This is an optimization exercise on Yosys and OpenROAD, whose aim is small area and a short achievable clock period, not a production implementation.
RTL that was checked went through simulation tests only; none was proved equivalent to the original.
The series may have gaps, and a smaller design here may also do less where the tests do not look.
Only the layout flow was run in runs 1 to 6; the RTL was not checked for function there.
Power and IR drop assume default switching activity.

## design/flow/config.mk

```make
export PLATFORM = sky130hd
export DESIGN_NAME = ArithmaticUnit
export DESIGN_NICKNAME = ArithmaticUnit
export VERILOG_FILES = /design/flow/design.v
export SDC_FILE = /design/flow/constraint.sdc
export NUM_CORES = 4
export LEC_CHECK = 0
export ABC_AREA = 1
export CAP_MARGIN = 20
export CORE_MARGIN = 2
export CORE_UTILIZATION = 60
export SETUP_SLACK_MARGIN = 2.5
export SLEW_MARGIN = 20
export SYNTH_HIERARCHICAL = 1
export SYNTH_MINIMUM_KEEP_SIZE = 0
```

## design/flow/constraint.sdc

```tcl
create_clock -name core_clock -period 8.0 [get_ports {clock_i}]
set_input_delay 1.6000 -clock core_clock [delete_from_list [all_inputs] [get_ports {clock_i}]]
set_output_delay 1.6000 -clock core_clock [all_outputs]
set_load 0.01 [all_outputs]
```

## design/flow/design.v

```verilog
`timescale 1ns / 1ps
`default_nettype none
module ArithmaticUnit(
		input wire clock_i, isWb_i, enable_i,
		input wire [4:0] wbAddress_i,
		input wire [6:0] opCode_i,
		input wire [15:0] pOperand_i, sOperand_i,
		output reg wbEnable_o,
		output reg [4:0] wbAddress_o,
		output reg [15:0] wbData_o,
		output reg [1:0] statusWriteback_o  
    );
	wire [15:0] P = pOperand_i;
	wire [15:0] S = sOperand_i;
	wire mul = opCode_i[1] & opCode_i[0];
	wire sub = opCode_i[1] & ~opCode_i[0];
	wire as  = opCode_i[1] ^ opCode_i[0];
	wire [7:0] one, two, neg;
	assign one[0] = (mul & P[0]) | as;
	assign two[0] = mul & P[1] & ~P[0];
	assign neg[0] = (mul & P[1]) | sub;
	genvar k;
	generate for (k = 1; k < 8; k = k + 1) begin : enc
		assign one[k] = mul & (P[2*k] ^ P[2*k-1]);
		assign two[k] = mul & ((P[2*k+1] & ~P[2*k] & ~P[2*k-1]) | (~P[2*k+1] & P[2*k] & P[2*k-1]));
		assign neg[k] = mul & P[2*k+1];
	end endgenerate
	wire pp0_0 = ((one[0] & S[0]) | (two[0] & 1'b0)) ^ neg[0];
	wire pp0_1 = ((one[0] & S[1]) | (two[0] & S[0])) ^ neg[0];
	wire pp0_2 = ((one[0] & S[2]) | (two[0] & S[1])) ^ neg[0];
	wire pp0_3 = ((one[0] & S[3]) | (two[0] & S[2])) ^ neg[0];
	wire pp0_4 = ((one[0] & S[4]) | (two[0] & S[3])) ^ neg[0];
	wire pp0_5 = ((one[0] & S[5]) | (two[0] & S[4])) ^ neg[0];
	wire pp0_6 = ((one[0] & S[6]) | (two[0] & S[5])) ^ neg[0];
	wire pp0_7 = ((one[0] & S[7]) | (two[0] & S[6])) ^ neg[0];
	wire pp0_8 = ((one[0] & S[8]) | (two[0] & S[7])) ^ neg[0];
	wire pp0_9 = ((one[0] & S[9]) | (two[0] & S[8])) ^ neg[0];
	wire pp0_10 = ((one[0] & S[10]) | (two[0] & S[9])) ^ neg[0];
	wire pp0_11 = ((one[0] & S[11]) | (two[0] & S[10])) ^ neg[0];
	wire pp0_12 = ((one[0] & S[12]) | (two[0] & S[11])) ^ neg[0];
	wire pp0_13 = ((one[0] & S[13]) | (two[0] & S[12])) ^ neg[0];
	wire pp0_14 = ((one[0] & S[14]) | (two[0] & S[13])) ^ neg[0];
	wire pp0_15 = ((one[0] & S[15]) | (two[0] & S[14])) ^ neg[0];
	wire ng0 = neg[0];
	wire pp1_2 = (((one[1] & S[0]) | (two[1] & 1'b0)) ^ neg[1]) | (as & P[2]);
	wire pp1_3 = (((one[1] & S[1]) | (two[1] & S[0])) ^ neg[1]) | (as & P[3]);
	wire pp1_4 = (((one[1] & S[2]) | (two[1] & S[1])) ^ neg[1]) | (as & P[4]);
	wire pp1_5 = (((one[1] & S[3]) | (two[1] & S[2])) ^ neg[1]) | (as & P[5]);
	wire pp1_6 = (((one[1] & S[4]) | (two[1] & S[3])) ^ neg[1]) | (as & P[6]);
	wire pp1_7 = (((one[1] & S[5]) | (two[1] & S[4])) ^ neg[1]) | (as & P[7]);
	wire pp1_8 = (((one[1] & S[6]) | (two[1] & S[5])) ^ neg[1]) | (as & P[8]);
	wire pp1_9 = (((one[1] & S[7]) | (two[1] & S[6])) ^ neg[1]) | (as & P[9]);
	wire pp1_10 = (((one[1] & S[8]) | (two[1] & S[7])) ^ neg[1]) | (as & P[10]);
	wire pp1_11 = (((one[1] & S[9]) | (two[1] & S[8])) ^ neg[1]) | (as & P[11]);
	wire pp1_12 = (((one[1] & S[10]) | (two[1] & S[9])) ^ neg[1]) | (as & P[12]);
	wire pp1_13 = (((one[1] & S[11]) | (two[1] & S[10])) ^ neg[1]) | (as & P[13]);
	wire pp1_14 = (((one[1] & S[12]) | (two[1] & S[11])) ^ neg[1]) | (as & P[14]);
	wire pp1_15 = (((one[1] & S[13]) | (two[1] & S[12])) ^ neg[1]) | (as & P[15]);
	wire ng1 = neg[1];
	wire pp2_4 = ((one[2] & S[0]) | (two[2] & 1'b0)) ^ neg[2];
	wire pp2_5 = ((one[2] & S[1]) | (two[2] & S[0])) ^ neg[2];
	wire pp2_6 = ((one[2] & S[2]) | (two[2] & S[1])) ^ neg[2];
	wire pp2_7 = ((one[2] & S[3]) | (two[2] & S[2])) ^ neg[2];
	wire pp2_8 = ((one[2] & S[4]) | (two[2] & S[3])) ^ neg[2];
	wire pp2_9 = ((one[2] & S[5]) | (two[2] & S[4])) ^ neg[2];
	wire pp2_10 = ((one[2] & S[6]) | (two[2] & S[5])) ^ neg[2];
	wire pp2_11 = ((one[2] & S[7]) | (two[2] & S[6])) ^ neg[2];
	wire pp2_12 = ((one[2] & S[8]) | (two[2] & S[7])) ^ neg[2];
	wire pp2_13 = ((one[2] & S[9]) | (two[2] & S[8])) ^ neg[2];
	wire pp2_14 = ((one[2] & S[10]) | (two[2] & S[9])) ^ neg[2];
	wire pp2_15 = ((one[2] & S[11]) | (two[2] & S[10])) ^ neg[2];
	wire ng2 = neg[2];
	wire pp3_6 = ((one[3] & S[0]) | (two[3] & 1'b0)) ^ neg[3];
	wire pp3_7 = ((one[3] & S[1]) | (two[3] & S[0])) ^ neg[3];
	wire pp3_8 = ((one[3] & S[2]) | (two[3] & S[1])) ^ neg[3];
	wire pp3_9 = ((one[3] & S[3]) | (two[3] & S[2])) ^ neg[3];
	wire pp3_10 = ((one[3] & S[4]) | (two[3] & S[3])) ^ neg[3];
	wire pp3_11 = ((one[3] & S[5]) | (two[3] & S[4])) ^ neg[3];
	wire pp3_12 = ((one[3] & S[6]) | (two[3] & S[5])) ^ neg[3];
	wire pp3_13 = ((one[3] & S[7]) | (two[3] & S[6])) ^ neg[3];
	wire pp3_14 = ((one[3] & S[8]) | (two[3] & S[7])) ^ neg[3];
	wire pp3_15 = ((one[3] & S[9]) | (two[3] & S[8])) ^ neg[3];
	wire ng3 = neg[3];
	wire pp4_8 = ((one[4] & S[0]) | (two[4] & 1'b0)) ^ neg[4];
	wire pp4_9 = ((one[4] & S[1]) | (two[4] & S[0])) ^ neg[4];
	wire pp4_10 = ((one[4] & S[2]) | (two[4] & S[1])) ^ neg[4];
	wire pp4_11 = ((one[4] & S[3]) | (two[4] & S[2])) ^ neg[4];
	wire pp4_12 = ((one[4] & S[4]) | (two[4] & S[3])) ^ neg[4];
	wire pp4_13 = ((one[4] & S[5]) | (two[4] & S[4])) ^ neg[4];
	wire pp4_14 = ((one[4] & S[6]) | (two[4] & S[5])) ^ neg[4];
	wire pp4_15 = ((one[4] & S[7]) | (two[4] & S[6])) ^ neg[4];
	wire ng4 = neg[4];
	wire pp5_10 = ((one[5] & S[0]) | (two[5] & 1'b0)) ^ neg[5];
	wire pp5_11 = ((one[5] & S[1]) | (two[5] & S[0])) ^ neg[5];
	wire pp5_12 = ((one[5] & S[2]) | (two[5] & S[1])) ^ neg[5];
	wire pp5_13 = ((one[5] & S[3]) | (two[5] & S[2])) ^ neg[5];
	wire pp5_14 = ((one[5] & S[4]) | (two[5] & S[3])) ^ neg[5];
	wire pp5_15 = ((one[5] & S[5]) | (two[5] & S[4])) ^ neg[5];
	wire ng5 = neg[5];
	wire pp6_12 = ((one[6] & S[0]) | (two[6] & 1'b0)) ^ neg[6];
	wire pp6_13 = ((one[6] & S[1]) | (two[6] & S[0])) ^ neg[6];
	wire pp6_14 = ((one[6] & S[2]) | (two[6] & S[1])) ^ neg[6];
	wire pp6_15 = ((one[6] & S[3]) | (two[6] & S[2])) ^ neg[6];
	wire ng6 = neg[6];
	wire pp7_14 = ((one[7] & S[0]) | (two[7] & 1'b0)) ^ neg[7];
	wire pp7_15 = ((one[7] & S[1]) | (two[7] & S[0])) ^ neg[7];
	wire ng7 = neg[7];
	wire xp0 = as & P[0];
	wire xp1 = as & P[1];
	wire hs0, hc0;
	pa_ha u_hs0 (.a(ng5), .b(pp0_10), .s(hs0), .co(hc0));
	wire hs1, hc1;
	pa_ha u_hs1 (.a(pp0_11), .b(pp1_11), .s(hs1), .co(hc1));
	wire fs0, fc0;
	pa_fa u_fs0 (.a(ng6), .b(pp0_12), .c(pp1_12), .s(fs0), .co(fc0));
	wire hs2, hc2;
	pa_ha u_hs2 (.a(pp2_12), .b(pp3_12), .s(hs2), .co(hc2));
	wire fs1, fc1;
	pa_fa u_fs1 (.a(pp0_13), .b(pp1_13), .c(pp2_13), .s(fs1), .co(fc1));
	wire hs3, hc3;
	pa_ha u_hs3 (.a(pp3_13), .b(pp4_13), .s(hs3), .co(hc3));
	wire fs2, fc2;
	pa_fa u_fs2 (.a(ng7), .b(pp0_14), .c(pp1_14), .s(fs2), .co(fc2));
	wire fs3, fc3;
	pa_fa u_fs3 (.a(pp2_14), .b(pp3_14), .c(pp4_14), .s(fs3), .co(fc3));
	wire hs4, hc4;
	pa_ha u_hs4 (.a(pp5_14), .b(pp6_14), .s(hs4), .co(hc4));
	wire fs4, fc4;
	pa_fa u_fs4 (.a(pp0_15), .b(pp1_15), .c(pp2_15), .s(fs4), .co(fc4));
	wire fs5, fc5;
	pa_fa u_fs5 (.a(pp3_15), .b(pp4_15), .c(pp5_15), .s(fs5), .co(fc5));
	wire hs5, hc5;
	pa_ha u_hs5 (.a(pp6_15), .b(pp7_15), .s(hs5), .co(hc5));
	wire hs6, hc6;
	pa_ha u_hs6 (.a(ng3), .b(pp0_6), .s(hs6), .co(hc6));
	wire hs7, hc7;
	pa_ha u_hs7 (.a(pp0_7), .b(pp1_7), .s(hs7), .co(hc7));
	wire fs6, fc6;
	pa_fa u_fs6 (.a(ng4), .b(pp0_8), .c(pp1_8), .s(fs6), .co(fc6));
	wire hs8, hc8;
	pa_ha u_hs8 (.a(pp2_8), .b(pp3_8), .s(hs8), .co(hc8));
	wire fs7, fc7;
	pa_fa u_fs7 (.a(pp0_9), .b(pp1_9), .c(pp2_9), .s(fs7), .co(fc7));
	wire hs9, hc9;
	pa_ha u_hs9 (.a(pp3_9), .b(pp4_9), .s(hs9), .co(hc9));
	wire fs8, fc8;
	pa_fa u_fs8 (.a(pp1_10), .b(pp2_10), .c(pp3_10), .s(fs8), .co(fc8));
	wire fs9, fc9;
	pa_fa u_fs9 (.a(pp4_10), .b(pp5_10), .c(hs0), .s(fs9), .co(fc9));
	wire fs10, fc10;
	pa_fa u_fs10 (.a(pp2_11), .b(pp3_11), .c(pp4_11), .s(fs10), .co(fc10));
	wire fs11, fc11;
	pa_fa u_fs11 (.a(pp5_11), .b(hc0), .c(hs1), .s(fs11), .co(fc11));
	wire fs12, fc12;
	pa_fa u_fs12 (.a(pp4_12), .b(pp5_12), .c(pp6_12), .s(fs12), .co(fc12));
	wire fs13, fc13;
	pa_fa u_fs13 (.a(hc1), .b(hs2), .c(fs0), .s(fs13), .co(fc13));
	wire fs14, fc14;
	pa_fa u_fs14 (.a(pp5_13), .b(pp6_13), .c(hc2), .s(fs14), .co(fc14));
	wire fs15, fc15;
	pa_fa u_fs15 (.a(hs3), .b(fc0), .c(fs1), .s(fs15), .co(fc15));
	wire fs16, fc16;
	pa_fa u_fs16 (.a(pp7_14), .b(hc3), .c(hs4), .s(fs16), .co(fc16));
	wire fs17, fc17;
	pa_fa u_fs17 (.a(fc1), .b(fs2), .c(fs3), .s(fs17), .co(fc17));
	wire fs18, fc18;
	pa_fa u_fs18 (.a(hc4), .b(hs5), .c(fc2), .s(fs18), .co(fc18));
	wire fs19, fc19;
	pa_fa u_fs19 (.a(fc3), .b(fs4), .c(fs5), .s(fs19), .co(fc19));
	wire hs10, hc10;
	pa_ha u_hs10 (.a(ng2), .b(pp0_4), .s(hs10), .co(hc10));
	wire hs11, hc11;
	pa_ha u_hs11 (.a(pp0_5), .b(pp1_5), .s(hs11), .co(hc11));
	wire fs20, fc20;
	pa_fa u_fs20 (.a(pp1_6), .b(pp2_6), .c(pp3_6), .s(fs20), .co(fc20));
	wire fs21, fc21;
	pa_fa u_fs21 (.a(pp2_7), .b(pp3_7), .c(hc6), .s(fs21), .co(fc21));
	wire fs22, fc22;
	pa_fa u_fs22 (.a(pp4_8), .b(hc7), .c(hs8), .s(fs22), .co(fc22));
	wire fs23, fc23;
	pa_fa u_fs23 (.a(hc8), .b(hs9), .c(fc6), .s(fs23), .co(fc23));
	wire fs24, fc24;
	pa_fa u_fs24 (.a(hc9), .b(fc7), .c(fs8), .s(fs24), .co(fc24));
	wire fs25, fc25;
	pa_fa u_fs25 (.a(fc8), .b(fs10), .c(fc9), .s(fs25), .co(fc25));
	wire fs26, fc26;
	pa_fa u_fs26 (.a(fc10), .b(fs12), .c(fc11), .s(fs26), .co(fc26));
	wire fs27, fc27;
	pa_fa u_fs27 (.a(fc12), .b(fs14), .c(fc13), .s(fs27), .co(fc27));
	wire fs28, fc28;
	pa_fa u_fs28 (.a(fc14), .b(fs16), .c(fc15), .s(fs28), .co(fc28));
	wire fs29, fc29;
	pa_fa u_fs29 (.a(fc16), .b(fc17), .c(fs18), .s(fs29), .co(fc29));
	wire hs12, hc12;
	pa_ha u_hs12 (.a(xp0), .b(ng0), .s(hs12), .co(hc12));
	wire hs13, hc13;
	pa_ha u_hs13 (.a(xp1), .b(pp0_1), .s(hs13), .co(hc13));
	wire fs30, fc30;
	pa_fa u_fs30 (.a(ng1), .b(pp0_2), .c(pp1_2), .s(fs30), .co(fc30));
	wire hs14, hc14;
	pa_ha u_hs14 (.a(pp0_3), .b(pp1_3), .s(hs14), .co(hc14));
	wire fs31, fc31;
	pa_fa u_fs31 (.a(pp1_4), .b(pp2_4), .c(hs10), .s(fs31), .co(fc31));
	wire fs32, fc32;
	pa_fa u_fs32 (.a(pp2_5), .b(hc10), .c(hs11), .s(fs32), .co(fc32));
	wire fs33, fc33;
	pa_fa u_fs33 (.a(hc11), .b(hs6), .c(fs20), .s(fs33), .co(fc33));
	wire fs34, fc34;
	pa_fa u_fs34 (.a(hs7), .b(fc20), .c(fs21), .s(fs34), .co(fc34));
	wire fs35, fc35;
	pa_fa u_fs35 (.a(fs6), .b(fc21), .c(fs22), .s(fs35), .co(fc35));
	wire fs36, fc36;
	pa_fa u_fs36 (.a(fs7), .b(fc22), .c(fs23), .s(fs36), .co(fc36));
	wire fs37, fc37;
	pa_fa u_fs37 (.a(fs9), .b(fc23), .c(fs24), .s(fs37), .co(fc37));
	wire fs38, fc38;
	pa_fa u_fs38 (.a(fs11), .b(fc24), .c(fs25), .s(fs38), .co(fc38));
	wire fs39, fc39;
	pa_fa u_fs39 (.a(fs13), .b(fc25), .c(fs26), .s(fs39), .co(fc39));
	wire fs40, fc40;
	pa_fa u_fs40 (.a(fs15), .b(fc26), .c(fs27), .s(fs40), .co(fc40));
	wire fs41, fc41;
	pa_fa u_fs41 (.a(fs17), .b(fc27), .c(fs28), .s(fs41), .co(fc41));
	wire fs42, fc42;
	pa_fa u_fs42 (.a(fs19), .b(fc28), .c(fs29), .s(fs42), .co(fc42));
	wire [15:0] ra = {fc41, fc40, fc39, fc38, fc37, fc36, fc35, fc34, fc33, fc32, fc31, hc14, fc30, hc13, hc12, hs12};
	wire [15:0] rb = {fs42, fs41, fs40, fs39, fs38, fs37, fs36, fs35, fs34, fs33, fs32, fs31, hs14, fs30, hs13, pp0_0};
	wire [15:0] g0 = ra & rb;
	wire [15:0] p0 = ra ^ rb;
	wire g1_1 = g0[1] | (p0[1] & g0[0]);
	wire g1_3 = g0[3] | (p0[3] & g0[2]);
	wire p1_3 = p0[3] & p0[2];
	wire g1_5 = g0[5] | (p0[5] & g0[4]);
	wire p1_5 = p0[5] & p0[4];
	wire g1_7 = g0[7] | (p0[7] & g0[6]);
	wire p1_7 = p0[7] & p0[6];
	wire g1_9 = g0[9] | (p0[9] & g0[8]);
	wire p1_9 = p0[9] & p0[8];
	wire g1_11 = g0[11] | (p0[11] & g0[10]);
	wire p1_11 = p0[11] & p0[10];
	wire g1_13 = g0[13] | (p0[13] & g0[12]);
	wire p1_13 = p0[13] & p0[12];
	wire g1_15 = g0[15] | (p0[15] & g0[14]);
	wire p1_15 = p0[15] & p0[14];
	wire g2_2 = g0[2] | (p0[2] & g1_1);
	wire g2_3 = g1_3 | (p1_3 & g1_1);
	wire g2_6 = g0[6] | (p0[6] & g1_5);
	wire p2_6 = p0[6] & p1_5;
	wire g2_7 = g1_7 | (p1_7 & g1_5);
	wire p2_7 = p1_7 & p1_5;
	wire g2_10 = g0[10] | (p0[10] & g1_9);
	wire p2_10 = p0[10] & p1_9;
	wire g2_11 = g1_11 | (p1_11 & g1_9);
	wire p2_11 = p1_11 & p1_9;
	wire g2_14 = g0[14] | (p0[14] & g1_13);
	wire p2_14 = p0[14] & p1_13;
	wire g2_15 = g1_15 | (p1_15 & g1_13);
	wire p2_15 = p1_15 & p1_13;
	wire g3_4 = g0[4] | (p0[4] & g2_3);
	wire g3_5 = g1_5 | (p1_5 & g2_3);
	wire g3_6 = g2_6 | (p2_6 & g2_3);
	wire g3_7 = g2_7 | (p2_7 & g2_3);
	wire g3_12 = g0[12] | (p0[12] & g2_11);
	wire p3_12 = p0[12] & p2_11;
	wire g3_13 = g1_13 | (p1_13 & g2_11);
	wire p3_13 = p1_13 & p2_11;
	wire g3_14 = g2_14 | (p2_14 & g2_11);
	wire p3_14 = p2_14 & p2_11;
	wire g3_15 = g2_15 | (p2_15 & g2_11);
	wire p3_15 = p2_15 & p2_11;
	wire g4_8 = g0[8] | (p0[8] & g3_7);
	wire g4_9 = g1_9 | (p1_9 & g3_7);
	wire g4_10 = g2_10 | (p2_10 & g3_7);
	wire g4_11 = g2_11 | (p2_11 & g3_7);
	wire g4_12 = g3_12 | (p3_12 & g3_7);
	wire g4_13 = g3_13 | (p3_13 & g3_7);
	wire g4_14 = g3_14 | (p3_14 & g3_7);
	wire g4_15 = g3_15 | (p3_15 & g3_7);
	wire [16:0] sum;
	assign sum[0] = p0[0];
	assign sum[1] = p0[1] ^ g0[0];
	assign sum[2] = p0[2] ^ g1_1;
	assign sum[3] = p0[3] ^ g2_2;
	assign sum[4] = p0[4] ^ g2_3;
	assign sum[5] = p0[5] ^ g3_4;
	assign sum[6] = p0[6] ^ g3_5;
	assign sum[7] = p0[7] ^ g3_6;
	assign sum[8] = p0[8] ^ g3_7;
	assign sum[9] = p0[9] ^ g4_8;
	assign sum[10] = p0[10] ^ g4_9;
	assign sum[11] = p0[11] ^ g4_10;
	assign sum[12] = p0[12] ^ g4_11;
	assign sum[13] = p0[13] ^ g4_12;
	assign sum[14] = p0[14] ^ g4_13;
	assign sum[15] = p0[15] ^ g4_14;
	assign sum[16] = g4_15;
	wire cout = sum[16] | fc4 | fc5 | hc5 | fc18 | fc19 | fc29 | fc42;
	wire arith = ~|opCode_i[6:2];
	always @(posedge clock_i)
	begin
		if (enable_i)
		begin
			wbEnable_o <= isWb_i & |opCode_i;
			wbAddress_o <= wbAddress_i;
			if (arith) wbData_o <= sum[15:0];
			if (arith & as) statusWriteback_o <= {~opCode_i[1] & cout, opCode_i[1] & ~cout};
		end
	end
endmodule
module pa_fa(input wire a, b, c, output wire s, co);
	assign s = a ^ b ^ c;
	assign co = (a & b) | (a & c) | (b & c);
endmodule
module pa_ha(input wire a, b, output wire s, co);
	assign s = a ^ b;
	assign co = a & b;
endmodule
```

## design/flow/run.sh

```bash
#!/bin/bash
# synth_recipe.tcl (not shown) runs the flow's synth.tcl, then flattens the netlist and writes it again
# the make line also repeats each setting of config.mk as NAME=value (left out here)
make -C /OpenROAD-flow-scripts/flow DESIGN_CONFIG=/design/flow/config.mk WORK_HOME=/design/flow/orfs CLKGATE_MAP_FILE= SYNTH_SCRIPT=/design/flow/synth_recipe.tcl finish
```

Fig. 1: run 1, floorplan with the power grid
Scale bar: 20 µm. Pins as bars on the die edge. Tap cells in grey.
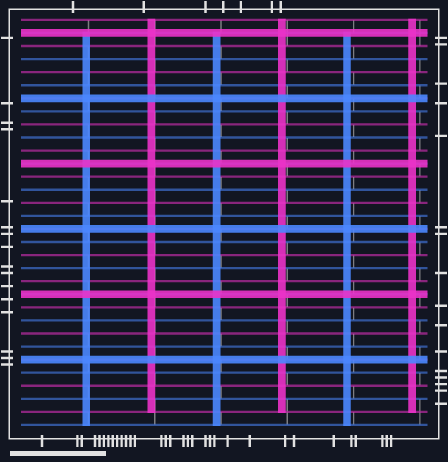
[VSS] blue
[VDD] magenta
met4 straps: 6
met5 straps: 6
signal pins: 71
tap cells: 99
rows: 31
Die Wd: 89.10 µm
die height: 89.10 µm
VDD IR max: 0.0004723 V
core area: 7137 µm²

Fig. 2: run 1, cell classes on the final placement
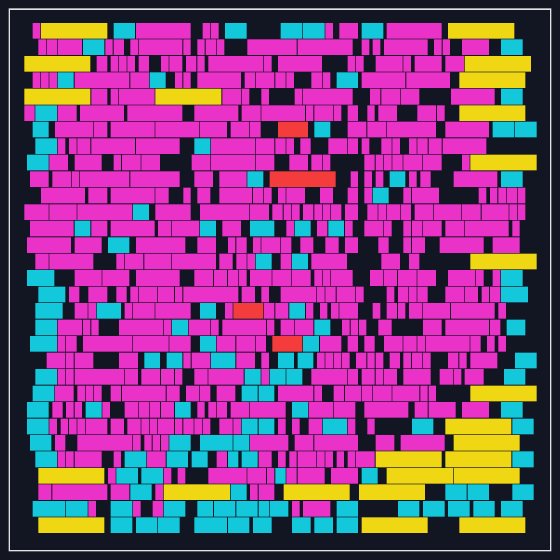
[flops] yellow | cells: 24 | share of their area: 13%
[combinational and other logic] magenta | cells: 484 | share of their area: 68%
[other buffers and delay cells] cyan | cells: 116 | share of their area: 19%
[clock drivers and dummy loads] red | cells: 4 | share of their area: 1.2%
Util after Layout: 82.50%
Finished Cell Area: 5888 µm²

==> qor.yml, run 1 <==
synth:
  synth_area_um2: 4345
  yosys-mux-area-fraction_pct: 0
  synthCells: 525
  synth_xor_area_share_pct: 13.30
  synth_top_family_by_area: "adder cells"
  synth_fp_nets: 652
  synth-seq-area-share_pct: 16.59
  synth-seq-cells: 24
  syn_avg_cell_area_um2: 8.277
clock_network:
  cts_sinks: 24
  tritoncts: "built"
  cts_max_path_buffers: 2
  h-tree-depth: 1
  cts_buffers: 3
  cts_root_buf: "clkbuf_8"
  path_clk_slew_ns: 0.10
status:
  status: "complete, no violations"
setup_path:
  worstPathMaxFanout: 8
  start_kind: "input port"
  required_ns: 8.05
  cp-startpoint: "opCode_i[0]"
  worstSetupPathType: "in2reg"
  crit_arrival_ns: 5.51
route:
  drt-total-wl_um: 13050
  num_vias: 4217
  drc: 0
  dr.pass1.iters: 5
  ant_nets: 0
  routedWlPerCell_um: 17.96
  drt_iter0_markers: 329
power:
  p_total_mw: 1.449
  p_leak_nw: 2.839
  power.density_nw_per_um2: 246.0
grt:
  grt_max_degree: 29
  gr-total-overflow: 0
  grt_usage_pct: 33.40
  grt_pass1_wl_um: 20180
  antenna_found_initial: 0
  grt_pass1_vias: 4178
finish:
  fin_nets: 756
  layout_common_cells: "nand2_1, xor2_1, clkdlybuf4s50_1"
  antenna_cells: 0
sta:
  period_minus_slack_ns: 5.452
  final_hold_viol_count: 0
  period_share_pct: 68.14
  setup_viol: 0
  slew_viol_final: 0
floorplanning:
  dieArea_um2: 7939
  io_pins: 71
  start_util_pct: 60.89
placement:
  port_buffers: 70
  dp_hpwl_um: 9616
  gp_congestion: 0.9487
  place_worst_setup_slack_ns: 1.066
job:
  maxCapViolations: 0
hold_path:
  holdCritStartpoint: "opCode_i[1]"
Fig. 3: run 1, clock wires, drivers and flops
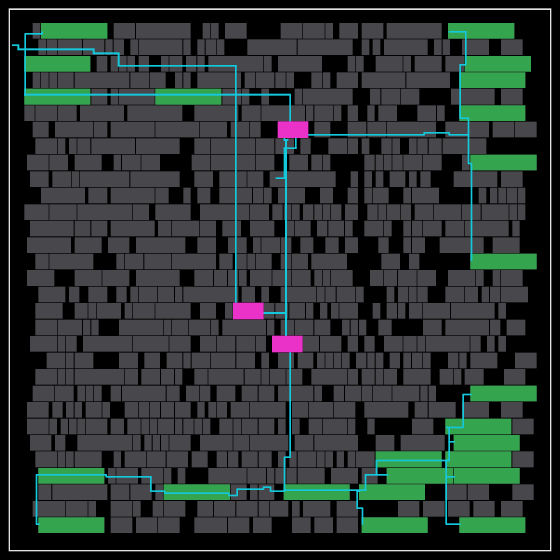
[clock wires] cyan | length: 433 µm
[clock drivers] magenta | count: 3
[flip-flops] green | count: 24
flops lie: spread over the die
Clock Power: 0.114 mW
clock share of power: 7.9%

## run 1: Yosys stat by module, one instance, submodules excluded
module / copies in the design / area, µm² / flops+latches / cells
ArithmaticUnit: 1 / 3297 / 24 / 467
pa_fa: 43 / 20.02 / 0 / 1
pa_ha: 15 / 12.51 / 0 / 1
## run 1: Yosys cell counts (all sizes together)
master / number / area (µm²)
or2: 18 / 112.6
fa: 47 / 940.9
inv: 46 / 172.7
o22ai: 21 / 137.6
o2111ai: 1 / 8.760
and3: 1 / 6.260
clkbuf: 2 / 7.510
nand4: 2 / 12.51
o21ai: 50 / 272.8
nor2: 18 / 67.56
clkinv: 3 / 11.26
a31oi: 2 / 12.51
a21boi: 2 / 15.01
nand3: 29 / 150.1
a21oi: 9 / 48.80
o21bai: 1 / 7.510
nor4: 2 / 12.51
nand2: 126 / 480.5
nor3b: 1 / 7.510
ha: 33 / 412.9
nor3: 3 / 15.01
and2: 1 / 6.260
buf: 15 / 112.6
xor2: 65 / 569.3
nand3b: 2 / 15.01
edfxtp: 24 / 720.7
xnor2: 1 / 8.760
## run 1: what timing repair did
| item | in CTS | in global routing |
|---|---|---|
| cloned | 0 | 0 |
| setup buffers | 31 | 11 |
| pin swaps | 15 | 48 |
| setup endpoints to repair | 11 | 9 |
| gates resized for setup | 50 | 76 |
## run 1: metal layers
metal | wire length, µm | up-vias | global-route usage [%]
li1 | - | 1936 | -
met1 | 5154 | 2015 | 42.14
met2 | 6575 | 224 | 57.98
met3 | 881 | 42 | 3.416
met4 | 443 | 0 | 14.65
met5 | 0 | - | 0
## run 1: state kept, by name, indices dropped and copies added (netlist names)
| signal | count |
|---|---|
| statusWriteback_o | 2 |
| wbAddress_o | 5 |
| wbData_o | 16 |
| wbEnable_o | 1 |
## run 1: stage by stage
step	hold WS, ns	area, µm²	instances
3_5_place_dp	2.159	5084	681
4_1_cts	1.629	5532	716
2_1_floorplan	1.699	4349	525
3_3_place_gp	2.157	5084	681
5_1_grt	1.596	5888	727
6_report	1.593	5888	727
## run 1: worst max path at each step
stage,to,slack [ns]
floorplan,statusWriteback_o[1]$_DFFE_PP_,2.51
global placement,statusWriteback_o[1]$_DFFE_PP_,1.23
detailed placement,statusWriteback_o[1]$_DFFE_PP_,1.07
CTS,statusWriteback_o[1]$_DFFE_PP_,2.50
global route,wbData_o[15]$_DFFE_PP_,2.43
finish,wbData_o[15]$_DFFE_PP_,2.55
## run 1: worst max-delay path, stage by stage
cell and delay, ns:
buf_8 0.08, ha_4 0.17, buf_6 0.16, nand3b_1 0.10, buf_4 0.18, o22ai_2 0.19, xor2_2 0.19, fa_1 0.48
fa_2 0.41, fa_1 0.53, fa_1 0.46, ha_4 0.28, a21oi_4 0.15, o21bai_1 0.11, a31oi_2 0.20, nand2_1 0.08
nand2_1 0.08, nand2_1 0.04
## run 1: report_power, final
group | switching, mW | internal (mW)
clock | 0.0466 | 0.0671
sequential | 0.00144 | 0.191
combinational | 0.611 | 0.532
## run 1: cells by family (layout without fill, tap and decap cells)
| kind of cell | Yosys count | in the layout |
|---|---|---|
| simple gates | 203 | 203 |
| flops | 24 | 24 |
| xor+xnor | 66 | 66 |
| compound gates | 86 | 86 |
| fa+ha+maj | 80 | 80 |
| buf+inv | 66 | 169 |
## run 1: cell type report
type,instances,area [µm²]
clock buffers,3,41.29
multi-input cells,435,3692
flip-flops and latches,24,720.7
clock inverters,1,30.03
fillers,464,1249
well taps,99,123.9
inverters,49,210.2
repair buffers,116,1070
==> run 2, diff against run 1 <==
--- a/design/flow/config.mk
+++ b/design/flow/config.mk
@@ -10,5 +10,5 @@
 export CORE_MARGIN = 2
 export CORE_UTILIZATION = 60
-export SETUP_SLACK_MARGIN = 2.5
+export SETUP_SLACK_MARGIN = 2.0
 export SLEW_MARGIN = 20
 export SYNTH_HIERARCHICAL = 1
Fig. 4: run 2, cell classes on the final placement
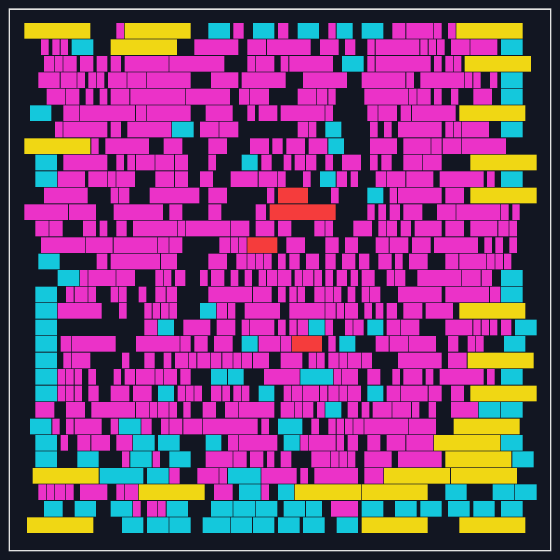
[combinational and other logic] magenta | cells: 484 | share of their area: 68%
[clock drivers and dummy loads] red | cells: 4 | share of their area: 1.3%
[flops] yellow | cells: 24 | share of their area: 13%
[other buffers and delay cells] cyan | cells: 96 | share of their area: 17%
Util after Layout: 77.10%
Finished Cell Area: 5503 µm²
sequential share of cell area: 13.10%
row count: 31

Fig. 5: run 2, routed metal, one colour a layer
Scale bar: 20 µm.
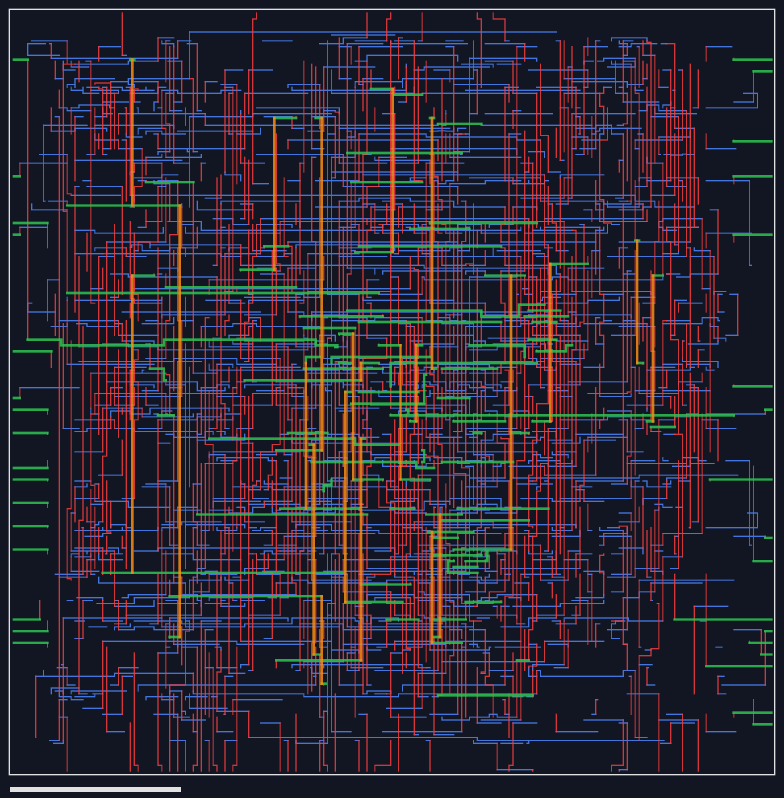
[metal 3] green | wire length: 815 µm
[metal 1] blue | wire length: 4950 µm
[metal 2] red | wire length: 6320 µm
[metal 4] orange | wire length: 461 µm
WL per Instance: 17.76 µm
drt total wl: 12550 µm
Vias: 4032

==> run 2 against run 1 <==
Compared with the run above: clock power hardly changed; core utilization is 5.4 points lower; global-route usage is 2.5 points lower; synthesized cell count stayed put; sequential cell count stayed put; critical path depth is 2 lower; sequential share of layout area is 0.86 points higher; synthesized area stayed put; sequential power hardly changed; design area is 6.5% lower; critical endpoint is now statusWriteback_o[1]$_DFFE_PP_.
==> qor.yml, run 2 <==
status:
  status: "complete, no violations"
grt:
  gr-total-overflow: 0  # unchanged
  use_met3_pct: 2.955  # -0.46 points
  grt_pass1_wl_um: 18490  # -8.4%
  use_met2_pct: 54.55  # -3.4 points
  grt_busiest_layer: "met2"
  grt_pass1_vias: 3736  # -11%
  antenna_found_initial: 0  # unchanged
  grt_usage_pct: 30.89  # -2.5 points
  grt_max_degree: 30  # +3.4%
  grt_util_met1_pct: 39.19  # -2.9 points
floorplanning:
  io_pins: 71  # unchanged
  start_util_pct: 60.89  # unchanged
  dieArea_um2: 7939  # unchanged
  die_w_um: 89.10  # unchanged
  die_y_um: 89.10  # unchanged
  core_area_um2: 7137  # unchanged
sta:
  slew_headroom_pct: 55.63
  setup_viol: 0  # unchanged
  period_minus_slack_ns: 5.825  # +0.3731 ns
  period_share_pct: 72.81  # +4.7 points
  rsz0062_at_grt: "no"
  slew_viol_final: 0  # unchanged
  layout_setup_ws_ns: 2.175
  holdWs_ns: 1.871  # +0.2786 ns
  tightest_slew_ns: 0.6630
  final_hold_viol_count: 0  # unchanged
synth:
  synth_commonest_cells: "nand2_1, xor2_1, fa_1"
  synth-seq-area-share_pct: 16.59  # unchanged
  synth-seq-cells: 24  # unchanged
  yosysTopAreaCell: "fa_1"
  synthArstFlopShare_pct: 0  # unchanged
  synth_fp_nets: 652  # unchanged
  synthTopCellsByArea: "fa_1, edfxtp_1, xor2_1"
  yosysWarnings: 7
  synth-edff-count: 24  # unchanged
  synth_area_um2: 4345  # unchanged
  synthCells: 525  # unchanged
  syn_avg_cell_area_um2: 8.277  # unchanged
  yosys.area.top_type_share_pct: 21.65  # unchanged
  synthFlopType: "edfxtp_1"
  yosysUniqueCellTypes: 39
  yosysMostFrequentCell: "nand2_1"
setup_path:
  crit_arrival_ns: 5.86  # +0.35 ns
  endpoint_kind: "flop"
  worstPathMaxFanout: 6  # -2
  worstSetupPathType: "in2reg"
  start_kind: "input port"
  required_ns: 8.03  # -0.02 ns
  cp-startpoint: "pOperand_i[1]"
placement:
  port_buffers: 70  # unchanged
  place_worst_setup_slack_ns: 1.066  # -0.0004900 ns
  dp_hpwl_um: 9365  # -2.6%
  gp_congestion: 0.9267  # -2.3%
clock_network:
  cts_max_path_buffers: 2  # unchanged
  cts_sinks: 24  # unchanged
  h-tree-depth: 1  # unchanged
  cts_root_buf: "clkbuf_8"
  cts_buffers: 3  # unchanged
  path_clk_slew_ns: 0.10  # about the same
  tritoncts: "built"
finish:
  top_regs: "wbData_o (16), wbAddress_o (5), statusWriteback_o (2)"
  antenna_cells: 0  # unchanged
  fin_nets: 736  # -2.6%
  layout_common_cells: "nand2_1, clkdlybuf4s50_1, xor2_1"
  syn_to_final_growth_pct: 26.63
  largest_reg_flops: 16  # unchanged
  regMostFlops: "wbData_o"
power:
  power.density_nw_per_um2: 223.2  # -9.3%
  p_leak_nw: 2.650  # -6.6%
hold_path:
  hold_depth: 1
  holdCritStartpoint: "wbAddress_i[0]"
  hold_path.class: "in2reg"
route:
  drt_iter0_markers: 451  # +37%
  dr.pass1.iters: 5  # unchanged
  drc: 0  # unchanged
  ant_nets: 0  # unchanged
  drt-vias-per-instance: 5.703
job:
  maxCapViolations: 0  # unchanged
Fig. 6: run 2, floorplan with the power grid
Scale bar: 20 µm. Pins as bars on the die edge. Tap cells in grey.
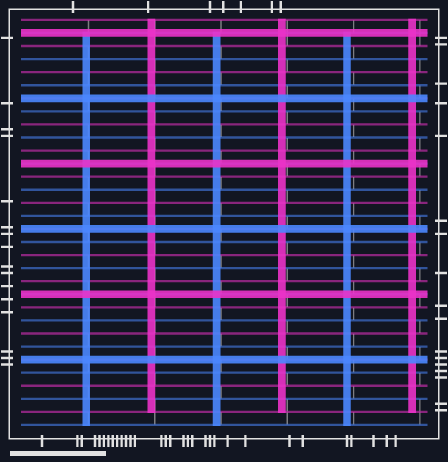
[VSS] blue
[VDD] magenta
met1 rails: 32
tap cells: 99
VDD IR max: 0.0003674 V

Fig. 7: run 2, clock wires, drivers and flops
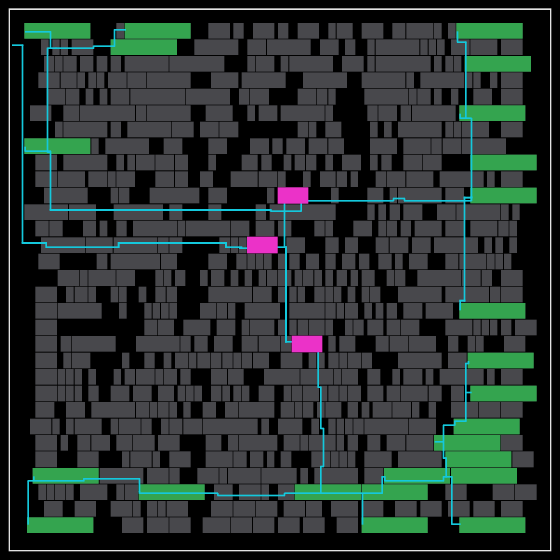
[clock drivers] magenta | count: 3
[clock wires] cyan | length: 440 µm
[flip-flops] green | count: 24
flops lie: spread over the die
routed clock nets: 4
clock share of power: 9.4%
Clock Power: 0.115 mW

==> run 2: changes by cell type in the layout (fill, tap and decap cells not counted), sizes merged <==
cell	change
clkbuf	-3
bufinv	-1
inv	+1
dlymetal6s2s	-4
dlygate4sd2	-4
clkdlybuf4s50	+13
buf	-22
==> run 2: per-layer routing <==
layer  share of wire [%]  wire, µm  up-vias
li1                    -         -     1903
met1                  39      4953     1879
met2                  50      6323      204
met3                 6.5       814       46
met4                 3.7       461        0
met5                   0         0        -
==> run 2: cell families after synthesis <==
logic type / Yosys count / share of synthesized area, %
buf+inv: 66 / 6.997
xor+xnor: 66 / 13.30
compound gates: 86 / 11.58
fa+ha+maj: 80 / 31.15
simple gates: 203 / 20.39
flops: 24 / 16.59
==> run 2: modules after synthesis (local to each module, per instance) <==
module / cells / cell area [µm²] / flip-flops and latches / copies in the design
pa_ha: 1 / 12.51 / 0 / 15
ArithmaticUnit: 467 / 3297 / 24 / 1
pa_fa: 1 / 20.02 / 0 / 43
==> run 2: through the flow <==
stage               area, µm²  cells  power (mW)  utilization [%]
floorplan                4345    525      0.7865                -
global placement         5080    681      0.9463            71.18
detailed placement       5080    681      0.9896            71.18
CTS                      5271    695       1.125            73.86
global route             5503    707       1.342            77.10
finish                   5503    707       1.228            77.10
==> run 2: layout make-up <==
type	count	area, µm²
multi-input cells	435	3468
fillers	584	1634
repair buffers	96	928.4
flip-flops and latches	24	720.7
inverters	49	190.2
well taps	99	123.9
clock buffers	3	41.29
clock inverters	1	30.03
==> run 2: final timing paths <==
| check | endpoint | slack, ns |
|---|---|---|
| min | wbAddress_o[0]$_DFFE_PP_ | 1.87 |
| max | statusWriteback_o[1]$_DFFE_PP_ | 2.18 |
==> run 2: critical path: stages <==
cell	delay (ns)
clkdlybuf4s50_1	0.52
or2_1	0.36
o21ai_4	0.22
buf_4	0.16
nand2_1	0.05
o21ai_0	0.10
or2_2	0.16
nand3_1	0.09
fa_1	0.42
fa_1	0.49
fa_1	0.51
fa_1	0.41
ha_1	0.18
nor4_1	0.26
and3_1	0.24
a21oi_1	0.08
==> run 2: power breakdown <==
part	switching [mW]	leakage, nW	internal, mW
Clock	0.0483	0.0357	0.0671
Combinational	0.508	2.40	0.413
Sequential	0.00142	0.218	0.191
==> run 2: repair_timing <==
item,in CTS,in global routing
hold buffers,0,0
buffers inserted,10,12
resized for setup,10,29
endpoints found under the setup margin,10,8
pin swaps,4,10
## Run 3: files that changed since run 2, shown whole
==> design/flow/design.v <==
`timescale 1ns / 1ps
`default_nettype none
module ArithmaticUnit(
		input wire clock_i, isWb_i, enable_i,
		input wire [4:0] wbAddress_i,
		input wire [6:0] opCode_i,
		input wire [15:0] pOperand_i, sOperand_i,
		output reg wbEnable_o,
		output reg [4:0] wbAddress_o,
		output reg [15:0] wbData_o,
		output reg [1:0] statusWriteback_o  
    );
	wire [15:0] P = pOperand_i;
	wire [15:0] S = sOperand_i;
	wire mul = opCode_i[1] & opCode_i[0];
	wire sub = opCode_i[1] & ~opCode_i[0];
	wire as  = opCode_i[1] ^ opCode_i[0];
	wire [7:0] one, two, neg;
	assign one[0] = (mul & P[0]) | as;
	assign two[0] = mul & P[1] & ~P[0];
	assign neg[0] = (mul & P[1]) | sub;
	genvar k;
	generate for (k = 1; k < 8; k = k + 1) begin : enc
		assign one[k] = mul & (P[2*k] ^ P[2*k-1]);
		assign two[k] = mul & ((P[2*k+1] & ~P[2*k] & ~P[2*k-1]) | (~P[2*k+1] & P[2*k] & P[2*k-1]));
		assign neg[k] = mul & P[2*k+1];
	end endgenerate
	wire pp0_0; pa_bpp0 u_pp0_0 (.one(one[0]), .a(S[0]), .neg(neg[0]), .y(pp0_0));
	wire pp0_1; pa_bpp u_pp0_1 (.one(one[0]), .two(two[0]), .a(S[1]), .b(S[0]), .neg(neg[0]), .y(pp0_1));
	wire pp0_2; pa_bpp u_pp0_2 (.one(one[0]), .two(two[0]), .a(S[2]), .b(S[1]), .neg(neg[0]), .y(pp0_2));
	wire pp0_3; pa_bpp u_pp0_3 (.one(one[0]), .two(two[0]), .a(S[3]), .b(S[2]), .neg(neg[0]), .y(pp0_3));
	wire pp0_4; pa_bpp u_pp0_4 (.one(one[0]), .two(two[0]), .a(S[4]), .b(S[3]), .neg(neg[0]), .y(pp0_4));
	wire pp0_5; pa_bpp u_pp0_5 (.one(one[0]), .two(two[0]), .a(S[5]), .b(S[4]), .neg(neg[0]), .y(pp0_5));
	wire pp0_6; pa_bpp u_pp0_6 (.one(one[0]), .two(two[0]), .a(S[6]), .b(S[5]), .neg(neg[0]), .y(pp0_6));
	wire pp0_7; pa_bpp u_pp0_7 (.one(one[0]), .two(two[0]), .a(S[7]), .b(S[6]), .neg(neg[0]), .y(pp0_7));
	wire pp0_8; pa_bpp u_pp0_8 (.one(one[0]), .two(two[0]), .a(S[8]), .b(S[7]), .neg(neg[0]), .y(pp0_8));
	wire pp0_9; pa_bpp u_pp0_9 (.one(one[0]), .two(two[0]), .a(S[9]), .b(S[8]), .neg(neg[0]), .y(pp0_9));
	wire pp0_10; pa_bpp u_pp0_10 (.one(one[0]), .two(two[0]), .a(S[10]), .b(S[9]), .neg(neg[0]), .y(pp0_10));
	wire pp0_11; pa_bpp u_pp0_11 (.one(one[0]), .two(two[0]), .a(S[11]), .b(S[10]), .neg(neg[0]), .y(pp0_11));
	wire pp0_12; pa_bpp u_pp0_12 (.one(one[0]), .two(two[0]), .a(S[12]), .b(S[11]), .neg(neg[0]), .y(pp0_12));
	wire pp0_13; pa_bpp u_pp0_13 (.one(one[0]), .two(two[0]), .a(S[13]), .b(S[12]), .neg(neg[0]), .y(pp0_13));
	wire pp0_14; pa_bpp u_pp0_14 (.one(one[0]), .two(two[0]), .a(S[14]), .b(S[13]), .neg(neg[0]), .y(pp0_14));
	wire pp0_15; pa_bpp u_pp0_15 (.one(one[0]), .two(two[0]), .a(S[15]), .b(S[14]), .neg(neg[0]), .y(pp0_15));
	wire ng0 = neg[0];
	wire pp1_2; pa_bpp0x u_pp1_2 (.one(one[1]), .a(S[0]), .neg(neg[1]), .e(as), .p(P[2]), .y(pp1_2));
	wire pp1_3; pa_bppx u_pp1_3 (.one(one[1]), .two(two[1]), .a(S[1]), .b(S[0]), .neg(neg[1]), .e(as), .p(P[3]), .y(pp1_3));
	wire pp1_4; pa_bppx u_pp1_4 (.one(one[1]), .two(two[1]), .a(S[2]), .b(S[1]), .neg(neg[1]), .e(as), .p(P[4]), .y(pp1_4));
	wire pp1_5; pa_bppx u_pp1_5 (.one(one[1]), .two(two[1]), .a(S[3]), .b(S[2]), .neg(neg[1]), .e(as), .p(P[5]), .y(pp1_5));
	wire pp1_6; pa_bppx u_pp1_6 (.one(one[1]), .two(two[1]), .a(S[4]), .b(S[3]), .neg(neg[1]), .e(as), .p(P[6]), .y(pp1_6));
	wire pp1_7; pa_bppx u_pp1_7 (.one(one[1]), .two(two[1]), .a(S[5]), .b(S[4]), .neg(neg[1]), .e(as), .p(P[7]), .y(pp1_7));
	wire pp1_8; pa_bppx u_pp1_8 (.one(one[1]), .two(two[1]), .a(S[6]), .b(S[5]), .neg(neg[1]), .e(as), .p(P[8]), .y(pp1_8));
	wire pp1_9; pa_bppx u_pp1_9 (.one(one[1]), .two(two[1]), .a(S[7]), .b(S[6]), .neg(neg[1]), .e(as), .p(P[9]), .y(pp1_9));
	wire pp1_10; pa_bppx u_pp1_10 (.one(one[1]), .two(two[1]), .a(S[8]), .b(S[7]), .neg(neg[1]), .e(as), .p(P[10]), .y(pp1_10));
	wire pp1_11; pa_bppx u_pp1_11 (.one(one[1]), .two(two[1]), .a(S[9]), .b(S[8]), .neg(neg[1]), .e(as), .p(P[11]), .y(pp1_11));
	wire pp1_12; pa_bppx u_pp1_12 (.one(one[1]), .two(two[1]), .a(S[10]), .b(S[9]), .neg(neg[1]), .e(as), .p(P[12]), .y(pp1_12));
	wire pp1_13; pa_bppx u_pp1_13 (.one(one[1]), .two(two[1]), .a(S[11]), .b(S[10]), .neg(neg[1]), .e(as), .p(P[13]), .y(pp1_13));
	wire pp1_14; pa_bppx u_pp1_14 (.one(one[1]), .two(two[1]), .a(S[12]), .b(S[11]), .neg(neg[1]), .e(as), .p(P[14]), .y(pp1_14));
	wire pp1_15; pa_bppx u_pp1_15 (.one(one[1]), .two(two[1]), .a(S[13]), .b(S[12]), .neg(neg[1]), .e(as), .p(P[15]), .y(pp1_15));
	wire ng1 = neg[1];
	wire pp2_4; pa_bpp0 u_pp2_4 (.one(one[2]), .a(S[0]), .neg(neg[2]), .y(pp2_4));
	wire pp2_5; pa_bpp u_pp2_5 (.one(one[2]), .two(two[2]), .a(S[1]), .b(S[0]), .neg(neg[2]), .y(pp2_5));
	wire pp2_6; pa_bpp u_pp2_6 (.one(one[2]), .two(two[2]), .a(S[2]), .b(S[1]), .neg(neg[2]), .y(pp2_6));
	wire pp2_7; pa_bpp u_pp2_7 (.one(one[2]), .two(two[2]), .a(S[3]), .b(S[2]), .neg(neg[2]), .y(pp2_7));
	wire pp2_8; pa_bpp u_pp2_8 (.one(one[2]), .two(two[2]), .a(S[4]), .b(S[3]), .neg(neg[2]), .y(pp2_8));
	wire pp2_9; pa_bpp u_pp2_9 (.one(one[2]), .two(two[2]), .a(S[5]), .b(S[4]), .neg(neg[2]), .y(pp2_9));
	wire pp2_10; pa_bpp u_pp2_10 (.one(one[2]), .two(two[2]), .a(S[6]), .b(S[5]), .neg(neg[2]), .y(pp2_10));
	wire pp2_11; pa_bpp u_pp2_11 (.one(one[2]), .two(two[2]), .a(S[7]), .b(S[6]), .neg(neg[2]), .y(pp2_11));
	wire pp2_12; pa_bpp u_pp2_12 (.one(one[2]), .two(two[2]), .a(S[8]), .b(S[7]), .neg(neg[2]), .y(pp2_12));
	wire pp2_13; pa_bpp u_pp2_13 (.one(one[2]), .two(two[2]), .a(S[9]), .b(S[8]), .neg(neg[2]), .y(pp2_13));
	wire pp2_14; pa_bpp u_pp2_14 (.one(one[2]), .two(two[2]), .a(S[10]), .b(S[9]), .neg(neg[2]), .y(pp2_14));
	wire pp2_15; pa_bpp u_pp2_15 (.one(one[2]), .two(two[2]), .a(S[11]), .b(S[10]), .neg(neg[2]), .y(pp2_15));
	wire ng2 = neg[2];
	wire pp3_6; pa_bpp0 u_pp3_6 (.one(one[3]), .a(S[0]), .neg(neg[3]), .y(pp3_6));
	wire pp3_7; pa_bpp u_pp3_7 (.one(one[3]), .two(two[3]), .a(S[1]), .b(S[0]), .neg(neg[3]), .y(pp3_7));
	wire pp3_8; pa_bpp u_pp3_8 (.one(one[3]), .two(two[3]), .a(S[2]), .b(S[1]), .neg(neg[3]), .y(pp3_8));
	wire pp3_9; pa_bpp u_pp3_9 (.one(one[3]), .two(two[3]), .a(S[3]), .b(S[2]), .neg(neg[3]), .y(pp3_9));
	wire pp3_10; pa_bpp u_pp3_10 (.one(one[3]), .two(two[3]), .a(S[4]), .b(S[3]), .neg(neg[3]), .y(pp3_10));
	wire pp3_11; pa_bpp u_pp3_11 (.one(one[3]), .two(two[3]), .a(S[5]), .b(S[4]), .neg(neg[3]), .y(pp3_11));
	wire pp3_12; pa_bpp u_pp3_12 (.one(one[3]), .two(two[3]), .a(S[6]), .b(S[5]), .neg(neg[3]), .y(pp3_12));
	wire pp3_13; pa_bpp u_pp3_13 (.one(one[3]), .two(two[3]), .a(S[7]), .b(S[6]), .neg(neg[3]), .y(pp3_13));
	wire pp3_14; pa_bpp u_pp3_14 (.one(one[3]), .two(two[3]), .a(S[8]), .b(S[7]), .neg(neg[3]), .y(pp3_14));
	wire pp3_15; pa_bpp u_pp3_15 (.one(one[3]), .two(two[3]), .a(S[9]), .b(S[8]), .neg(neg[3]), .y(pp3_15));
	wire ng3 = neg[3];
	wire pp4_8; pa_bpp0 u_pp4_8 (.one(one[4]), .a(S[0]), .neg(neg[4]), .y(pp4_8));
	wire pp4_9; pa_bpp u_pp4_9 (.one(one[4]), .two(two[4]), .a(S[1]), .b(S[0]), .neg(neg[4]), .y(pp4_9));
	wire pp4_10; pa_bpp u_pp4_10 (.one(one[4]), .two(two[4]), .a(S[2]), .b(S[1]), .neg(neg[4]), .y(pp4_10));
	wire pp4_11; pa_bpp u_pp4_11 (.one(one[4]), .two(two[4]), .a(S[3]), .b(S[2]), .neg(neg[4]), .y(pp4_11));
	wire pp4_12; pa_bpp u_pp4_12 (.one(one[4]), .two(two[4]), .a(S[4]), .b(S[3]), .neg(neg[4]), .y(pp4_12));
	wire pp4_13; pa_bpp u_pp4_13 (.one(one[4]), .two(two[4]), .a(S[5]), .b(S[4]), .neg(neg[4]), .y(pp4_13));
	wire pp4_14; pa_bpp u_pp4_14 (.one(one[4]), .two(two[4]), .a(S[6]), .b(S[5]), .neg(neg[4]), .y(pp4_14));
	wire pp4_15; pa_bpp u_pp4_15 (.one(one[4]), .two(two[4]), .a(S[7]), .b(S[6]), .neg(neg[4]), .y(pp4_15));
	wire ng4 = neg[4];
	wire pp5_10; pa_bpp0 u_pp5_10 (.one(one[5]), .a(S[0]), .neg(neg[5]), .y(pp5_10));
	wire pp5_11; pa_bpp u_pp5_11 (.one(one[5]), .two(two[5]), .a(S[1]), .b(S[0]), .neg(neg[5]), .y(pp5_11));
	wire pp5_12; pa_bpp u_pp5_12 (.one(one[5]), .two(two[5]), .a(S[2]), .b(S[1]), .neg(neg[5]), .y(pp5_12));
	wire pp5_13; pa_bpp u_pp5_13 (.one(one[5]), .two(two[5]), .a(S[3]), .b(S[2]), .neg(neg[5]), .y(pp5_13));
	wire pp5_14; pa_bpp u_pp5_14 (.one(one[5]), .two(two[5]), .a(S[4]), .b(S[3]), .neg(neg[5]), .y(pp5_14));
	wire pp5_15; pa_bpp u_pp5_15 (.one(one[5]), .two(two[5]), .a(S[5]), .b(S[4]), .neg(neg[5]), .y(pp5_15));
	wire ng5 = neg[5];
	wire pp6_12; pa_bpp0 u_pp6_12 (.one(one[6]), .a(S[0]), .neg(neg[6]), .y(pp6_12));
	wire pp6_13; pa_bpp u_pp6_13 (.one(one[6]), .two(two[6]), .a(S[1]), .b(S[0]), .neg(neg[6]), .y(pp6_13));
	wire pp6_14; pa_bpp u_pp6_14 (.one(one[6]), .two(two[6]), .a(S[2]), .b(S[1]), .neg(neg[6]), .y(pp6_14));
	wire pp6_15; pa_bpp u_pp6_15 (.one(one[6]), .two(two[6]), .a(S[3]), .b(S[2]), .neg(neg[6]), .y(pp6_15));
	wire ng6 = neg[6];
	wire pp7_14; pa_bpp0 u_pp7_14 (.one(one[7]), .a(S[0]), .neg(neg[7]), .y(pp7_14));
	wire pp7_15; pa_bpp u_pp7_15 (.one(one[7]), .two(two[7]), .a(S[1]), .b(S[0]), .neg(neg[7]), .y(pp7_15));
	wire ng7 = neg[7];
	wire xp0 = as & P[0];
	wire xp1 = as & P[1];
	wire hs0, hc0;
	pa_ha u_hs0 (.a(ng5), .b(pp0_10), .s(hs0), .co(hc0));
	wire hs1, hc1;
	pa_ha u_hs1 (.a(pp0_11), .b(pp1_11), .s(hs1), .co(hc1));
	wire fs0, fc0;
	pa_fa u_fs0 (.a(ng6), .b(pp0_12), .c(pp1_12), .s(fs0), .co(fc0));
	wire hs2, hc2;
	pa_ha u_hs2 (.a(pp2_12), .b(pp3_12), .s(hs2), .co(hc2));
	wire fs1, fc1;
	pa_fa u_fs1 (.a(pp0_13), .b(pp1_13), .c(pp2_13), .s(fs1), .co(fc1));
	wire hs3, hc3;
	pa_ha u_hs3 (.a(pp3_13), .b(pp4_13), .s(hs3), .co(hc3));
	wire fs2, fc2;
	pa_fa u_fs2 (.a(ng7), .b(pp0_14), .c(pp1_14), .s(fs2), .co(fc2));
	wire fs3, fc3;
	pa_fa u_fs3 (.a(pp2_14), .b(pp3_14), .c(pp4_14), .s(fs3), .co(fc3));
	wire hs4, hc4;
	pa_ha u_hs4 (.a(pp5_14), .b(pp6_14), .s(hs4), .co(hc4));
	wire fs4, fc4;
	pa_fa u_fs4 (.a(pp0_15), .b(pp1_15), .c(pp2_15), .s(fs4), .co(fc4));
	wire fs5, fc5;
	pa_fa u_fs5 (.a(pp3_15), .b(pp4_15), .c(pp5_15), .s(fs5), .co(fc5));
	wire hs5, hc5;
	pa_ha u_hs5 (.a(pp6_15), .b(pp7_15), .s(hs5), .co(hc5));
	wire hs6, hc6;
	pa_ha u_hs6 (.a(ng3), .b(pp0_6), .s(hs6), .co(hc6));
	wire hs7, hc7;
	pa_ha u_hs7 (.a(pp0_7), .b(pp1_7), .s(hs7), .co(hc7));
	wire fs6, fc6;
	pa_fa u_fs6 (.a(ng4), .b(pp0_8), .c(pp1_8), .s(fs6), .co(fc6));
	wire hs8, hc8;
	pa_ha u_hs8 (.a(pp2_8), .b(pp3_8), .s(hs8), .co(hc8));
	wire fs7, fc7;
	pa_fa u_fs7 (.a(pp0_9), .b(pp1_9), .c(pp2_9), .s(fs7), .co(fc7));
	wire hs9, hc9;
	pa_ha u_hs9 (.a(pp3_9), .b(pp4_9), .s(hs9), .co(hc9));
	wire fs8, fc8;
	pa_fa u_fs8 (.a(pp1_10), .b(pp2_10), .c(pp3_10), .s(fs8), .co(fc8));
	wire fs9, fc9;
	pa_fa u_fs9 (.a(pp4_10), .b(pp5_10), .c(hs0), .s(fs9), .co(fc9));
	wire fs10, fc10;
	pa_fa u_fs10 (.a(pp2_11), .b(pp3_11), .c(pp4_11), .s(fs10), .co(fc10));
	wire fs11, fc11;
	pa_fa u_fs11 (.a(pp5_11), .b(hc0), .c(hs1), .s(fs11), .co(fc11));
	wire fs12, fc12;
	pa_fa u_fs12 (.a(pp4_12), .b(pp5_12), .c(pp6_12), .s(fs12), .co(fc12));
	wire fs13, fc13;
	pa_fa u_fs13 (.a(hc1), .b(hs2), .c(fs0), .s(fs13), .co(fc13));
	wire fs14, fc14;
	pa_fa u_fs14 (.a(pp5_13), .b(pp6_13), .c(hc2), .s(fs14), .co(fc14));
	wire fs15, fc15;
	pa_fa u_fs15 (.a(hs3), .b(fc0), .c(fs1), .s(fs15), .co(fc15));
	wire fs16, fc16;
	pa_fa u_fs16 (.a(pp7_14), .b(hc3), .c(hs4), .s(fs16), .co(fc16));
	wire fs17, fc17;
	pa_fa u_fs17 (.a(fc1), .b(fs2), .c(fs3), .s(fs17), .co(fc17));
	wire fs18, fc18;
	pa_fa u_fs18 (.a(hc4), .b(hs5), .c(fc2), .s(fs18), .co(fc18));
	wire fs19, fc19;
	pa_fa u_fs19 (.a(fc3), .b(fs4), .c(fs5), .s(fs19), .co(fc19));
	wire hs10, hc10;
	pa_ha u_hs10 (.a(ng2), .b(pp0_4), .s(hs10), .co(hc10));
	wire hs11, hc11;
	pa_ha u_hs11 (.a(pp0_5), .b(pp1_5), .s(hs11), .co(hc11));
	wire fs20, fc20;
	pa_fa u_fs20 (.a(pp1_6), .b(pp2_6), .c(pp3_6), .s(fs20), .co(fc20));
	wire fs21, fc21;
	pa_fa u_fs21 (.a(pp2_7), .b(pp3_7), .c(hc6), .s(fs21), .co(fc21));
	wire fs22, fc22;
	pa_fa u_fs22 (.a(pp4_8), .b(hc7), .c(hs8), .s(fs22), .co(fc22));
	wire fs23, fc23;
	pa_fa u_fs23 (.a(hc8), .b(hs9), .c(fc6), .s(fs23), .co(fc23));
	wire fs24, fc24;
	pa_fa u_fs24 (.a(hc9), .b(fc7), .c(fs8), .s(fs24), .co(fc24));
	wire fs25, fc25;
	pa_fa u_fs25 (.a(fc8), .b(fs10), .c(fc9), .s(fs25), .co(fc25));
	wire fs26, fc26;
	pa_fa u_fs26 (.a(fc10), .b(fs12), .c(fc11), .s(fs26), .co(fc26));
	wire fs27, fc27;
	pa_fa u_fs27 (.a(fc12), .b(fs14), .c(fc13), .s(fs27), .co(fc27));
	wire fs28, fc28;
	pa_fa u_fs28 (.a(fc14), .b(fs16), .c(fc15), .s(fs28), .co(fc28));
	wire fs29, fc29;
	pa_fa u_fs29 (.a(fc16), .b(fc17), .c(fs18), .s(fs29), .co(fc29));
	wire hs12, hc12;
	pa_ha u_hs12 (.a(xp0), .b(ng0), .s(hs12), .co(hc12));
	wire hs13, hc13;
	pa_ha u_hs13 (.a(xp1), .b(pp0_1), .s(hs13), .co(hc13));
	wire fs30, fc30;
	pa_fa u_fs30 (.a(ng1), .b(pp0_2), .c(pp1_2), .s(fs30), .co(fc30));
	wire hs14, hc14;
	pa_ha u_hs14 (.a(pp0_3), .b(pp1_3), .s(hs14), .co(hc14));
	wire fs31, fc31;
	pa_fa u_fs31 (.a(pp1_4), .b(pp2_4), .c(hs10), .s(fs31), .co(fc31));
	wire fs32, fc32;
	pa_fa u_fs32 (.a(pp2_5), .b(hc10), .c(hs11), .s(fs32), .co(fc32));
	wire fs33, fc33;
	pa_fa u_fs33 (.a(hc11), .b(hs6), .c(fs20), .s(fs33), .co(fc33));
	wire fs34, fc34;
	pa_fa u_fs34 (.a(hs7), .b(fc20), .c(fs21), .s(fs34), .co(fc34));
	wire fs35, fc35;
	pa_fa u_fs35 (.a(fs6), .b(fc21), .c(fs22), .s(fs35), .co(fc35));
	wire fs36, fc36;
	pa_fa u_fs36 (.a(fs7), .b(fc22), .c(fs23), .s(fs36), .co(fc36));
	wire fs37, fc37;
	pa_fa u_fs37 (.a(fs9), .b(fc23), .c(fs24), .s(fs37), .co(fc37));
	wire fs38, fc38;
	pa_fa u_fs38 (.a(fs11), .b(fc24), .c(fs25), .s(fs38), .co(fc38));
	wire fs39, fc39;
	pa_fa u_fs39 (.a(fs13), .b(fc25), .c(fs26), .s(fs39), .co(fc39));
	wire fs40, fc40;
	pa_fa u_fs40 (.a(fs15), .b(fc26), .c(fs27), .s(fs40), .co(fc40));
	wire fs41, fc41;
	pa_fa u_fs41 (.a(fs17), .b(fc27), .c(fs28), .s(fs41), .co(fc41));
	wire fs42, fc42;
	pa_fa u_fs42 (.a(fs19), .b(fc28), .c(fs29), .s(fs42), .co(fc42));
	wire [15:0] ra = {fc41, fc40, fc39, fc38, fc37, fc36, fc35, fc34, fc33, fc32, fc31, hc14, fc30, hc13, hc12, hs12};
	wire [15:0] rb = {fs42, fs41, fs40, fs39, fs38, fs37, fs36, fs35, fs34, fs33, fs32, fs31, hs14, fs30, hs13, pp0_0};
	wire [15:0] g0 = ra & rb;
	wire [15:0] p0 = ra ^ rb;
	wire g1_1 = g0[1] | (p0[1] & g0[0]);
	wire g1_3 = g0[3] | (p0[3] & g0[2]);
	wire p1_3 = p0[3] & p0[2];
	wire g1_5 = g0[5] | (p0[5] & g0[4]);
	wire p1_5 = p0[5] & p0[4];
	wire g1_7 = g0[7] | (p0[7] & g0[6]);
	wire p1_7 = p0[7] & p0[6];
	wire g1_9 = g0[9] | (p0[9] & g0[8]);
	wire p1_9 = p0[9] & p0[8];
	wire g1_11 = g0[11] | (p0[11] & g0[10]);
	wire p1_11 = p0[11] & p0[10];
	wire g1_13 = g0[13] | (p0[13] & g0[12]);
	wire p1_13 = p0[13] & p0[12];
	wire g1_15 = g0[15] | (p0[15] & g0[14]);
	wire p1_15 = p0[15] & p0[14];
	wire g2_2 = g0[2] | (p0[2] & g1_1);
	wire g2_3 = g1_3 | (p1_3 & g1_1);
	wire g2_6 = g0[6] | (p0[6] & g1_5);
	wire p2_6 = p0[6] & p1_5;
	wire g2_7 = g1_7 | (p1_7 & g1_5);
	wire p2_7 = p1_7 & p1_5;
	wire g2_10 = g0[10] | (p0[10] & g1_9);
	wire p2_10 = p0[10] & p1_9;
	wire g2_11 = g1_11 | (p1_11 & g1_9);
	wire p2_11 = p1_11 & p1_9;
	wire g2_14 = g0[14] | (p0[14] & g1_13);
	wire p2_14 = p0[14] & p1_13;
	wire g2_15 = g1_15 | (p1_15 & g1_13);
	wire p2_15 = p1_15 & p1_13;
	wire g3_4 = g0[4] | (p0[4] & g2_3);
	wire g3_5 = g1_5 | (p1_5 & g2_3);
	wire g3_6 = g2_6 | (p2_6 & g2_3);
	wire g3_7 = g2_7 | (p2_7 & g2_3);
	wire g3_12 = g0[12] | (p0[12] & g2_11);
	wire p3_12 = p0[12] & p2_11;
	wire g3_13 = g1_13 | (p1_13 & g2_11);
	wire p3_13 = p1_13 & p2_11;
	wire g3_14 = g2_14 | (p2_14 & g2_11);
	wire p3_14 = p2_14 & p2_11;
	wire g3_15 = g2_15 | (p2_15 & g2_11);
	wire p3_15 = p2_15 & p2_11;
	wire g4_8 = g0[8] | (p0[8] & g3_7);
	wire g4_9 = g1_9 | (p1_9 & g3_7);
	wire g4_10 = g2_10 | (p2_10 & g3_7);
	wire g4_11 = g2_11 | (p2_11 & g3_7);
	wire g4_12 = g3_12 | (p3_12 & g3_7);
	wire g4_13 = g3_13 | (p3_13 & g3_7);
	wire g4_14 = g3_14 | (p3_14 & g3_7);
	wire g4_15 = g3_15 | (p3_15 & g3_7);
	wire [16:0] sum;
	assign sum[0] = p0[0];
	assign sum[1] = p0[1] ^ g0[0];
	assign sum[2] = p0[2] ^ g1_1;
	assign sum[3] = p0[3] ^ g2_2;
	assign sum[4] = p0[4] ^ g2_3;
	assign sum[5] = p0[5] ^ g3_4;
	assign sum[6] = p0[6] ^ g3_5;
	assign sum[7] = p0[7] ^ g3_6;
	assign sum[8] = p0[8] ^ g3_7;
	assign sum[9] = p0[9] ^ g4_8;
	assign sum[10] = p0[10] ^ g4_9;
	assign sum[11] = p0[11] ^ g4_10;
	assign sum[12] = p0[12] ^ g4_11;
	assign sum[13] = p0[13] ^ g4_12;
	assign sum[14] = p0[14] ^ g4_13;
	assign sum[15] = p0[15] ^ g4_14;
	assign sum[16] = g4_15;
	wire cout = sum[16] | fc4 | fc5 | hc5 | fc18 | fc19 | fc29 | fc42;
	wire arith = ~|opCode_i[6:2];
	always @(posedge clock_i)
	begin
		if (enable_i)
		begin
			wbEnable_o <= isWb_i & |opCode_i;
			wbAddress_o <= wbAddress_i;
			if (arith) wbData_o <= sum[15:0];
			if (arith & as) statusWriteback_o <= {~opCode_i[1] & cout, opCode_i[1] & ~cout};
		end
	end
endmodule
module pa_fa(input wire a, b, c, output wire s, co);
	assign s = a ^ b ^ c;
	assign co = (a & b) | (a & c) | (b & c);
endmodule
module pa_ha(input wire a, b, output wire s, co);
	assign s = a ^ b;
	assign co = a & b;
endmodule
module pa_bpp(input wire one, two, a, b, neg, output wire y);
	assign y = ((one & a) | (two & b)) ^ neg;
endmodule
module pa_bpp0(input wire one, a, neg, output wire y);
	assign y = (one & a) ^ neg;
endmodule
module pa_bppx(input wire one, two, a, b, neg, e, p, output wire y);
	assign y = ((one & a) | (two & b) | (e & p)) ^ neg;
endmodule
module pa_bpp0x(input wire one, a, neg, e, p, output wire y);
	assign y = ((one & a) | (e & p)) ^ neg;
endmodule
==> design/flow/config.mk <==
export PLATFORM = sky130hd
export DESIGN_NAME = ArithmaticUnit
export DESIGN_NICKNAME = ArithmaticUnit
export VERILOG_FILES = /design/flow/design.v
export SDC_FILE = /design/flow/constraint.sdc
export NUM_CORES = 4
export LEC_CHECK = 0
export ABC_AREA = 0
export CAP_MARGIN = 20
export CORE_MARGIN = 2
export CORE_UTILIZATION = 60
export SETUP_SLACK_MARGIN = 2.5
export SLEW_MARGIN = 20
export SYNTH_HIERARCHICAL = 1
export SYNTH_MINIMUM_KEEP_SIZE = 0
Fig. 8: run 3, routed metal, one colour a layer
Scale bar: 20 µm.
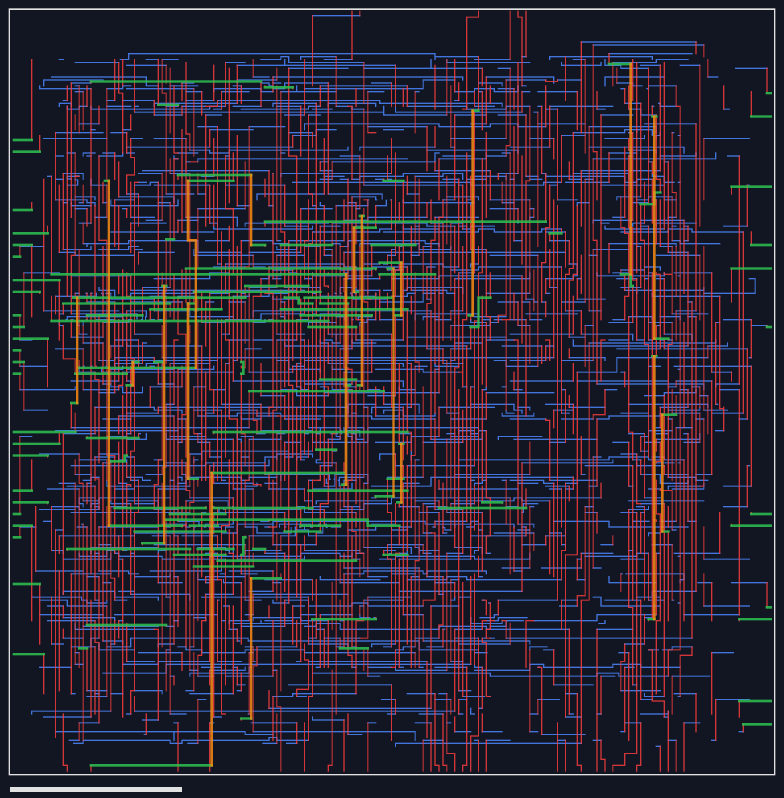
[metal 2] red | wire length: 6880 µm
[metal 3] green | wire length: 728 µm
[metal 4] orange | wire length: 396 µm
[metal 1] blue | wire length: 5230 µm
GRT Util Overall: 33.47%
drt total wl: 13240 µm

Fig. 9: run 3, cell classes on the final placement
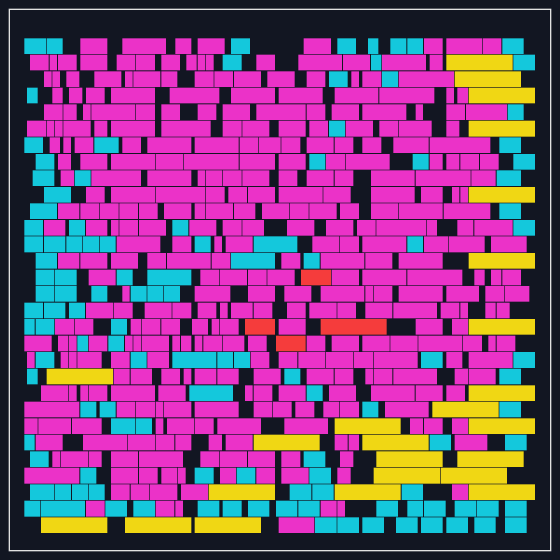
[combinational and other logic] magenta | cells: 357 | share of their area: 67%
[flops] yellow | cells: 24 | share of their area: 12%
[other buffers and delay cells] cyan | cells: 119 | share of their area: 19%
[clock drivers and dummy loads] red | cells: 4 | share of their area: 1.2%
row count: 30
Util after Layout: 86.19%
sequential share of cell area: 12.17%
Finished Cell Area: 5921 µm²
core area: 6869 µm²

==> run 3 against run 2 <==
Compared with the run above: still clean; non-clock buffer count rose by 23; synthesized cell count shrank 27%; sequential cell count unchanged; largest power group unchanged; clock-buffer cell count unchanged; first-iteration DRC count decreased by 29%; design area is 7.6% higher.
==> qor.yml, run 3 <==
route:
  drt_iter0_markers: 319  # -29%
  drt-vias-per-instance: 6.412  # +12%
  drc: 0  # unchanged
  routedWlPerCell_um: 22.07  # +24%
  dr.pass1.iters: 5  # unchanged
synth:
  synth-edff-count: 24  # unchanged
  synthArstFlopShare_pct: 0  # unchanged
  yosysMostFrequentCell: "xnor2_1"
  syn_avg_cell_area_um2: 11.29  # +36%
  synthCells: 383  # -27%
  synth-seq-area-share_pct: 16.67  # +0.082 points
  yosysUniqueCellTypes: 37  # -5.1%
  synth_area_um2: 4324  # -0.49%
  yosysTopAreaCell: "fa_1"
hold_path:
  holdCritStartpoint: "opCode_i[1]"
  hold_path.class: "in2reg"
clock_network:
  cts_sinks: 24  # unchanged
  cts_root_buf: "clkbuf_8"
floorplanning:
  start_util_pct: 62.95  # +2.1 points
  io_pins: 71  # unchanged
grt:
  antenna_found_initial: 0  # unchanged
  grt_pass1_vias: 3835  # +2.6%
  grt_pass1_wl_um: 19930  # +7.8%
finish:
  fin_nets: 632  # -14%
  multi_input_area_um2: 3877  # +12%
  fin_cells: 600  # -15%
  antenna_cells: 0  # unchanged
  largest_reg_flops: 16  # unchanged
power:
  p_int_mw: 0.9479  # +41%
  p_seq_share_pct: 11.3  # -4.3 points
  switching_share_pct: 45.07  # -0.35 points
  p_leak_nw: 2.260  # -15%
status:
  status: "complete, no violations"
sta:
  period_share_pct: 73.64  # +0.83 points
  slew_headroom_pct: 45.32  # -10 points
  period_minus_slack_ns: 5.891  # +0.06668 ns
  tightest_slew_ns: 0.8203  # +0.1572 ns
setup_path:
  worstSetupPathType: "in2reg"
placement:
  gp_congestion: 0.8787  # -5.2%
  dp_hpwl_um: 8476  # -9.5%
  port_buffers: 70  # unchanged
Fig. 10: run 3, cell placement
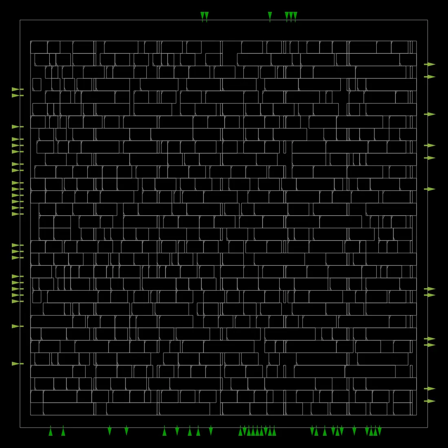
fill count: 354
Tapcells: 96

Fig. 11: run 3, floorplan with the power grid
Scale bar: 20 µm. Pins as bars on the die edge. Tap cells in grey.
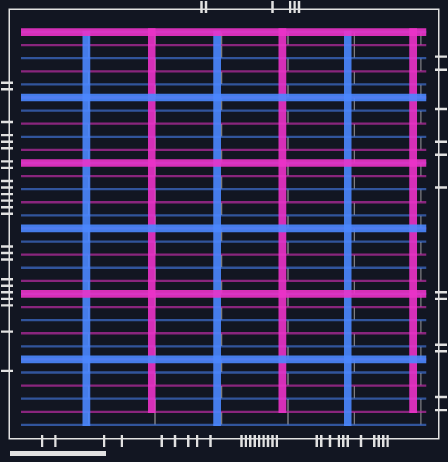
[VDD] magenta
[VSS] blue
tap cells: 96
signal pins: 71
met1 rails: 31
met5 straps: 6
VDD IR max: 0.0001989 V
die height: 88.90 µm
Die Wd: 88.90 µm

run 3: cell count changes after synthesis, moves of 13 or more:
| cell | delta |
|---|---|
| xor2_1 | -54 |
| xnor2_1 | +77 |
| inv_1 | -35 |
| nand3_1 | -28 |
| a22oi_2 | +52 |
| o21ai_0 | -16 |
| o21ai_1 | -21 |
| a222oi_1 | +13 |
| nand2_1 | -96 |
| o22ai_1 | -20 |
| and2_1 | +23 |
run 3: stage by stage:
stage                     instance area, µm²  power (mW)  utilization (%)  setup WS [ns]  hold slack (ns)
after detailed placement                5214       1.183            75.90         0.9888            2.165
after global placement                  5214       1.134            75.90          1.124            2.156
after global routing                    5921       1.810            86.19          2.113            1.830
final                                   5921       1.726            86.19          2.109            1.832
after floorplan                         4403      0.9411                -          2.278            1.699
after CTS                               5759       1.465            83.84          2.301            1.825
run 3: worst max path at each step:
stage	start	depth (start not counted)	endpoint	slack, ns
4_1_cts	opCode_i[1]	14	wbData_o[14]$_DFFE_PP_	2.30
3_3_place_gp	opCode_i[1]	15	wbData_o[14]$_DFFE_PP_	1.12
3_5_place_dp	opCode_i[1]	15	wbData_o[14]$_DFFE_PP_	0.99
2_1_floorplan	opCode_i[0]	14	wbData_o[14]$_DFFE_PP_	2.28
5_1_grt	opCode_i[1]	14	wbData_o[14]$_DFFE_PP_	2.11
6_report	opCode_i[1]	14	wbData_o[14]$_DFFE_PP_	2.11
run 3: layout make-up:
| cell class | count | share of cell area (%) |
|---|---|---|
| Tap cell | 96 | 2.029 |
| Sequential cell | 24 | 12.17 |
| Multi-Input combinational cell | 350 | 65.49 |
| Inverter | 7 | 0.4438 |
| Clock inverter | 1 | 0.5072 |
| Timing Repair Buffer | 119 | 18.66 |
| Clock buffer | 3 | 0.6974 |
run 3: cell families (layout without fill, tap and decap cells):
| logic type | after synthesis | count (layout) | share of synthesized area (%) |
|---|---|---|---|
| flops | 24 | 24 | 16.67 |
| xor+xnor | 89 | 89 | 18.03 |
| simple gates | 81 | 81 | 9.577 |
| fa+ha+maj | 80 | 80 | 31.31 |
| buf+inv | 9 | 130 | 0.7814 |
| compound gates | 100 | 100 | 23.64 |
run 3: what timing repair did:
item,CTS,global route
hold buffers,0,0
hold endpoints to repair,0,0
buffers inserted,41,7
endpoints found under the setup margin,12,9
pin swaps,38,37
resized for setup,90,30
run 3: Yosys stat by module, one instance, submodules excluded:
module | area [µm²] | times used | cells inside | flops+latches
pa_bpp0x | 21.27 | 1 | 2 | 0
pa_bpp | 21.27 | 51 | 2 | 0
pa_ha | 12.51 | 15 | 1 | 0
ArithmaticUnit | 1838 | 1 | 181 | 24
pa_bppx | 18.77 | 13 | 2 | 0
pa_fa | 20.02 | 43 | 1 | 0
pa_bpp0 | 12.51 | 7 | 2 | 0
run 3: metal layers:
layer,wire length [µm],up-vias,GRT usage [%]
met3,728,41,2.401
met4,396,0,10.47
met5,0,-,0
met2,6884,202,59.57
li1,-,1669,-
met1,5232,1935,43.57
run 3: worst max-delay path: cells and delay by family:
kind / cells / cell delay (ns)
buffers and inverters: 2 / 0.16
xor gates and xnor gates: 1 / 0.22
and+or+nand+nor: 3 / 1.00
adders and majority gates: 6 / 2.32
AOI/OAI and AO/OA: 2 / 0.67
run 3: power groups by stage:
stage / registers (mW) / logic [mW] / clock network [mW]
2_1_floorplan: 0.201 / 0.740 / 0
3_3_place_gp: 0.198 / 0.936 / 0
3_5_place_dp: 0.198 / 0.985 / 0
4_1_cts: 0.195 / 1.16 / 0.112
5_1_grt: 0.196 / 1.50 / 0.116
6_report: 0.195 / 1.42 / 0.112
==> run 4, diff against run 3 <==
==> design/flow/flow/run.sh (new file) <==
#!/bin/bash
# Standard ORFS layout, with smaller port buffers and free cell resizing.
set -euo pipefail
bash standard.sh MATCH_CELL_FOOTPRINT=0 "BUFFER_PORTS_ARGS=-buffer_cell sky130_fd_sc_hd__buf_2" finish > make_finish.log 2>&1
==> design/flow/standard.sh (new file) <==
#!/bin/bash
# synth_recipe.tcl (not shown) runs the flow's synth.tcl, then flattens the netlist and writes it again
# the make line also repeats each setting of config.mk as NAME=value (left out here)
make -C /OpenROAD-flow-scripts/flow DESIGN_CONFIG=/design/flow/config.mk WORK_HOME=/design/flow/orfs CLKGATE_MAP_FILE= SYNTH_SCRIPT=/design/flow/synth_recipe.tcl "${@:-finish}"
removed: design/flow/run.sh
Fig. 12: run 4, routed metal, one colour a layer
Scale bar: 20 µm.
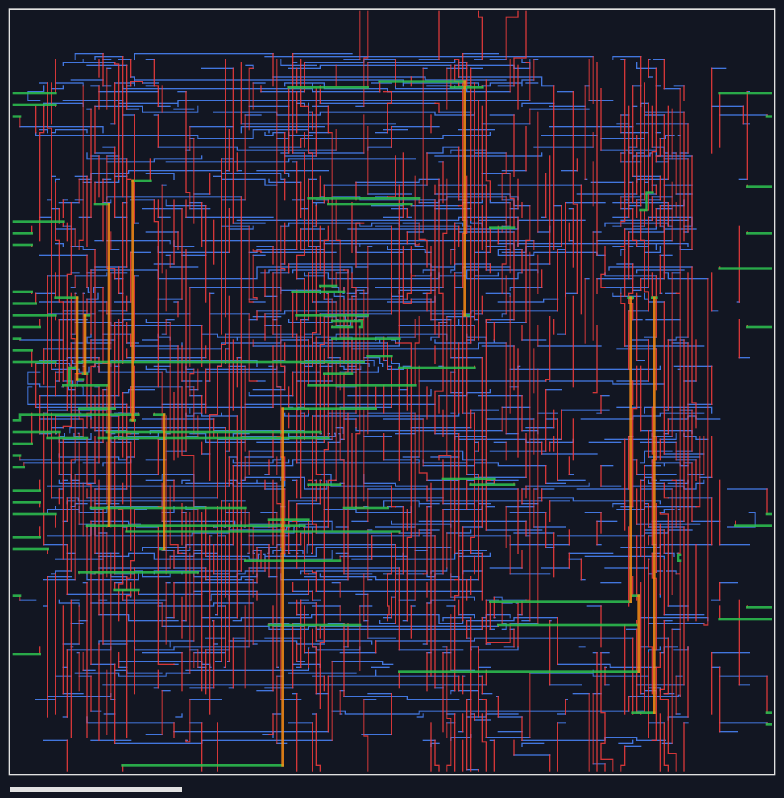
[metal 1] blue | wire length: 4940 µm
[metal 3] green | wire length: 572 µm
[metal 2] red | wire length: 5800 µm
[metal 4] orange | wire length: 258 µm
WL per Instance: 19.85 µm
Vias: 3580
drt total wl: 11570 µm
GRT Util Overall: 30.77%

Fig. 13: run 4, cell placement
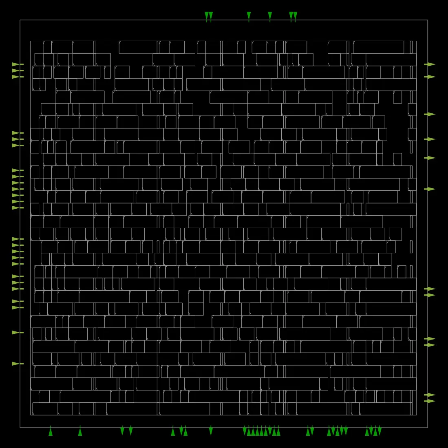
sequential share of cell area: 13.39%
Util after Layout: 78.38%
post-route insts no fill: 583
fill count: 466
FFs & Latches: 24

==> run 4 against run 3 <==
Compared with the run above: still clean; combinational power fell by about 20%; first-iteration DRC count decreased by 26%; synthesized area stayed put; die area unchanged; critical endpoint unchanged; highest routed layer unchanged.
==> qor.yml, run 4 <==
sta:
  final.setup.tns_ns: 0
  setup_viol: 0
  period_share_pct: 70.66  # -3.0 points
  fmax_mhz: 176.9
  slew_viol_final: 0
  period_minus_slack_ns: 5.653  # -0.2386 ns
  slew_headroom_pct: 45.66  # +0.34 points
  layout_setup_ws_ns: 2.347  # +0.2386 ns
  rsz0062_at_grt: "yes"
  tightest_slew_ns: 0.8151  # -0.005147 ns
  final_hold_viol_count: 0
placement:
  place_worst_setup_slack_ns: 1.499  # +0.5106 ns
  dp_hpwl_um: 8201  # -3.2%
  placed_cells: 547
  gp_congestion: 0.8454  # -3.8%
  port_buffers: 70  # unchanged
finish:
  top_regs: "wbData_o (16), wbAddress_o (5), statusWriteback_o (2)"
  regMostFlops: "wbData_o"
  final_common_cell: "xnor2_1"
  antenna_cells: 0  # unchanged
  drive_gt1_share_pct: 41.68
  fin_nets: 615  # -2.7%
  largest_reg_flops: 16  # unchanged
  layout_common_cells: "xnor2_1, buf_2, a22oi_2"
  syn_to_final_growth_pct: 24.51
floorplanning:
  dieArea_um2: 7902
  die_y_um: 88.90  # unchanged
  core_area_um2: 6869  # unchanged
  start_util_pct: 62.95  # unchanged
  io_pins: 71  # unchanged
  rows: 30  # unchanged
  die_w_um: 88.90  # unchanged
synth:
  synth_area_um2: 4324  # unchanged
  yosys.area.top_type_share_pct: 21.76
  synthTopCellsByArea: "fa_1, edfxtp_1, xnor2_1"
  syn_avg_cell_area_um2: 11.29  # unchanged
  synth-edff-count: 24  # unchanged
  synth_commonest_cells: "xnor2_1, a22oi_2, fa_1"
  yosys-mux-area-fraction_pct: 0  # unchanged
  synth-seq-cells: 24
  synth_top_family_by_area: "adder cells"
  yosysTopAreaCell: "fa_1"
  yosysMostFrequentCell: "xnor2_1"
  yosysUniqueCellTypes: 37  # unchanged
  synth-seq-area-share_pct: 16.67  # unchanged
  synthFlopType: "edfxtp_1"
  synthAdderAreaFrac_pct: 31.31  # unchanged
  yosysWarnings: 7
  synthArstFlopShare_pct: 0  # unchanged
  synthCells: 383  # unchanged
  synthSimpleGateAreaFrac_pct: 9.578  # unchanged
  synth_fp_nets: 510
  synth-compound-area-share_pct: 23.64  # unchanged
  synth_xor_area_share_pct: 18.03  # unchanged
setup_path:
  cp-endpoint: "wbData_o[14]$_DFFE_PP_"
  cp-startpoint: "opCode_i[1]"
  endpoint_kind: "flop"
  start_kind: "input port"
  crit_arrival_ns: 5.74
  worstPathMaxFanout: 7
  required_ns: 8.09
  worstSetupPathType: "in2reg"
route:
  drt_iter0_markers: 236  # -26%
  drc: 0  # unchanged
  ant_nets: 0
  drt-vias-per-instance: 6.141  # -4.2%
  dr.pass1.iters: 6  # +1
grt:
  antenna_found_initial: 0  # unchanged
  grt_max_degree: 18
  grt_pass1_vias: 3693  # -3.7%
  gr-total-overflow: 0
  grt_pass1_wl_um: 18320  # -8.1%
power:
  p_leak_nw: 2.101  # -7.0%
  p_total_mw: 1.441  # -16%
  power.density_nw_per_um2: 267.7
clock_network:
  cts_sinks: 24  # unchanged
  tritoncts: "built"
  cts_root_buf: "clkbuf_8"
  cts_max_path_buffers: 2
  h-tree-depth: 1
  path_clk_slew_ns: 0.11
  cts_buffers: 3
hold_path:
  hold_path.class: "in2reg"
  holdCritStartpoint: "wbAddress_i[1]"
job:
  maxCapViolations: 0
status:
  status: "complete, no violations"
Fig. 14: run 4, floorplan with the power grid
Scale bar: 20 µm. Pins as bars on the die edge. Tap cells in grey.
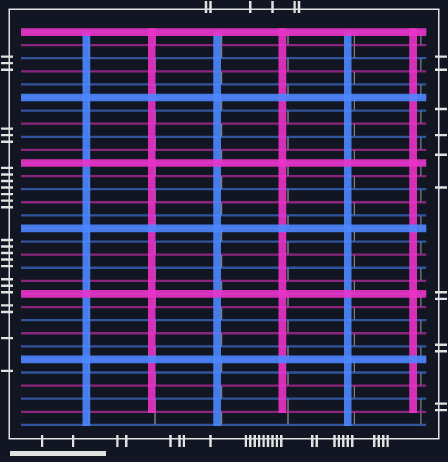
[VSS] blue
[VDD] magenta
rows: 30
signal pins: 71
met5 straps: 6
met4 straps: 6
VDD IR max: 0.0001544 V

Fig. 15: run 4, clock wires, drivers and flops
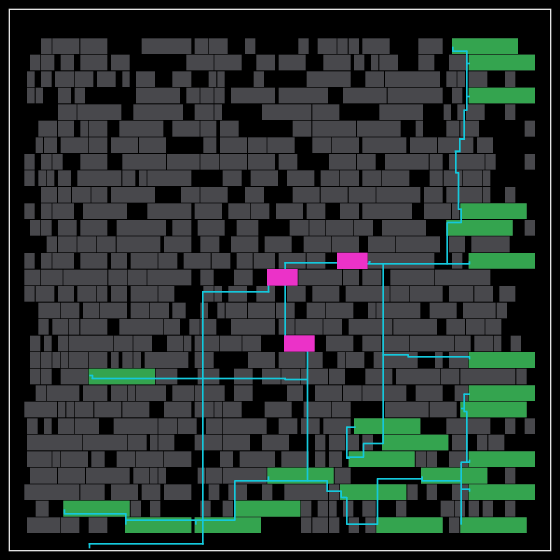
[flip-flops] green | count: 24
[clock wires] cyan | length: 395 µm
[clock drivers] magenta | count: 3
routed clock nets: 4
clock share of power: 7.8%
Clock Power: 0.112 mW

-- run 4: how the worst min path moves through the flow --
| stage | to | slack (ns) | cells past startpoint |
|---|---|---|---|
| after detailed placement | wbAddress_o[0]$_DFFE_PP_ | 1.78 | 1 |
| final | wbAddress_o[1]$_DFFE_PP_ | 1.48 | 1 |
| after CTS | wbAddress_o[0]$_DFFE_PP_ | 1.48 | 1 |
| after global placement | wbAddress_o[4]$_DFFE_PP_ | 1.78 | 1 |
| after floorplan | wbAddress_o[0]$_DFFE_PP_ | 1.70 | 0 |
| after global routing | wbAddress_o[1]$_DFFE_PP_ | 1.48 | 1 |
-- run 4: worst max-delay path: stages --
cell      delay (ns)
buf_8           0.10
ha_4            0.17
buf_6           0.14
and2_4          0.17
a222oi_1        0.31
xnor2_1         0.20
fa_1            0.48
fa_2            0.36
fa_1            0.51
fa_2            0.48
ha_4            0.29
inv_1           0.06
or3_1           0.36
or4_1           0.41
o311ai_1        0.10
-- run 4: through the flow --
stage | cell area [µm²] | utilization (%) | hold slack [ns]
6_report | 5384 | 78.38 | 1.485
5_1_grt | 5384 | 78.38 | 1.481
4_1_cts | 5259 | 76.56 | 1.485
3_5_place_dp | 4857 | 70.71 | 1.779
3_3_place_gp | 4857 | 70.71 | 1.776
2_1_floorplan | 4402 | - | 1.699
-- run 4: cell families (layout without fill, tap and decap cells) --
family | count (synthesis) | in the layout
AO/OA/AOI/OAI | 100 | 100
AND/OR/NAND/NOR | 81 | 81
flip-flops | 24 | 24
buffers and inverters | 9 | 113
XOR/XNOR | 89 | 89
adder cells (fa/ha/maj) | 80 | 80
-- run 4: Yosys stat by module, one instance, submodules excluded, a selection --
module / times used / flops+latches / area [µm²] / cells inside
pa_bpp: 51 / 0 / 21.27 / 2
pa_bpp0: 7 / 0 / 12.51 / 2
pa_bpp0x: 1 / 0 / 21.27 / 2
pa_bppx: 13 / 0 / 18.77 / 2
pa_fa: 43 / 0 / 20.02 / 1
pa_ha: 15 / 0 / 12.51 / 1
-- run 4: what timing repair did --
action	4_1_cts	5_1_grt
pin swaps	25	9
buffers inserted	24	8
resized for setup	30	12
hold buffers	0	0
setup endpoints to repair	9	8
-- run 4: layout make-up --
type / instances / area [µm²] / share of cell area [%]
multi-input combinational: 350 / 3774 / 70.09
sequential: 24 / 720.7 / 13.39
timing repair buffer: 102 / 671.9 / 12.48
tap: 96 / 120.1 / 2.231
clock buffer: 3 / 41.29 / 0.7669
clock inverter: 1 / 30.03 / 0.5578
inverter: 7 / 26.28 / 0.4880
-- run 4: power breakdown --
part	internal [mW]	total [mW]	switching, mW
logic	0.545	1.13	0.589
clock network	0.0670	0.112	0.0453
registers	0.194	0.195	0.00123
total	0.805	1.44	0.636
-- run 4: per-layer routing --
layer / GRT usage [%] / routed length [µm] / vias to the layer above
li1: - / - / 1633
met1: 41.09 / 4941 / 1788
met2: 53.32 / 5800 / 138
met3: 2.124 / 572 / 21
met4: 10.19 / 258 / 0
met5: 0 / 0 / -
==> run 5, diff against run 4 <==
--- a/design/flow/config.mk
+++ b/design/flow/config.mk
@@ -6,5 +6,5 @@
 export NUM_CORES = 4
 export LEC_CHECK = 0
-export ABC_AREA = 0
+export ABC_AREA = 1
 export CAP_MARGIN = 20
 export CORE_MARGIN = 2
Fig. 16: run 5, clock wires, drivers and flops
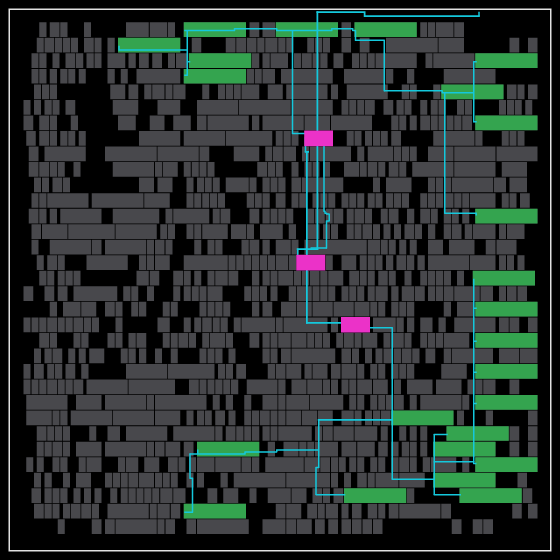
[clock drivers] magenta | count: 3
[clock wires] cyan | length: 459 µm
[flip-flops] green | count: 24
routed clock nets: 4
clock share of power: 8.8%
Clock Power: 0.117 mW

Fig. 17: run 5, cell placement
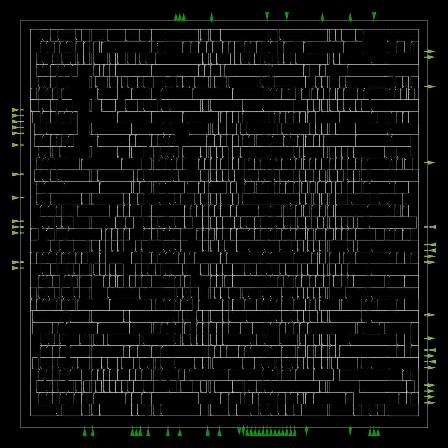
sequential share of cell area: 11.50%
post-route insts no fill: 1007
fill count: 613
row count: 33
core area: 8093 µm²

==> run 5 against run 4 <==
Compared with the run above: still clean; power fell by 7.9%; synthesized area increased by 14%; sequential power decreased by 6%; via count up 60%; clock power is 4% higher; first-iteration DRC count rose by 140%; global-route usage up 5.1 points; maximum frequency rose by 1.8%; hold slack got worse by 0.0054 ns; critical endpoint is now wbData_o[15]$_DFFE_PP_.
==> qor.yml, run 5 <==
hold_path:
  hold_path.class: "in2reg"
power:
  p_total_mw: 1.327  # -7.9%
  power.density_nw_per_um2: 211.7  # -21%
clock_network:
  path_clk_slew_ns: 0.11  # about the same
  cts_max_path_buffers: 2  # unchanged
  tritoncts: "built"
  hold_buffers: 0  # unchanged
  cts_sinks: 24  # unchanged
synth:
  synth_commonest_cells: "nand2_1, inv_1, nand3_1"
  synth-seq-cells: 24  # unchanged
  yosysUniqueCellTypes: 25  # -32%
  yosys.area.top_type_share_pct: 30.51  # +8.8 points
  synth_fp_nets: 908  # +78%
  yosysMostFrequentCell: "nand2_1"
  synth_area_um2: 4921  # +14%
sta:
  period_share_pct: 69.42  # -1.2 points
  final.setup.tns_ns: 0  # unchanged
  rsz0062_at_grt: "yes"
  tightest_slew_ns: 0.6952  # -0.1199 ns
  slew_viol_final: 0  # unchanged
  layout_setup_ws_ns: 2.446  # +0.09902 ns
  holdWs_ns: 1.479  # -0.005430 ns
  slew_headroom_pct: 53.62  # +8.0 points
  fmax_mhz: 180.1  # +1.8%
  period_minus_slack_ns: 5.554  # -0.09902 ns
  setup_viol: 0  # unchanged
placement:
  port_buffers: 70  # unchanged
  dpl_cell_area_um2: 5542  # +14%
setup_path:
  start_kind: "input port"
  crit_top_cell: "nand2_1"
  crit_path_max_incr_delay_ns: 0.57  # +0.06 ns
  crit_slowest_cell: "fa_1"
finish:
  largest_reg_flops: 16  # unchanged
  fin_nets: 1030  # +67%
  syn_to_final_growth_pct: 27.38
  top_regs: "wbData_o (16), wbAddress_o (5), statusWriteback_o (2)"
  final_common_cell: "nand2_1"
  layout_common_cells: "nand2_1, inv_1, nand3_1"
  regMostFlops: "wbData_o"
  final_cell_area_um2: 6269  # +16%
  final_util_pct: 77.46  # -0.92 points
route:
  drt-vias-per-instance: 5.700  # -7.2%
  ant_nets: 0  # unchanged
  drc: 0  # unchanged
  num_vias: 5740  # +60%
status:
  status: "complete, no violations"
floorplanning:
  io_pins: 71  # unchanged
  start_util_pct: 60.81  # -2.1 points
  dieArea_um2: 8942  # +13%
grt:
  grt_pass1_wl_um: 24520  # +34%
Fig. 18: run 5, routed metal, one colour a layer
Scale bar: 20 µm.
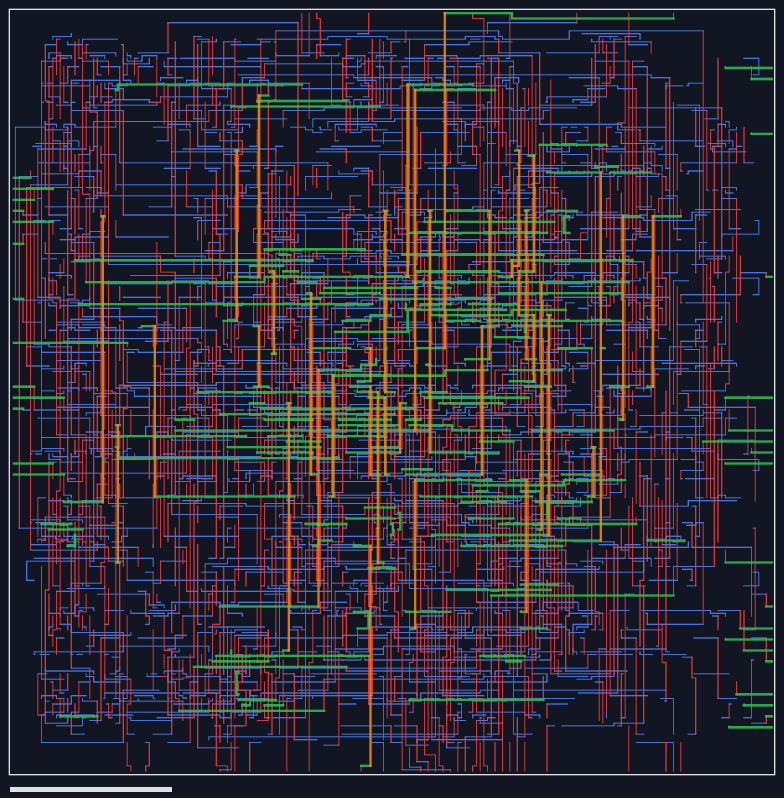
[metal 1] blue | wire length: 6090 µm
[metal 3] green | wire length: 1380 µm
[metal 2] red | wire length: 7850 µm
[metal 4] orange | wire length: 761 µm
WL per Instance: 15.96 µm
drt total wl: 16080 µm

Fig. 19: run 5, floorplan with the power grid
Scale bar: 20 µm. Pins as bars on the die edge. Tap cells in grey.
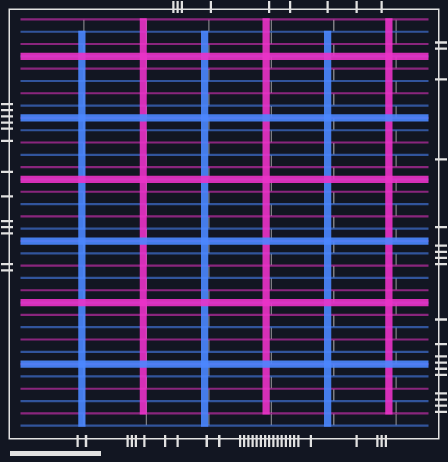
[VSS] blue
[VDD] magenta
met1 rails: 34
signal pins: 71
rows: 33
met4 straps: 6
met5 straps: 6
VDD IR max: 0.0001547 V
die height: 94.56 µm
Die Wd: 94.56 µm

==> run 5: cell count changes in the layout (fill, tap and decap cells not counted), moves of 14 or more <==
cell     previous run  this run
nand2_1            28       393
inv_1               6       111
nand3_1             0        81
xnor2_1            78         2
a22oi_2            52         0
and2_1             15         1
==> run 5: cells by family after synthesis <==
logic type      after synthesis  share of synthesized area (%)
flops                        24                          14.65
fa+ha+maj                    80                          27.51
simple gates                522                          43.73
buf+inv                     122                          9.357
compound gates               25                          3.331
xor+xnor                      8                          1.424
==> run 5: timing repair <==
| item | CTS | global route |
|---|---|---|
| buffers inserted | 35 | 7 |
| cloned | 4 | 0 |
| resized for setup | 26 | 27 |
| pin swaps | 21 | 18 |
| setup endpoints to repair | 10 | 8 |
==> run 5: cell type report <==
type | instances | share of cell area [%]
Clock buffer | 3 | 0.6587
Clock inverter | 1 | 0.4790
Inverter | 120 | 7.605
Multi-Input combinational cell | 636 | 65.35
Sequential cell | 24 | 11.50
Tap cell | 105 | 2.096
Timing Repair Buffer | 115 | 12.08
Timing Repair inverter | 3 | 0.2395
==> run 5: final timing paths <==
| check | startpoint | endpoint | slack, ns | cells after the start |
|---|---|---|---|---|
| setup / recovery | opCode_i[1] | wbData_o[15]$_DFFE_PP_ | 2.45 | 20 |
| hold / removal | wbAddress_i[1] | wbAddress_o[1]$_DFFE_PP_ | 1.48 | 1 |
==> run 5: per-layer routing <==
metal | GRT usage, % | wire, µm
met5 | 0 | 0
met4 | 16.06 | 761
met3 | 4.230 | 1377
met2 | 63.81 | 7848
met1 | 43.44 | 6089
==> run 5: Yosys stat by module (local to each module, per instance), a selection <==
module          cell area (µm²)  copies in the design
ArithmaticUnit             1862                     1
pa_bpp0                   20.02                     7
pa_bppx                   33.78                    13
pa_ha                     12.51                    15
pa_bpp                    27.53                    51
pa_bpp0x                  27.53                     1
==> run 5: power breakdown <==
| part | switching (mW) | internal (mW) |
|---|---|---|
| clock network | 0.0500 | 0.0672 |
| registers | 0.00110 | 0.183 |
| logic | 0.561 | 0.464 |
==> run 6, diff against run 5 <==
--- a/design/flow/config.mk
+++ b/design/flow/config.mk
@@ -10,5 +10,5 @@
 export CORE_MARGIN = 2
 export CORE_UTILIZATION = 60
-export SETUP_SLACK_MARGIN = 2.5
+export SETUP_SLACK_MARGIN = 3.0
 export SLEW_MARGIN = 20
 export SYNTH_HIERARCHICAL = 1
Fig. 20: run 6, routed metal, one colour a layer
Scale bar: 20 µm.
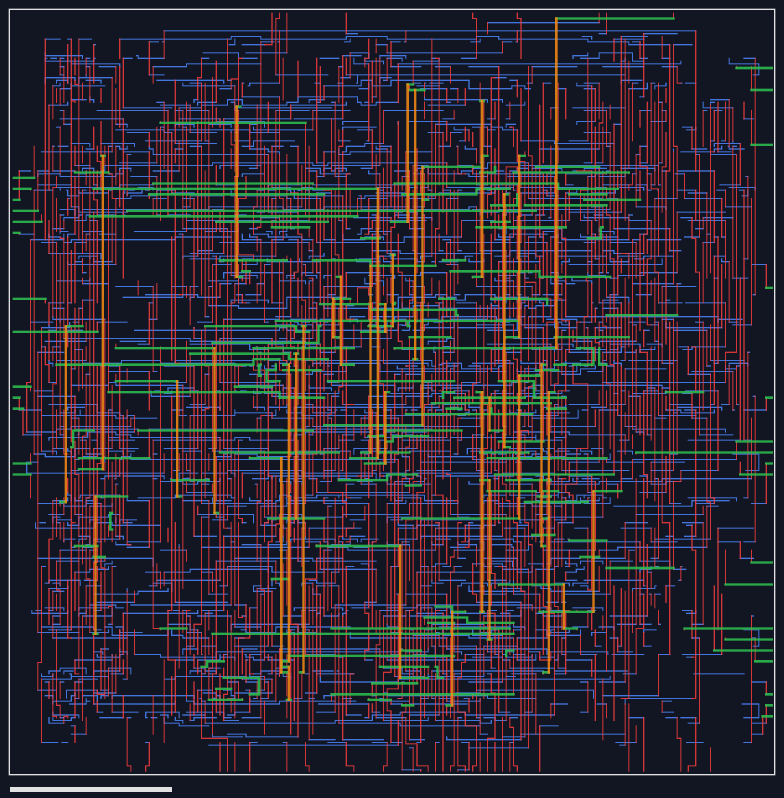
[metal 3] green | wire length: 1310 µm
[metal 1] blue | wire length: 6010 µm
[metal 4] orange | wire length: 730 µm
[metal 2] red | wire length: 8230 µm
drt total wl: 16270 µm
GRT Util Overall: 35.98%

Fig. 21: run 6, cell placement
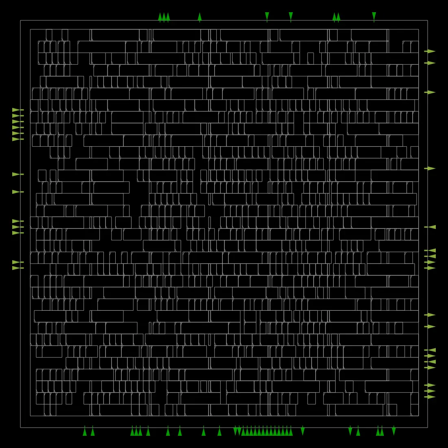
fill count: 589
Util after Layout: 79.00%

==> run 6 against run 5 <==
Compared with the run above: critical path type unchanged; power increased by 2.0%; synthesized area unchanged; combinational power is 6% higher; setup slack better by 0.053 ns; wire length grew 1.2%; largest power group unchanged.
==> qor.yml, run 6 <==
floorplanning:
  io_pins: 71  # unchanged
  core_area_um2: 8093  # unchanged
  start_util_pct: 60.81  # unchanged
  die_w_um: 94.56  # unchanged
  rows: 33  # unchanged
  dieArea_um2: 8942  # unchanged
setup_path:
  crit_path_max_incr_delay_ns: 0.58  # about the same
  start_kind: "input port"
  cp-startpoint: "opCode_i[1]"
  cp-endpoint: "wbData_o[15]$_DFFE_PP_"
  crit_cells: 21  # +5.0%
route:
  drc: 0  # unchanged
  drt-vias-per-instance: 5.659  # -0.72%
  ant_nets: 0  # unchanged
  wl_met2_um: 8231  # +4.9%
  num_vias: 5738  # -0.035%
  routedWlPerCell_um: 16.05  # +0.52%
  wl_met1_um: 6005  # -1.4%
sta:
  layout_setup_ws_ns: 2.499  # +0.05300 ns
  rsz0062_at_grt: "yes"
  period_share_pct: 68.76  # -0.66 points
  fmax_mhz: 181.8  # +0.96%
  slew_headroom_pct: 62.94  # +9.3 points
  period_minus_slack_ns: 5.501  # -0.05300 ns
  setup_viol: 0  # unchanged
  final.setup.tns_ns: 0  # unchanged
  slew_viol_final: 0  # unchanged
hold_path:
  hold_path.class: "in2reg"
grt:
  grt_pass1_wl_um: 24920  # +1.7%
clock_network:
  cts_sinks: 24  # unchanged
  path_clk_slew_ns: 0.09  # -0.02 ns
  hold_buffers: 0  # unchanged
  tritoncts: "built"
finish:
  top_regs: "wbData_o (16), wbAddress_o (5), statusWriteback_o (2)"
  final_cell_area_um2: 6394  # +2.0%
  regMostFlops: "wbData_o"
  fin_cells: 1014  # +0.70%
  fin_nets: 1037  # +0.68%
  final_common_cell: "nand2_1"
synth:
  yosysUniqueCellTypes: 25  # unchanged
  synth_area_um2: 4921  # unchanged
  synth_fp_nets: 908  # unchanged
  yosysMostFrequentCell: "nand2_1"
  yosys.area.top_type_share_pct: 30.51  # unchanged
status:
  status: "complete, no violations"
placement:
  dpl_cell_area_um2: 5562  # +0.36%
Fig. 22: run 6, floorplan with the power grid
Scale bar: 20 µm. Pins as bars on the die edge. Tap cells in grey.
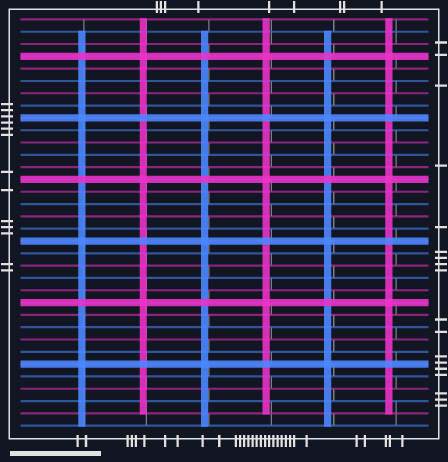
[VSS] blue
[VDD] magenta
met5 straps: 6
tap cells: 105
rows: 33
signal pins: 71
VDD IR max: 0.0001915 V

Fig. 23: run 6, clock wires, drivers and flops
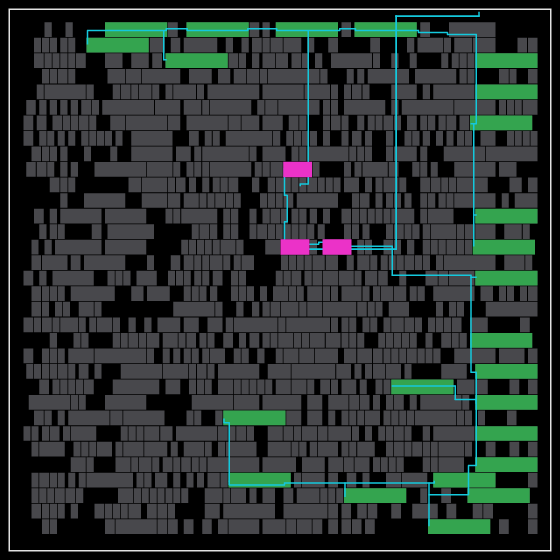
[clock drivers] magenta | count: 3
[flip-flops] green | count: 24
[clock wires] cyan | length: 397 µm
routed clock nets: 4
clock share of power: 5.6%
Clock Power: 0.0762 mW

==> run 6: cell counts after synthesis <==
No cell type changed its count.
==> run 6: per-module statistics from Yosys (local to each module, per instance) <==
module | flops+latches | cells | cell area (µm²)
pa_bppx | 0 | 8 | 33.78
pa_bpp | 0 | 7 | 27.53
pa_fa | 0 | 1 | 20.02
ArithmaticUnit | 24 | 220 | 1862
pa_bpp0 | 0 | 5 | 20.02
pa_ha | 0 | 1 | 12.51
pa_bpp0x | 0 | 7 | 27.53
==> run 6: worst min-delay path by stage <==
stage | startpoint | end | slack, ns | cells after the start
after floorplan | wbAddress_i[0] | wbAddress_o[0]$_DFFE_PP_ | 1.70 | 0
after global routing | wbAddress_i[2] | wbAddress_o[2]$_DFFE_PP_ | 1.50 | 1
final | wbAddress_i[2] | wbAddress_o[2]$_DFFE_PP_ | 1.50 | 1
after CTS | wbAddress_i[3] | wbAddress_o[3]$_DFFE_PP_ | 1.49 | 1
after detailed placement | wbAddress_i[3] | wbAddress_o[3]$_DFFE_PP_ | 1.78 | 1
after global placement | wbAddress_i[4] | wbAddress_o[4]$_DFFE_PP_ | 1.78 | 1
==> run 6: cell type report <==
cell class	instances	area (µm²)	share of cell area, %
Clock buffer	3	41.29	0.6458
Clock inverter	1	3.754	0.05871
Inverter	120	473.0	7.397
Multi-Input combinational cell	635	4189	65.52
Sequential cell	24	720.7	11.27
Tap cell	105	131.4	2.055
Timing Repair Buffer	123	814.5	12.74
Timing Repair inverter	3	20.02	0.3131
==> run 6: logic make-up (layout without fill, tap and decap cells) <==
family,Yosys count,count (layout),synth area share [%]
flops,24,24,14.65
xor+xnor,8,8,1.424
compound gates,25,25,3.331
simple gates,522,522,43.73
buf+inv,122,250,9.357
fa+ha+maj,80,80,27.51
==> run 6: routing by layer <==
layer / track usage [%] / vias to the layer above
li1: - / 2707
met1: 42.67 / 2620
met2: 64.76 / 335
met3: 4.868 / 76
met4: 16.06 / 0
met5: 0 / -
==> run 6: per-stage QoR <==
stage	power, mW	utilization, %
detailed placement	1.004	68.72
finish	1.354	79.00
global route	1.469	79.00
global placement	0.9665	68.72
CTS	1.227	76.14
floorplan	0.7974	-
==> run 6: timing repair <==
item	in CTS	in global routing
endpoints found under the hold margin	0	0
pin swaps	33	20
setup endpoints to repair	14	10
gates cloned	4	0
gates resized for setup	54	38
buffers inserted	36	12
==> run 6: power by group <==
group          internal [mW]  leakage, nW  switching (mW)  total [mW]
clock network         0.0344       0.0231          0.0418      0.0762
registers              0.183        0.218         0.00113       0.184
logic                  0.498         3.16           0.596        1.09
## Run 7: large edit since run 6, in outline
design/flow/design.v: 329 -> 401 lines; modules unchanged: 2
  ArithmaticUnit: edited, 307 -> 379 lines
  pa_aoi22: new, 3 lines
  pa_aoi222: new, 3 lines
  pa_nand2: new, 3 lines
  pa_xnor2: new, 3 lines
  removed: pa_bpp, pa_bpp0, pa_bppx, pa_bpp0x
==> module pa_nand2 as of run 7 <==
module pa_nand2(input wire a, b, output wire y);
	assign y = ~(a & b);
endmodule
==> module pa_xnor2 as of run 7 <==
module pa_xnor2(input wire a, b, output wire y);
	assign y = ~(a ^ b);
endmodule
==> module pa_aoi22 as of run 7 <==
module pa_aoi22(input wire a, b, c, d, output wire y);
	assign y = ~((a & b) | (c & d));
endmodule
==> module pa_aoi222 as of run 7 <==
module pa_aoi222(input wire a, b, c, d, e, f, output wire y);
	assign y = ~((a & b) | (c & d) | (e & f));
endmodule
==> design/flow/flow/run.sh (replaced) <==
#!/bin/bash
# Standard ORFS layout, with smaller port buffers and free cell resizing.
set -euo pipefail
bash standard.sh MATCH_CELL_FOOTPRINT=0 ABC_LOAD_IN_FF=1 "BUFFER_PORTS_ARGS=-buffer_cell sky130_fd_sc_hd__buf_1" finish > make_finish.log 2>&1
--- a/design/flow/config.mk
+++ b/design/flow/config.mk
@@ -6,9 +6,8 @@
 export NUM_CORES = 4
 export LEC_CHECK = 0
-export ABC_AREA = 1
 export CAP_MARGIN = 20
 export CORE_MARGIN = 2
 export CORE_UTILIZATION = 60
-export SETUP_SLACK_MARGIN = 3.0
+export SETUP_SLACK_MARGIN = 2.5
 export SLEW_MARGIN = 20
 export SYNTH_HIERARCHICAL = 1
Fig. 24: run 7, floorplan with the power grid
Scale bar: 20 µm. Pins as bars on the die edge. Tap cells in grey.
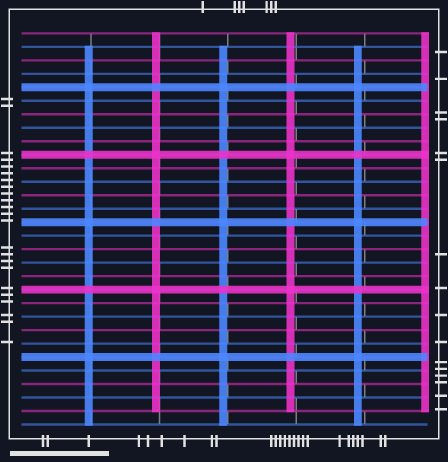
[VDD] magenta
[VSS] blue
met5 straps: 5
tap cells: 77
core area: 6459 µm²
VDD IR max: 0.0001931 V
Die Wd: 86.31 µm
die height: 86.31 µm

Fig. 25: run 7, cell classes on the final placement
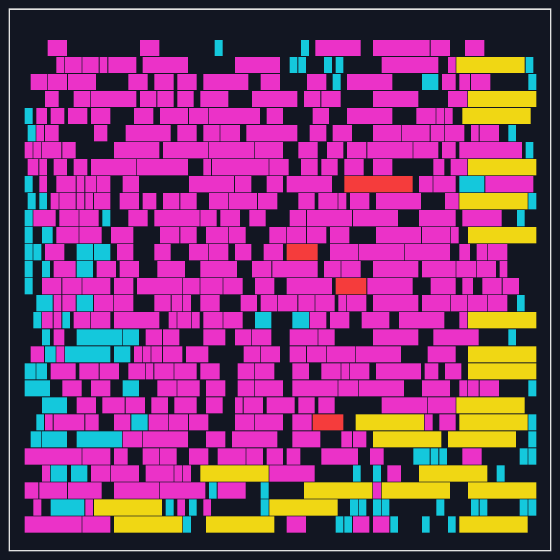
[clock drivers and dummy loads] red | cells: 4 | share of their area: 1.5%
[combinational and other logic] magenta | cells: 359 | share of their area: 74%
[other buffers and delay cells] cyan | cells: 90 | share of their area: 10%
[flops] yellow | cells: 24 | share of their area: 15%
Finished Cell Area: 4946 µm²
Util after Layout: 76.58%
row count: 29
sequential share of cell area: 14.57%

==> run 7 against run 6 <==
Compared with the run above: die area fell by 17%; power rose by 6.0%; hold slack got worse by 0.0027 ns; non-clock buffer count fell by 33; sequential cell count did not move; maximum frequency fell by 3.5%; sequential share of layout area rose by 3.3 points; critical path depth fell by 7; global-route usage fell by 5.6 points; largest cell class unchanged.
==> qor.yml, run 7 <==
status:
  status: "complete, no violations"
clock_network:
  cts_buffers: 3
  tritoncts: "built"
  cts_sinks: 24  # unchanged
  h-tree-depth: 1
  hold_buffers: 0  # unchanged
  path_clk_slew_ns: 0.09  # about the same
finish:
  top_regs: "wbData_o (16), wbAddress_o (5), statusWriteback_o (2)"
  final_common_cell: "xnor2_1"
  fin_nets: 605  # -42%
  syn_to_final_growth_pct: 21.67
  layout_common_cells: "xnor2_1, buf_1, a22oi_1"
  regMostFlops: "wbData_o"
setup_path:
  required_ns: 8.08
  start_kind: "input port"
  endpoint_kind: "flop"
  crit_arrival_ns: 5.78
synth:
  yosysUniqueCellTypes: 37  # +48%
  synth-edff-count: 24
  synth_area_um2: 4065  # -17%
  yosys.area.top_type_share_pct: 23.15  # -7.4 points
  synthFlopType: "edfxtp_1"
  synth_commonest_cells: "xnor2_1, a22oi_1, fa_1"
  yosysMostFrequentCell: "xnor2_1"
  yosysTopAreaCell: "fa_1"
  synth_fp_nets: 511  # -44%
sta:
  tightest_slew_ns: 1.087
  period_share_pct: 71.24  # +2.5 points
  slew_headroom_pct: 27.46  # -35 points
  rsz0062_at_grt: "yes"
  layout_setup_ws_ns: 2.301  # -0.1981 ns
  period_minus_slack_ns: 5.699  # +0.1981 ns
  final_hold_viol_count: 0
  setup_viol: 0  # unchanged
  fmax_mhz: 175.5  # -3.5%
  slew_viol_final: 0  # unchanged
  final.setup.tns_ns: 0  # unchanged
route:
  dr.pass1.iters: 8
  drc: 0  # unchanged
  drt-vias-per-instance: 6.480  # +15%
  ant_nets: 0  # unchanged
  drt_iter0_markers: 360
job:
  maxCapViolations: 0
placement:
  dp_hpwl_um: 7855
  dpl_cell_area_um2: 4501  # -19%
  port_buffers: 70
  placed_cells: 529
grt:
  antenna_found_initial: 0
  grt_pass1_wl_um: 17660  # -29%
  grt_pass1_vias: 3616
floorplanning:
  dieArea_um2: 7449  # -17%
  io_pins: 71  # unchanged
  start_util_pct: 62.94  # +2.1 points
hold_path:
  hold_path.class: "in2reg"
Fig. 26: run 7, cell placement
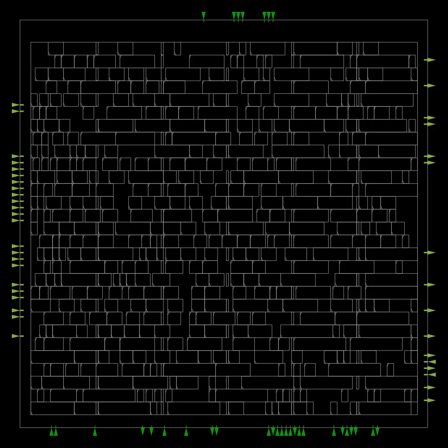
Tapcells: 77
fill count: 458
post-route insts no fill: 554

Fig. 27: run 7, routed metal, one colour a layer
Scale bar: 20 µm.
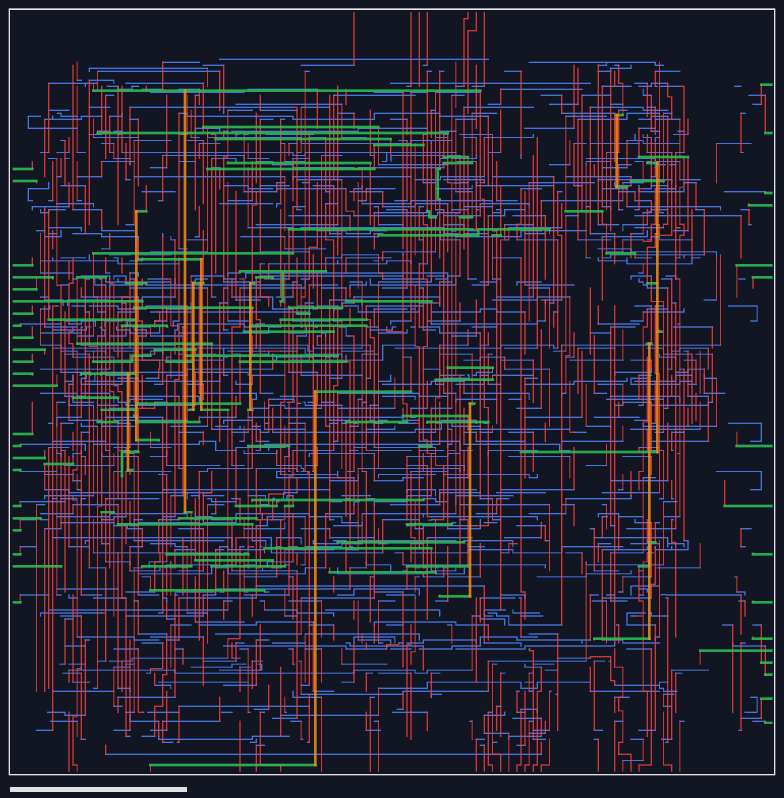
[metal 1] blue | wire length: 4500 µm
[metal 3] green | wire length: 832 µm
[metal 2] red | wire length: 5410 µm
[metal 4] orange | wire length: 268 µm
GRT Util Overall: 30.34%
drt total wl: 11010 µm
WL per Instance: 19.87 µm
Vias: 3590

## run 7: cell types whose count changed in the layout (fill, tap and decap cells not counted), sizes merged, moves of 36 or more
cell	previous run	this run
nand2	407	29
inv	114	8
nand3	87	0
xnor2	2	79
a22oi	0	52
buf	123	87
## run 7: cell families after synthesis
| logic type | count (synthesis) | synth area share, % |
|---|---|---|
| xor+xnor | 89 | 19.17 |
| flops | 24 | 17.73 |
| buf+inv | 10 | 0.9235 |
| compound gates | 100 | 18.68 |
| fa+ha+maj | 80 | 33.30 |
| simple gates | 81 | 10.19 |
## run 7: per-layer routing
metal / vias to the layer above / GRT usage (%) / part of all wire, %
met5: - / 0 / 0
met4: 0 / 9.659 / 2.4
met3: 24 / 3.429 / 7.5
met2: 212 / 51.73 / 49
met1: 1742 / 40.81 / 41
li1: 1612 / - / -
## run 7: final cells by class
type                    instances  area (µm²)
inverters                       8       30.03
clock buffers                   3       41.29
clock inverters                 1       30.03
repair buffers                 90       490.5
flip-flops and latches         24       720.7
fillers                       458        1513
well taps                      77       96.34
multi-input cells             351        3537
## run 7: through the flow
| stage | power (mW) | util, % |
|---|---|---|
| floorplan | 0.9409 | - |
| global placement | 1.108 | 69.68 |
| detailed placement | 1.140 | 69.68 |
| CTS | 1.282 | 74.12 |
| global route | 1.538 | 76.58 |
| finish | 1.436 | 76.58 |
## run 7: final timing paths
kind	startpoint	end	slack, ns	cells after the start
setup / recovery	pOperand_i[2]	wbData_o[14]$_DFFE_PP_	2.30	14
hold / removal	wbAddress_i[2]	wbAddress_o[2]$_DFFE_PP_	1.49	1
## run 7: what timing repair did
action                                  4_1_cts  5_1_grt
endpoints found under the setup margin        9        8
gates resized for setup                      38       32
pin swaps                                    18       13
gates cloned                                  1        0
buffers inserted                             14        6
## run 7: worst max-delay path, stage by stage
cell	delay [ns]
buf_6	0.11
xor2_1	0.17
and2_4	0.18
a222oi_1	0.41
xnor2_1	0.21
fa_1	0.50
fa_2	0.36
fa_1	0.46
fa_1	0.52
ha_4	0.30
inv_2	0.04
or3_1	0.37
or4_1	0.43
o311ai_1	0.12
## run 7: modules after synthesis (local to each module, per instance), a selection
module / flops+latches / copies in the design
pa_aoi22: 0 / 52
pa_xnor2: 0 / 72
pa_fa: 0 / 43
pa_nand2: 0 / 7
pa_aoi222: 0 / 13
pa_ha: 0 / 15
## run 7: power by group
group          leakage (nW)  switching (mW)  total [mW]  internal [mW]
clock network        0.0357          0.0421       0.109         0.0670
registers             0.219         0.00123       0.195          0.194
logic                  1.60           0.589        1.13          0.543
total                  1.85           0.633        1.44          0.803

==> layout pictures side by side <==
Cell classes on the final placement.
picture 1
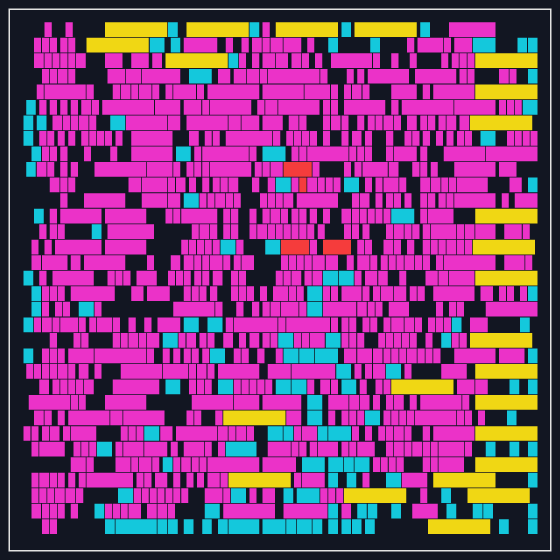
picture 2
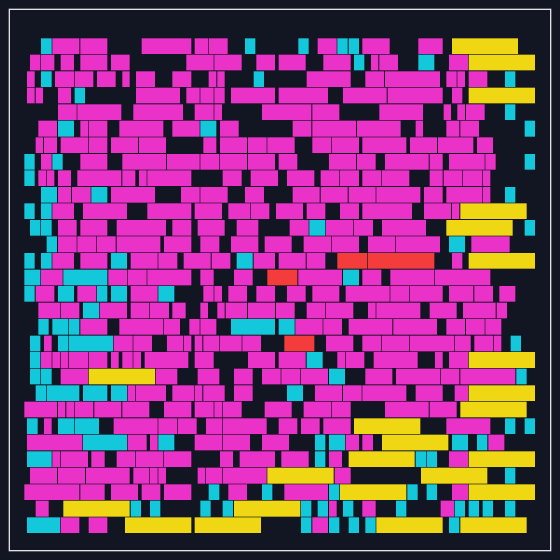
Picture 2 is run 4.
Picture 1 is run 6.

Key to picture 1:
[combinational and other logic] magenta | cells: 758 | share of their area: 75%
[flops] yellow | cells: 24 | share of their area: 12%
[other buffers and delay cells] cyan | cells: 123 | share of their area: 13%
[clock drivers and dummy loads] red | cells: 4 | share of their area: 0.72%

[static timing again, ports no longer ideal]
Ports are ideal in the flow. The routed layouts listed here were re-timed in OpenROAD.
Step 1 (the two cells are an assumption about what drives the block):
set clk [get_ports {clock_i}]
set_driving_cell -lib_cell sky130_fd_sc_hd__clkbuf_16 $clk
set_driving_cell -lib_cell sky130_fd_sc_hd__buf_2 [delete_from_list [all_inputs] $clk]
Step 2, shift: input delay + t, output delay - t, t = (earliest + latest rising clock arrival at the registers) / 2. This alone moves slack from input paths to output paths.
Three values: ideal ports, drivers, drivers and shift; two values: the first two.
run | t (ns) | setup slack, ns | slew at the worst register clock pin (ns) | worst data-port slew with drivers (ns)
run 1 | 0.317 | 2.548 / 2.533 / 2.216 | 0.10 / 0.10 | 0.05
run 2 | 0.308 | 2.175 / 2.183 / 1.874 | 0.11 / 0.11 | 0.04
run 3 | 0.300 | 2.109 / 2.091 / 1.791 | 0.10 / 0.10 | 0.06
run 4 | 0.302 | 2.347 / 2.339 / 2.037 | 0.11 / 0.11 | 0.05
run 5 | 0.315 | 2.446 / 2.397 / 2.082 | 0.11 / 0.11 | 0.07
run 6 | 0.298 | 2.499 / 2.478 / 2.180 | 0.09 / 0.09 | 0.05
run 7 | 0.301 | 2.301 / 2.301 / 2.000 | 0.09 / 0.09 | 0.05
After both steps setup and hold are still met in every run listed. The setup slack of run 5, which loses most, moves by -0.049 ns with the drivers and by -0.364 ns with both steps.
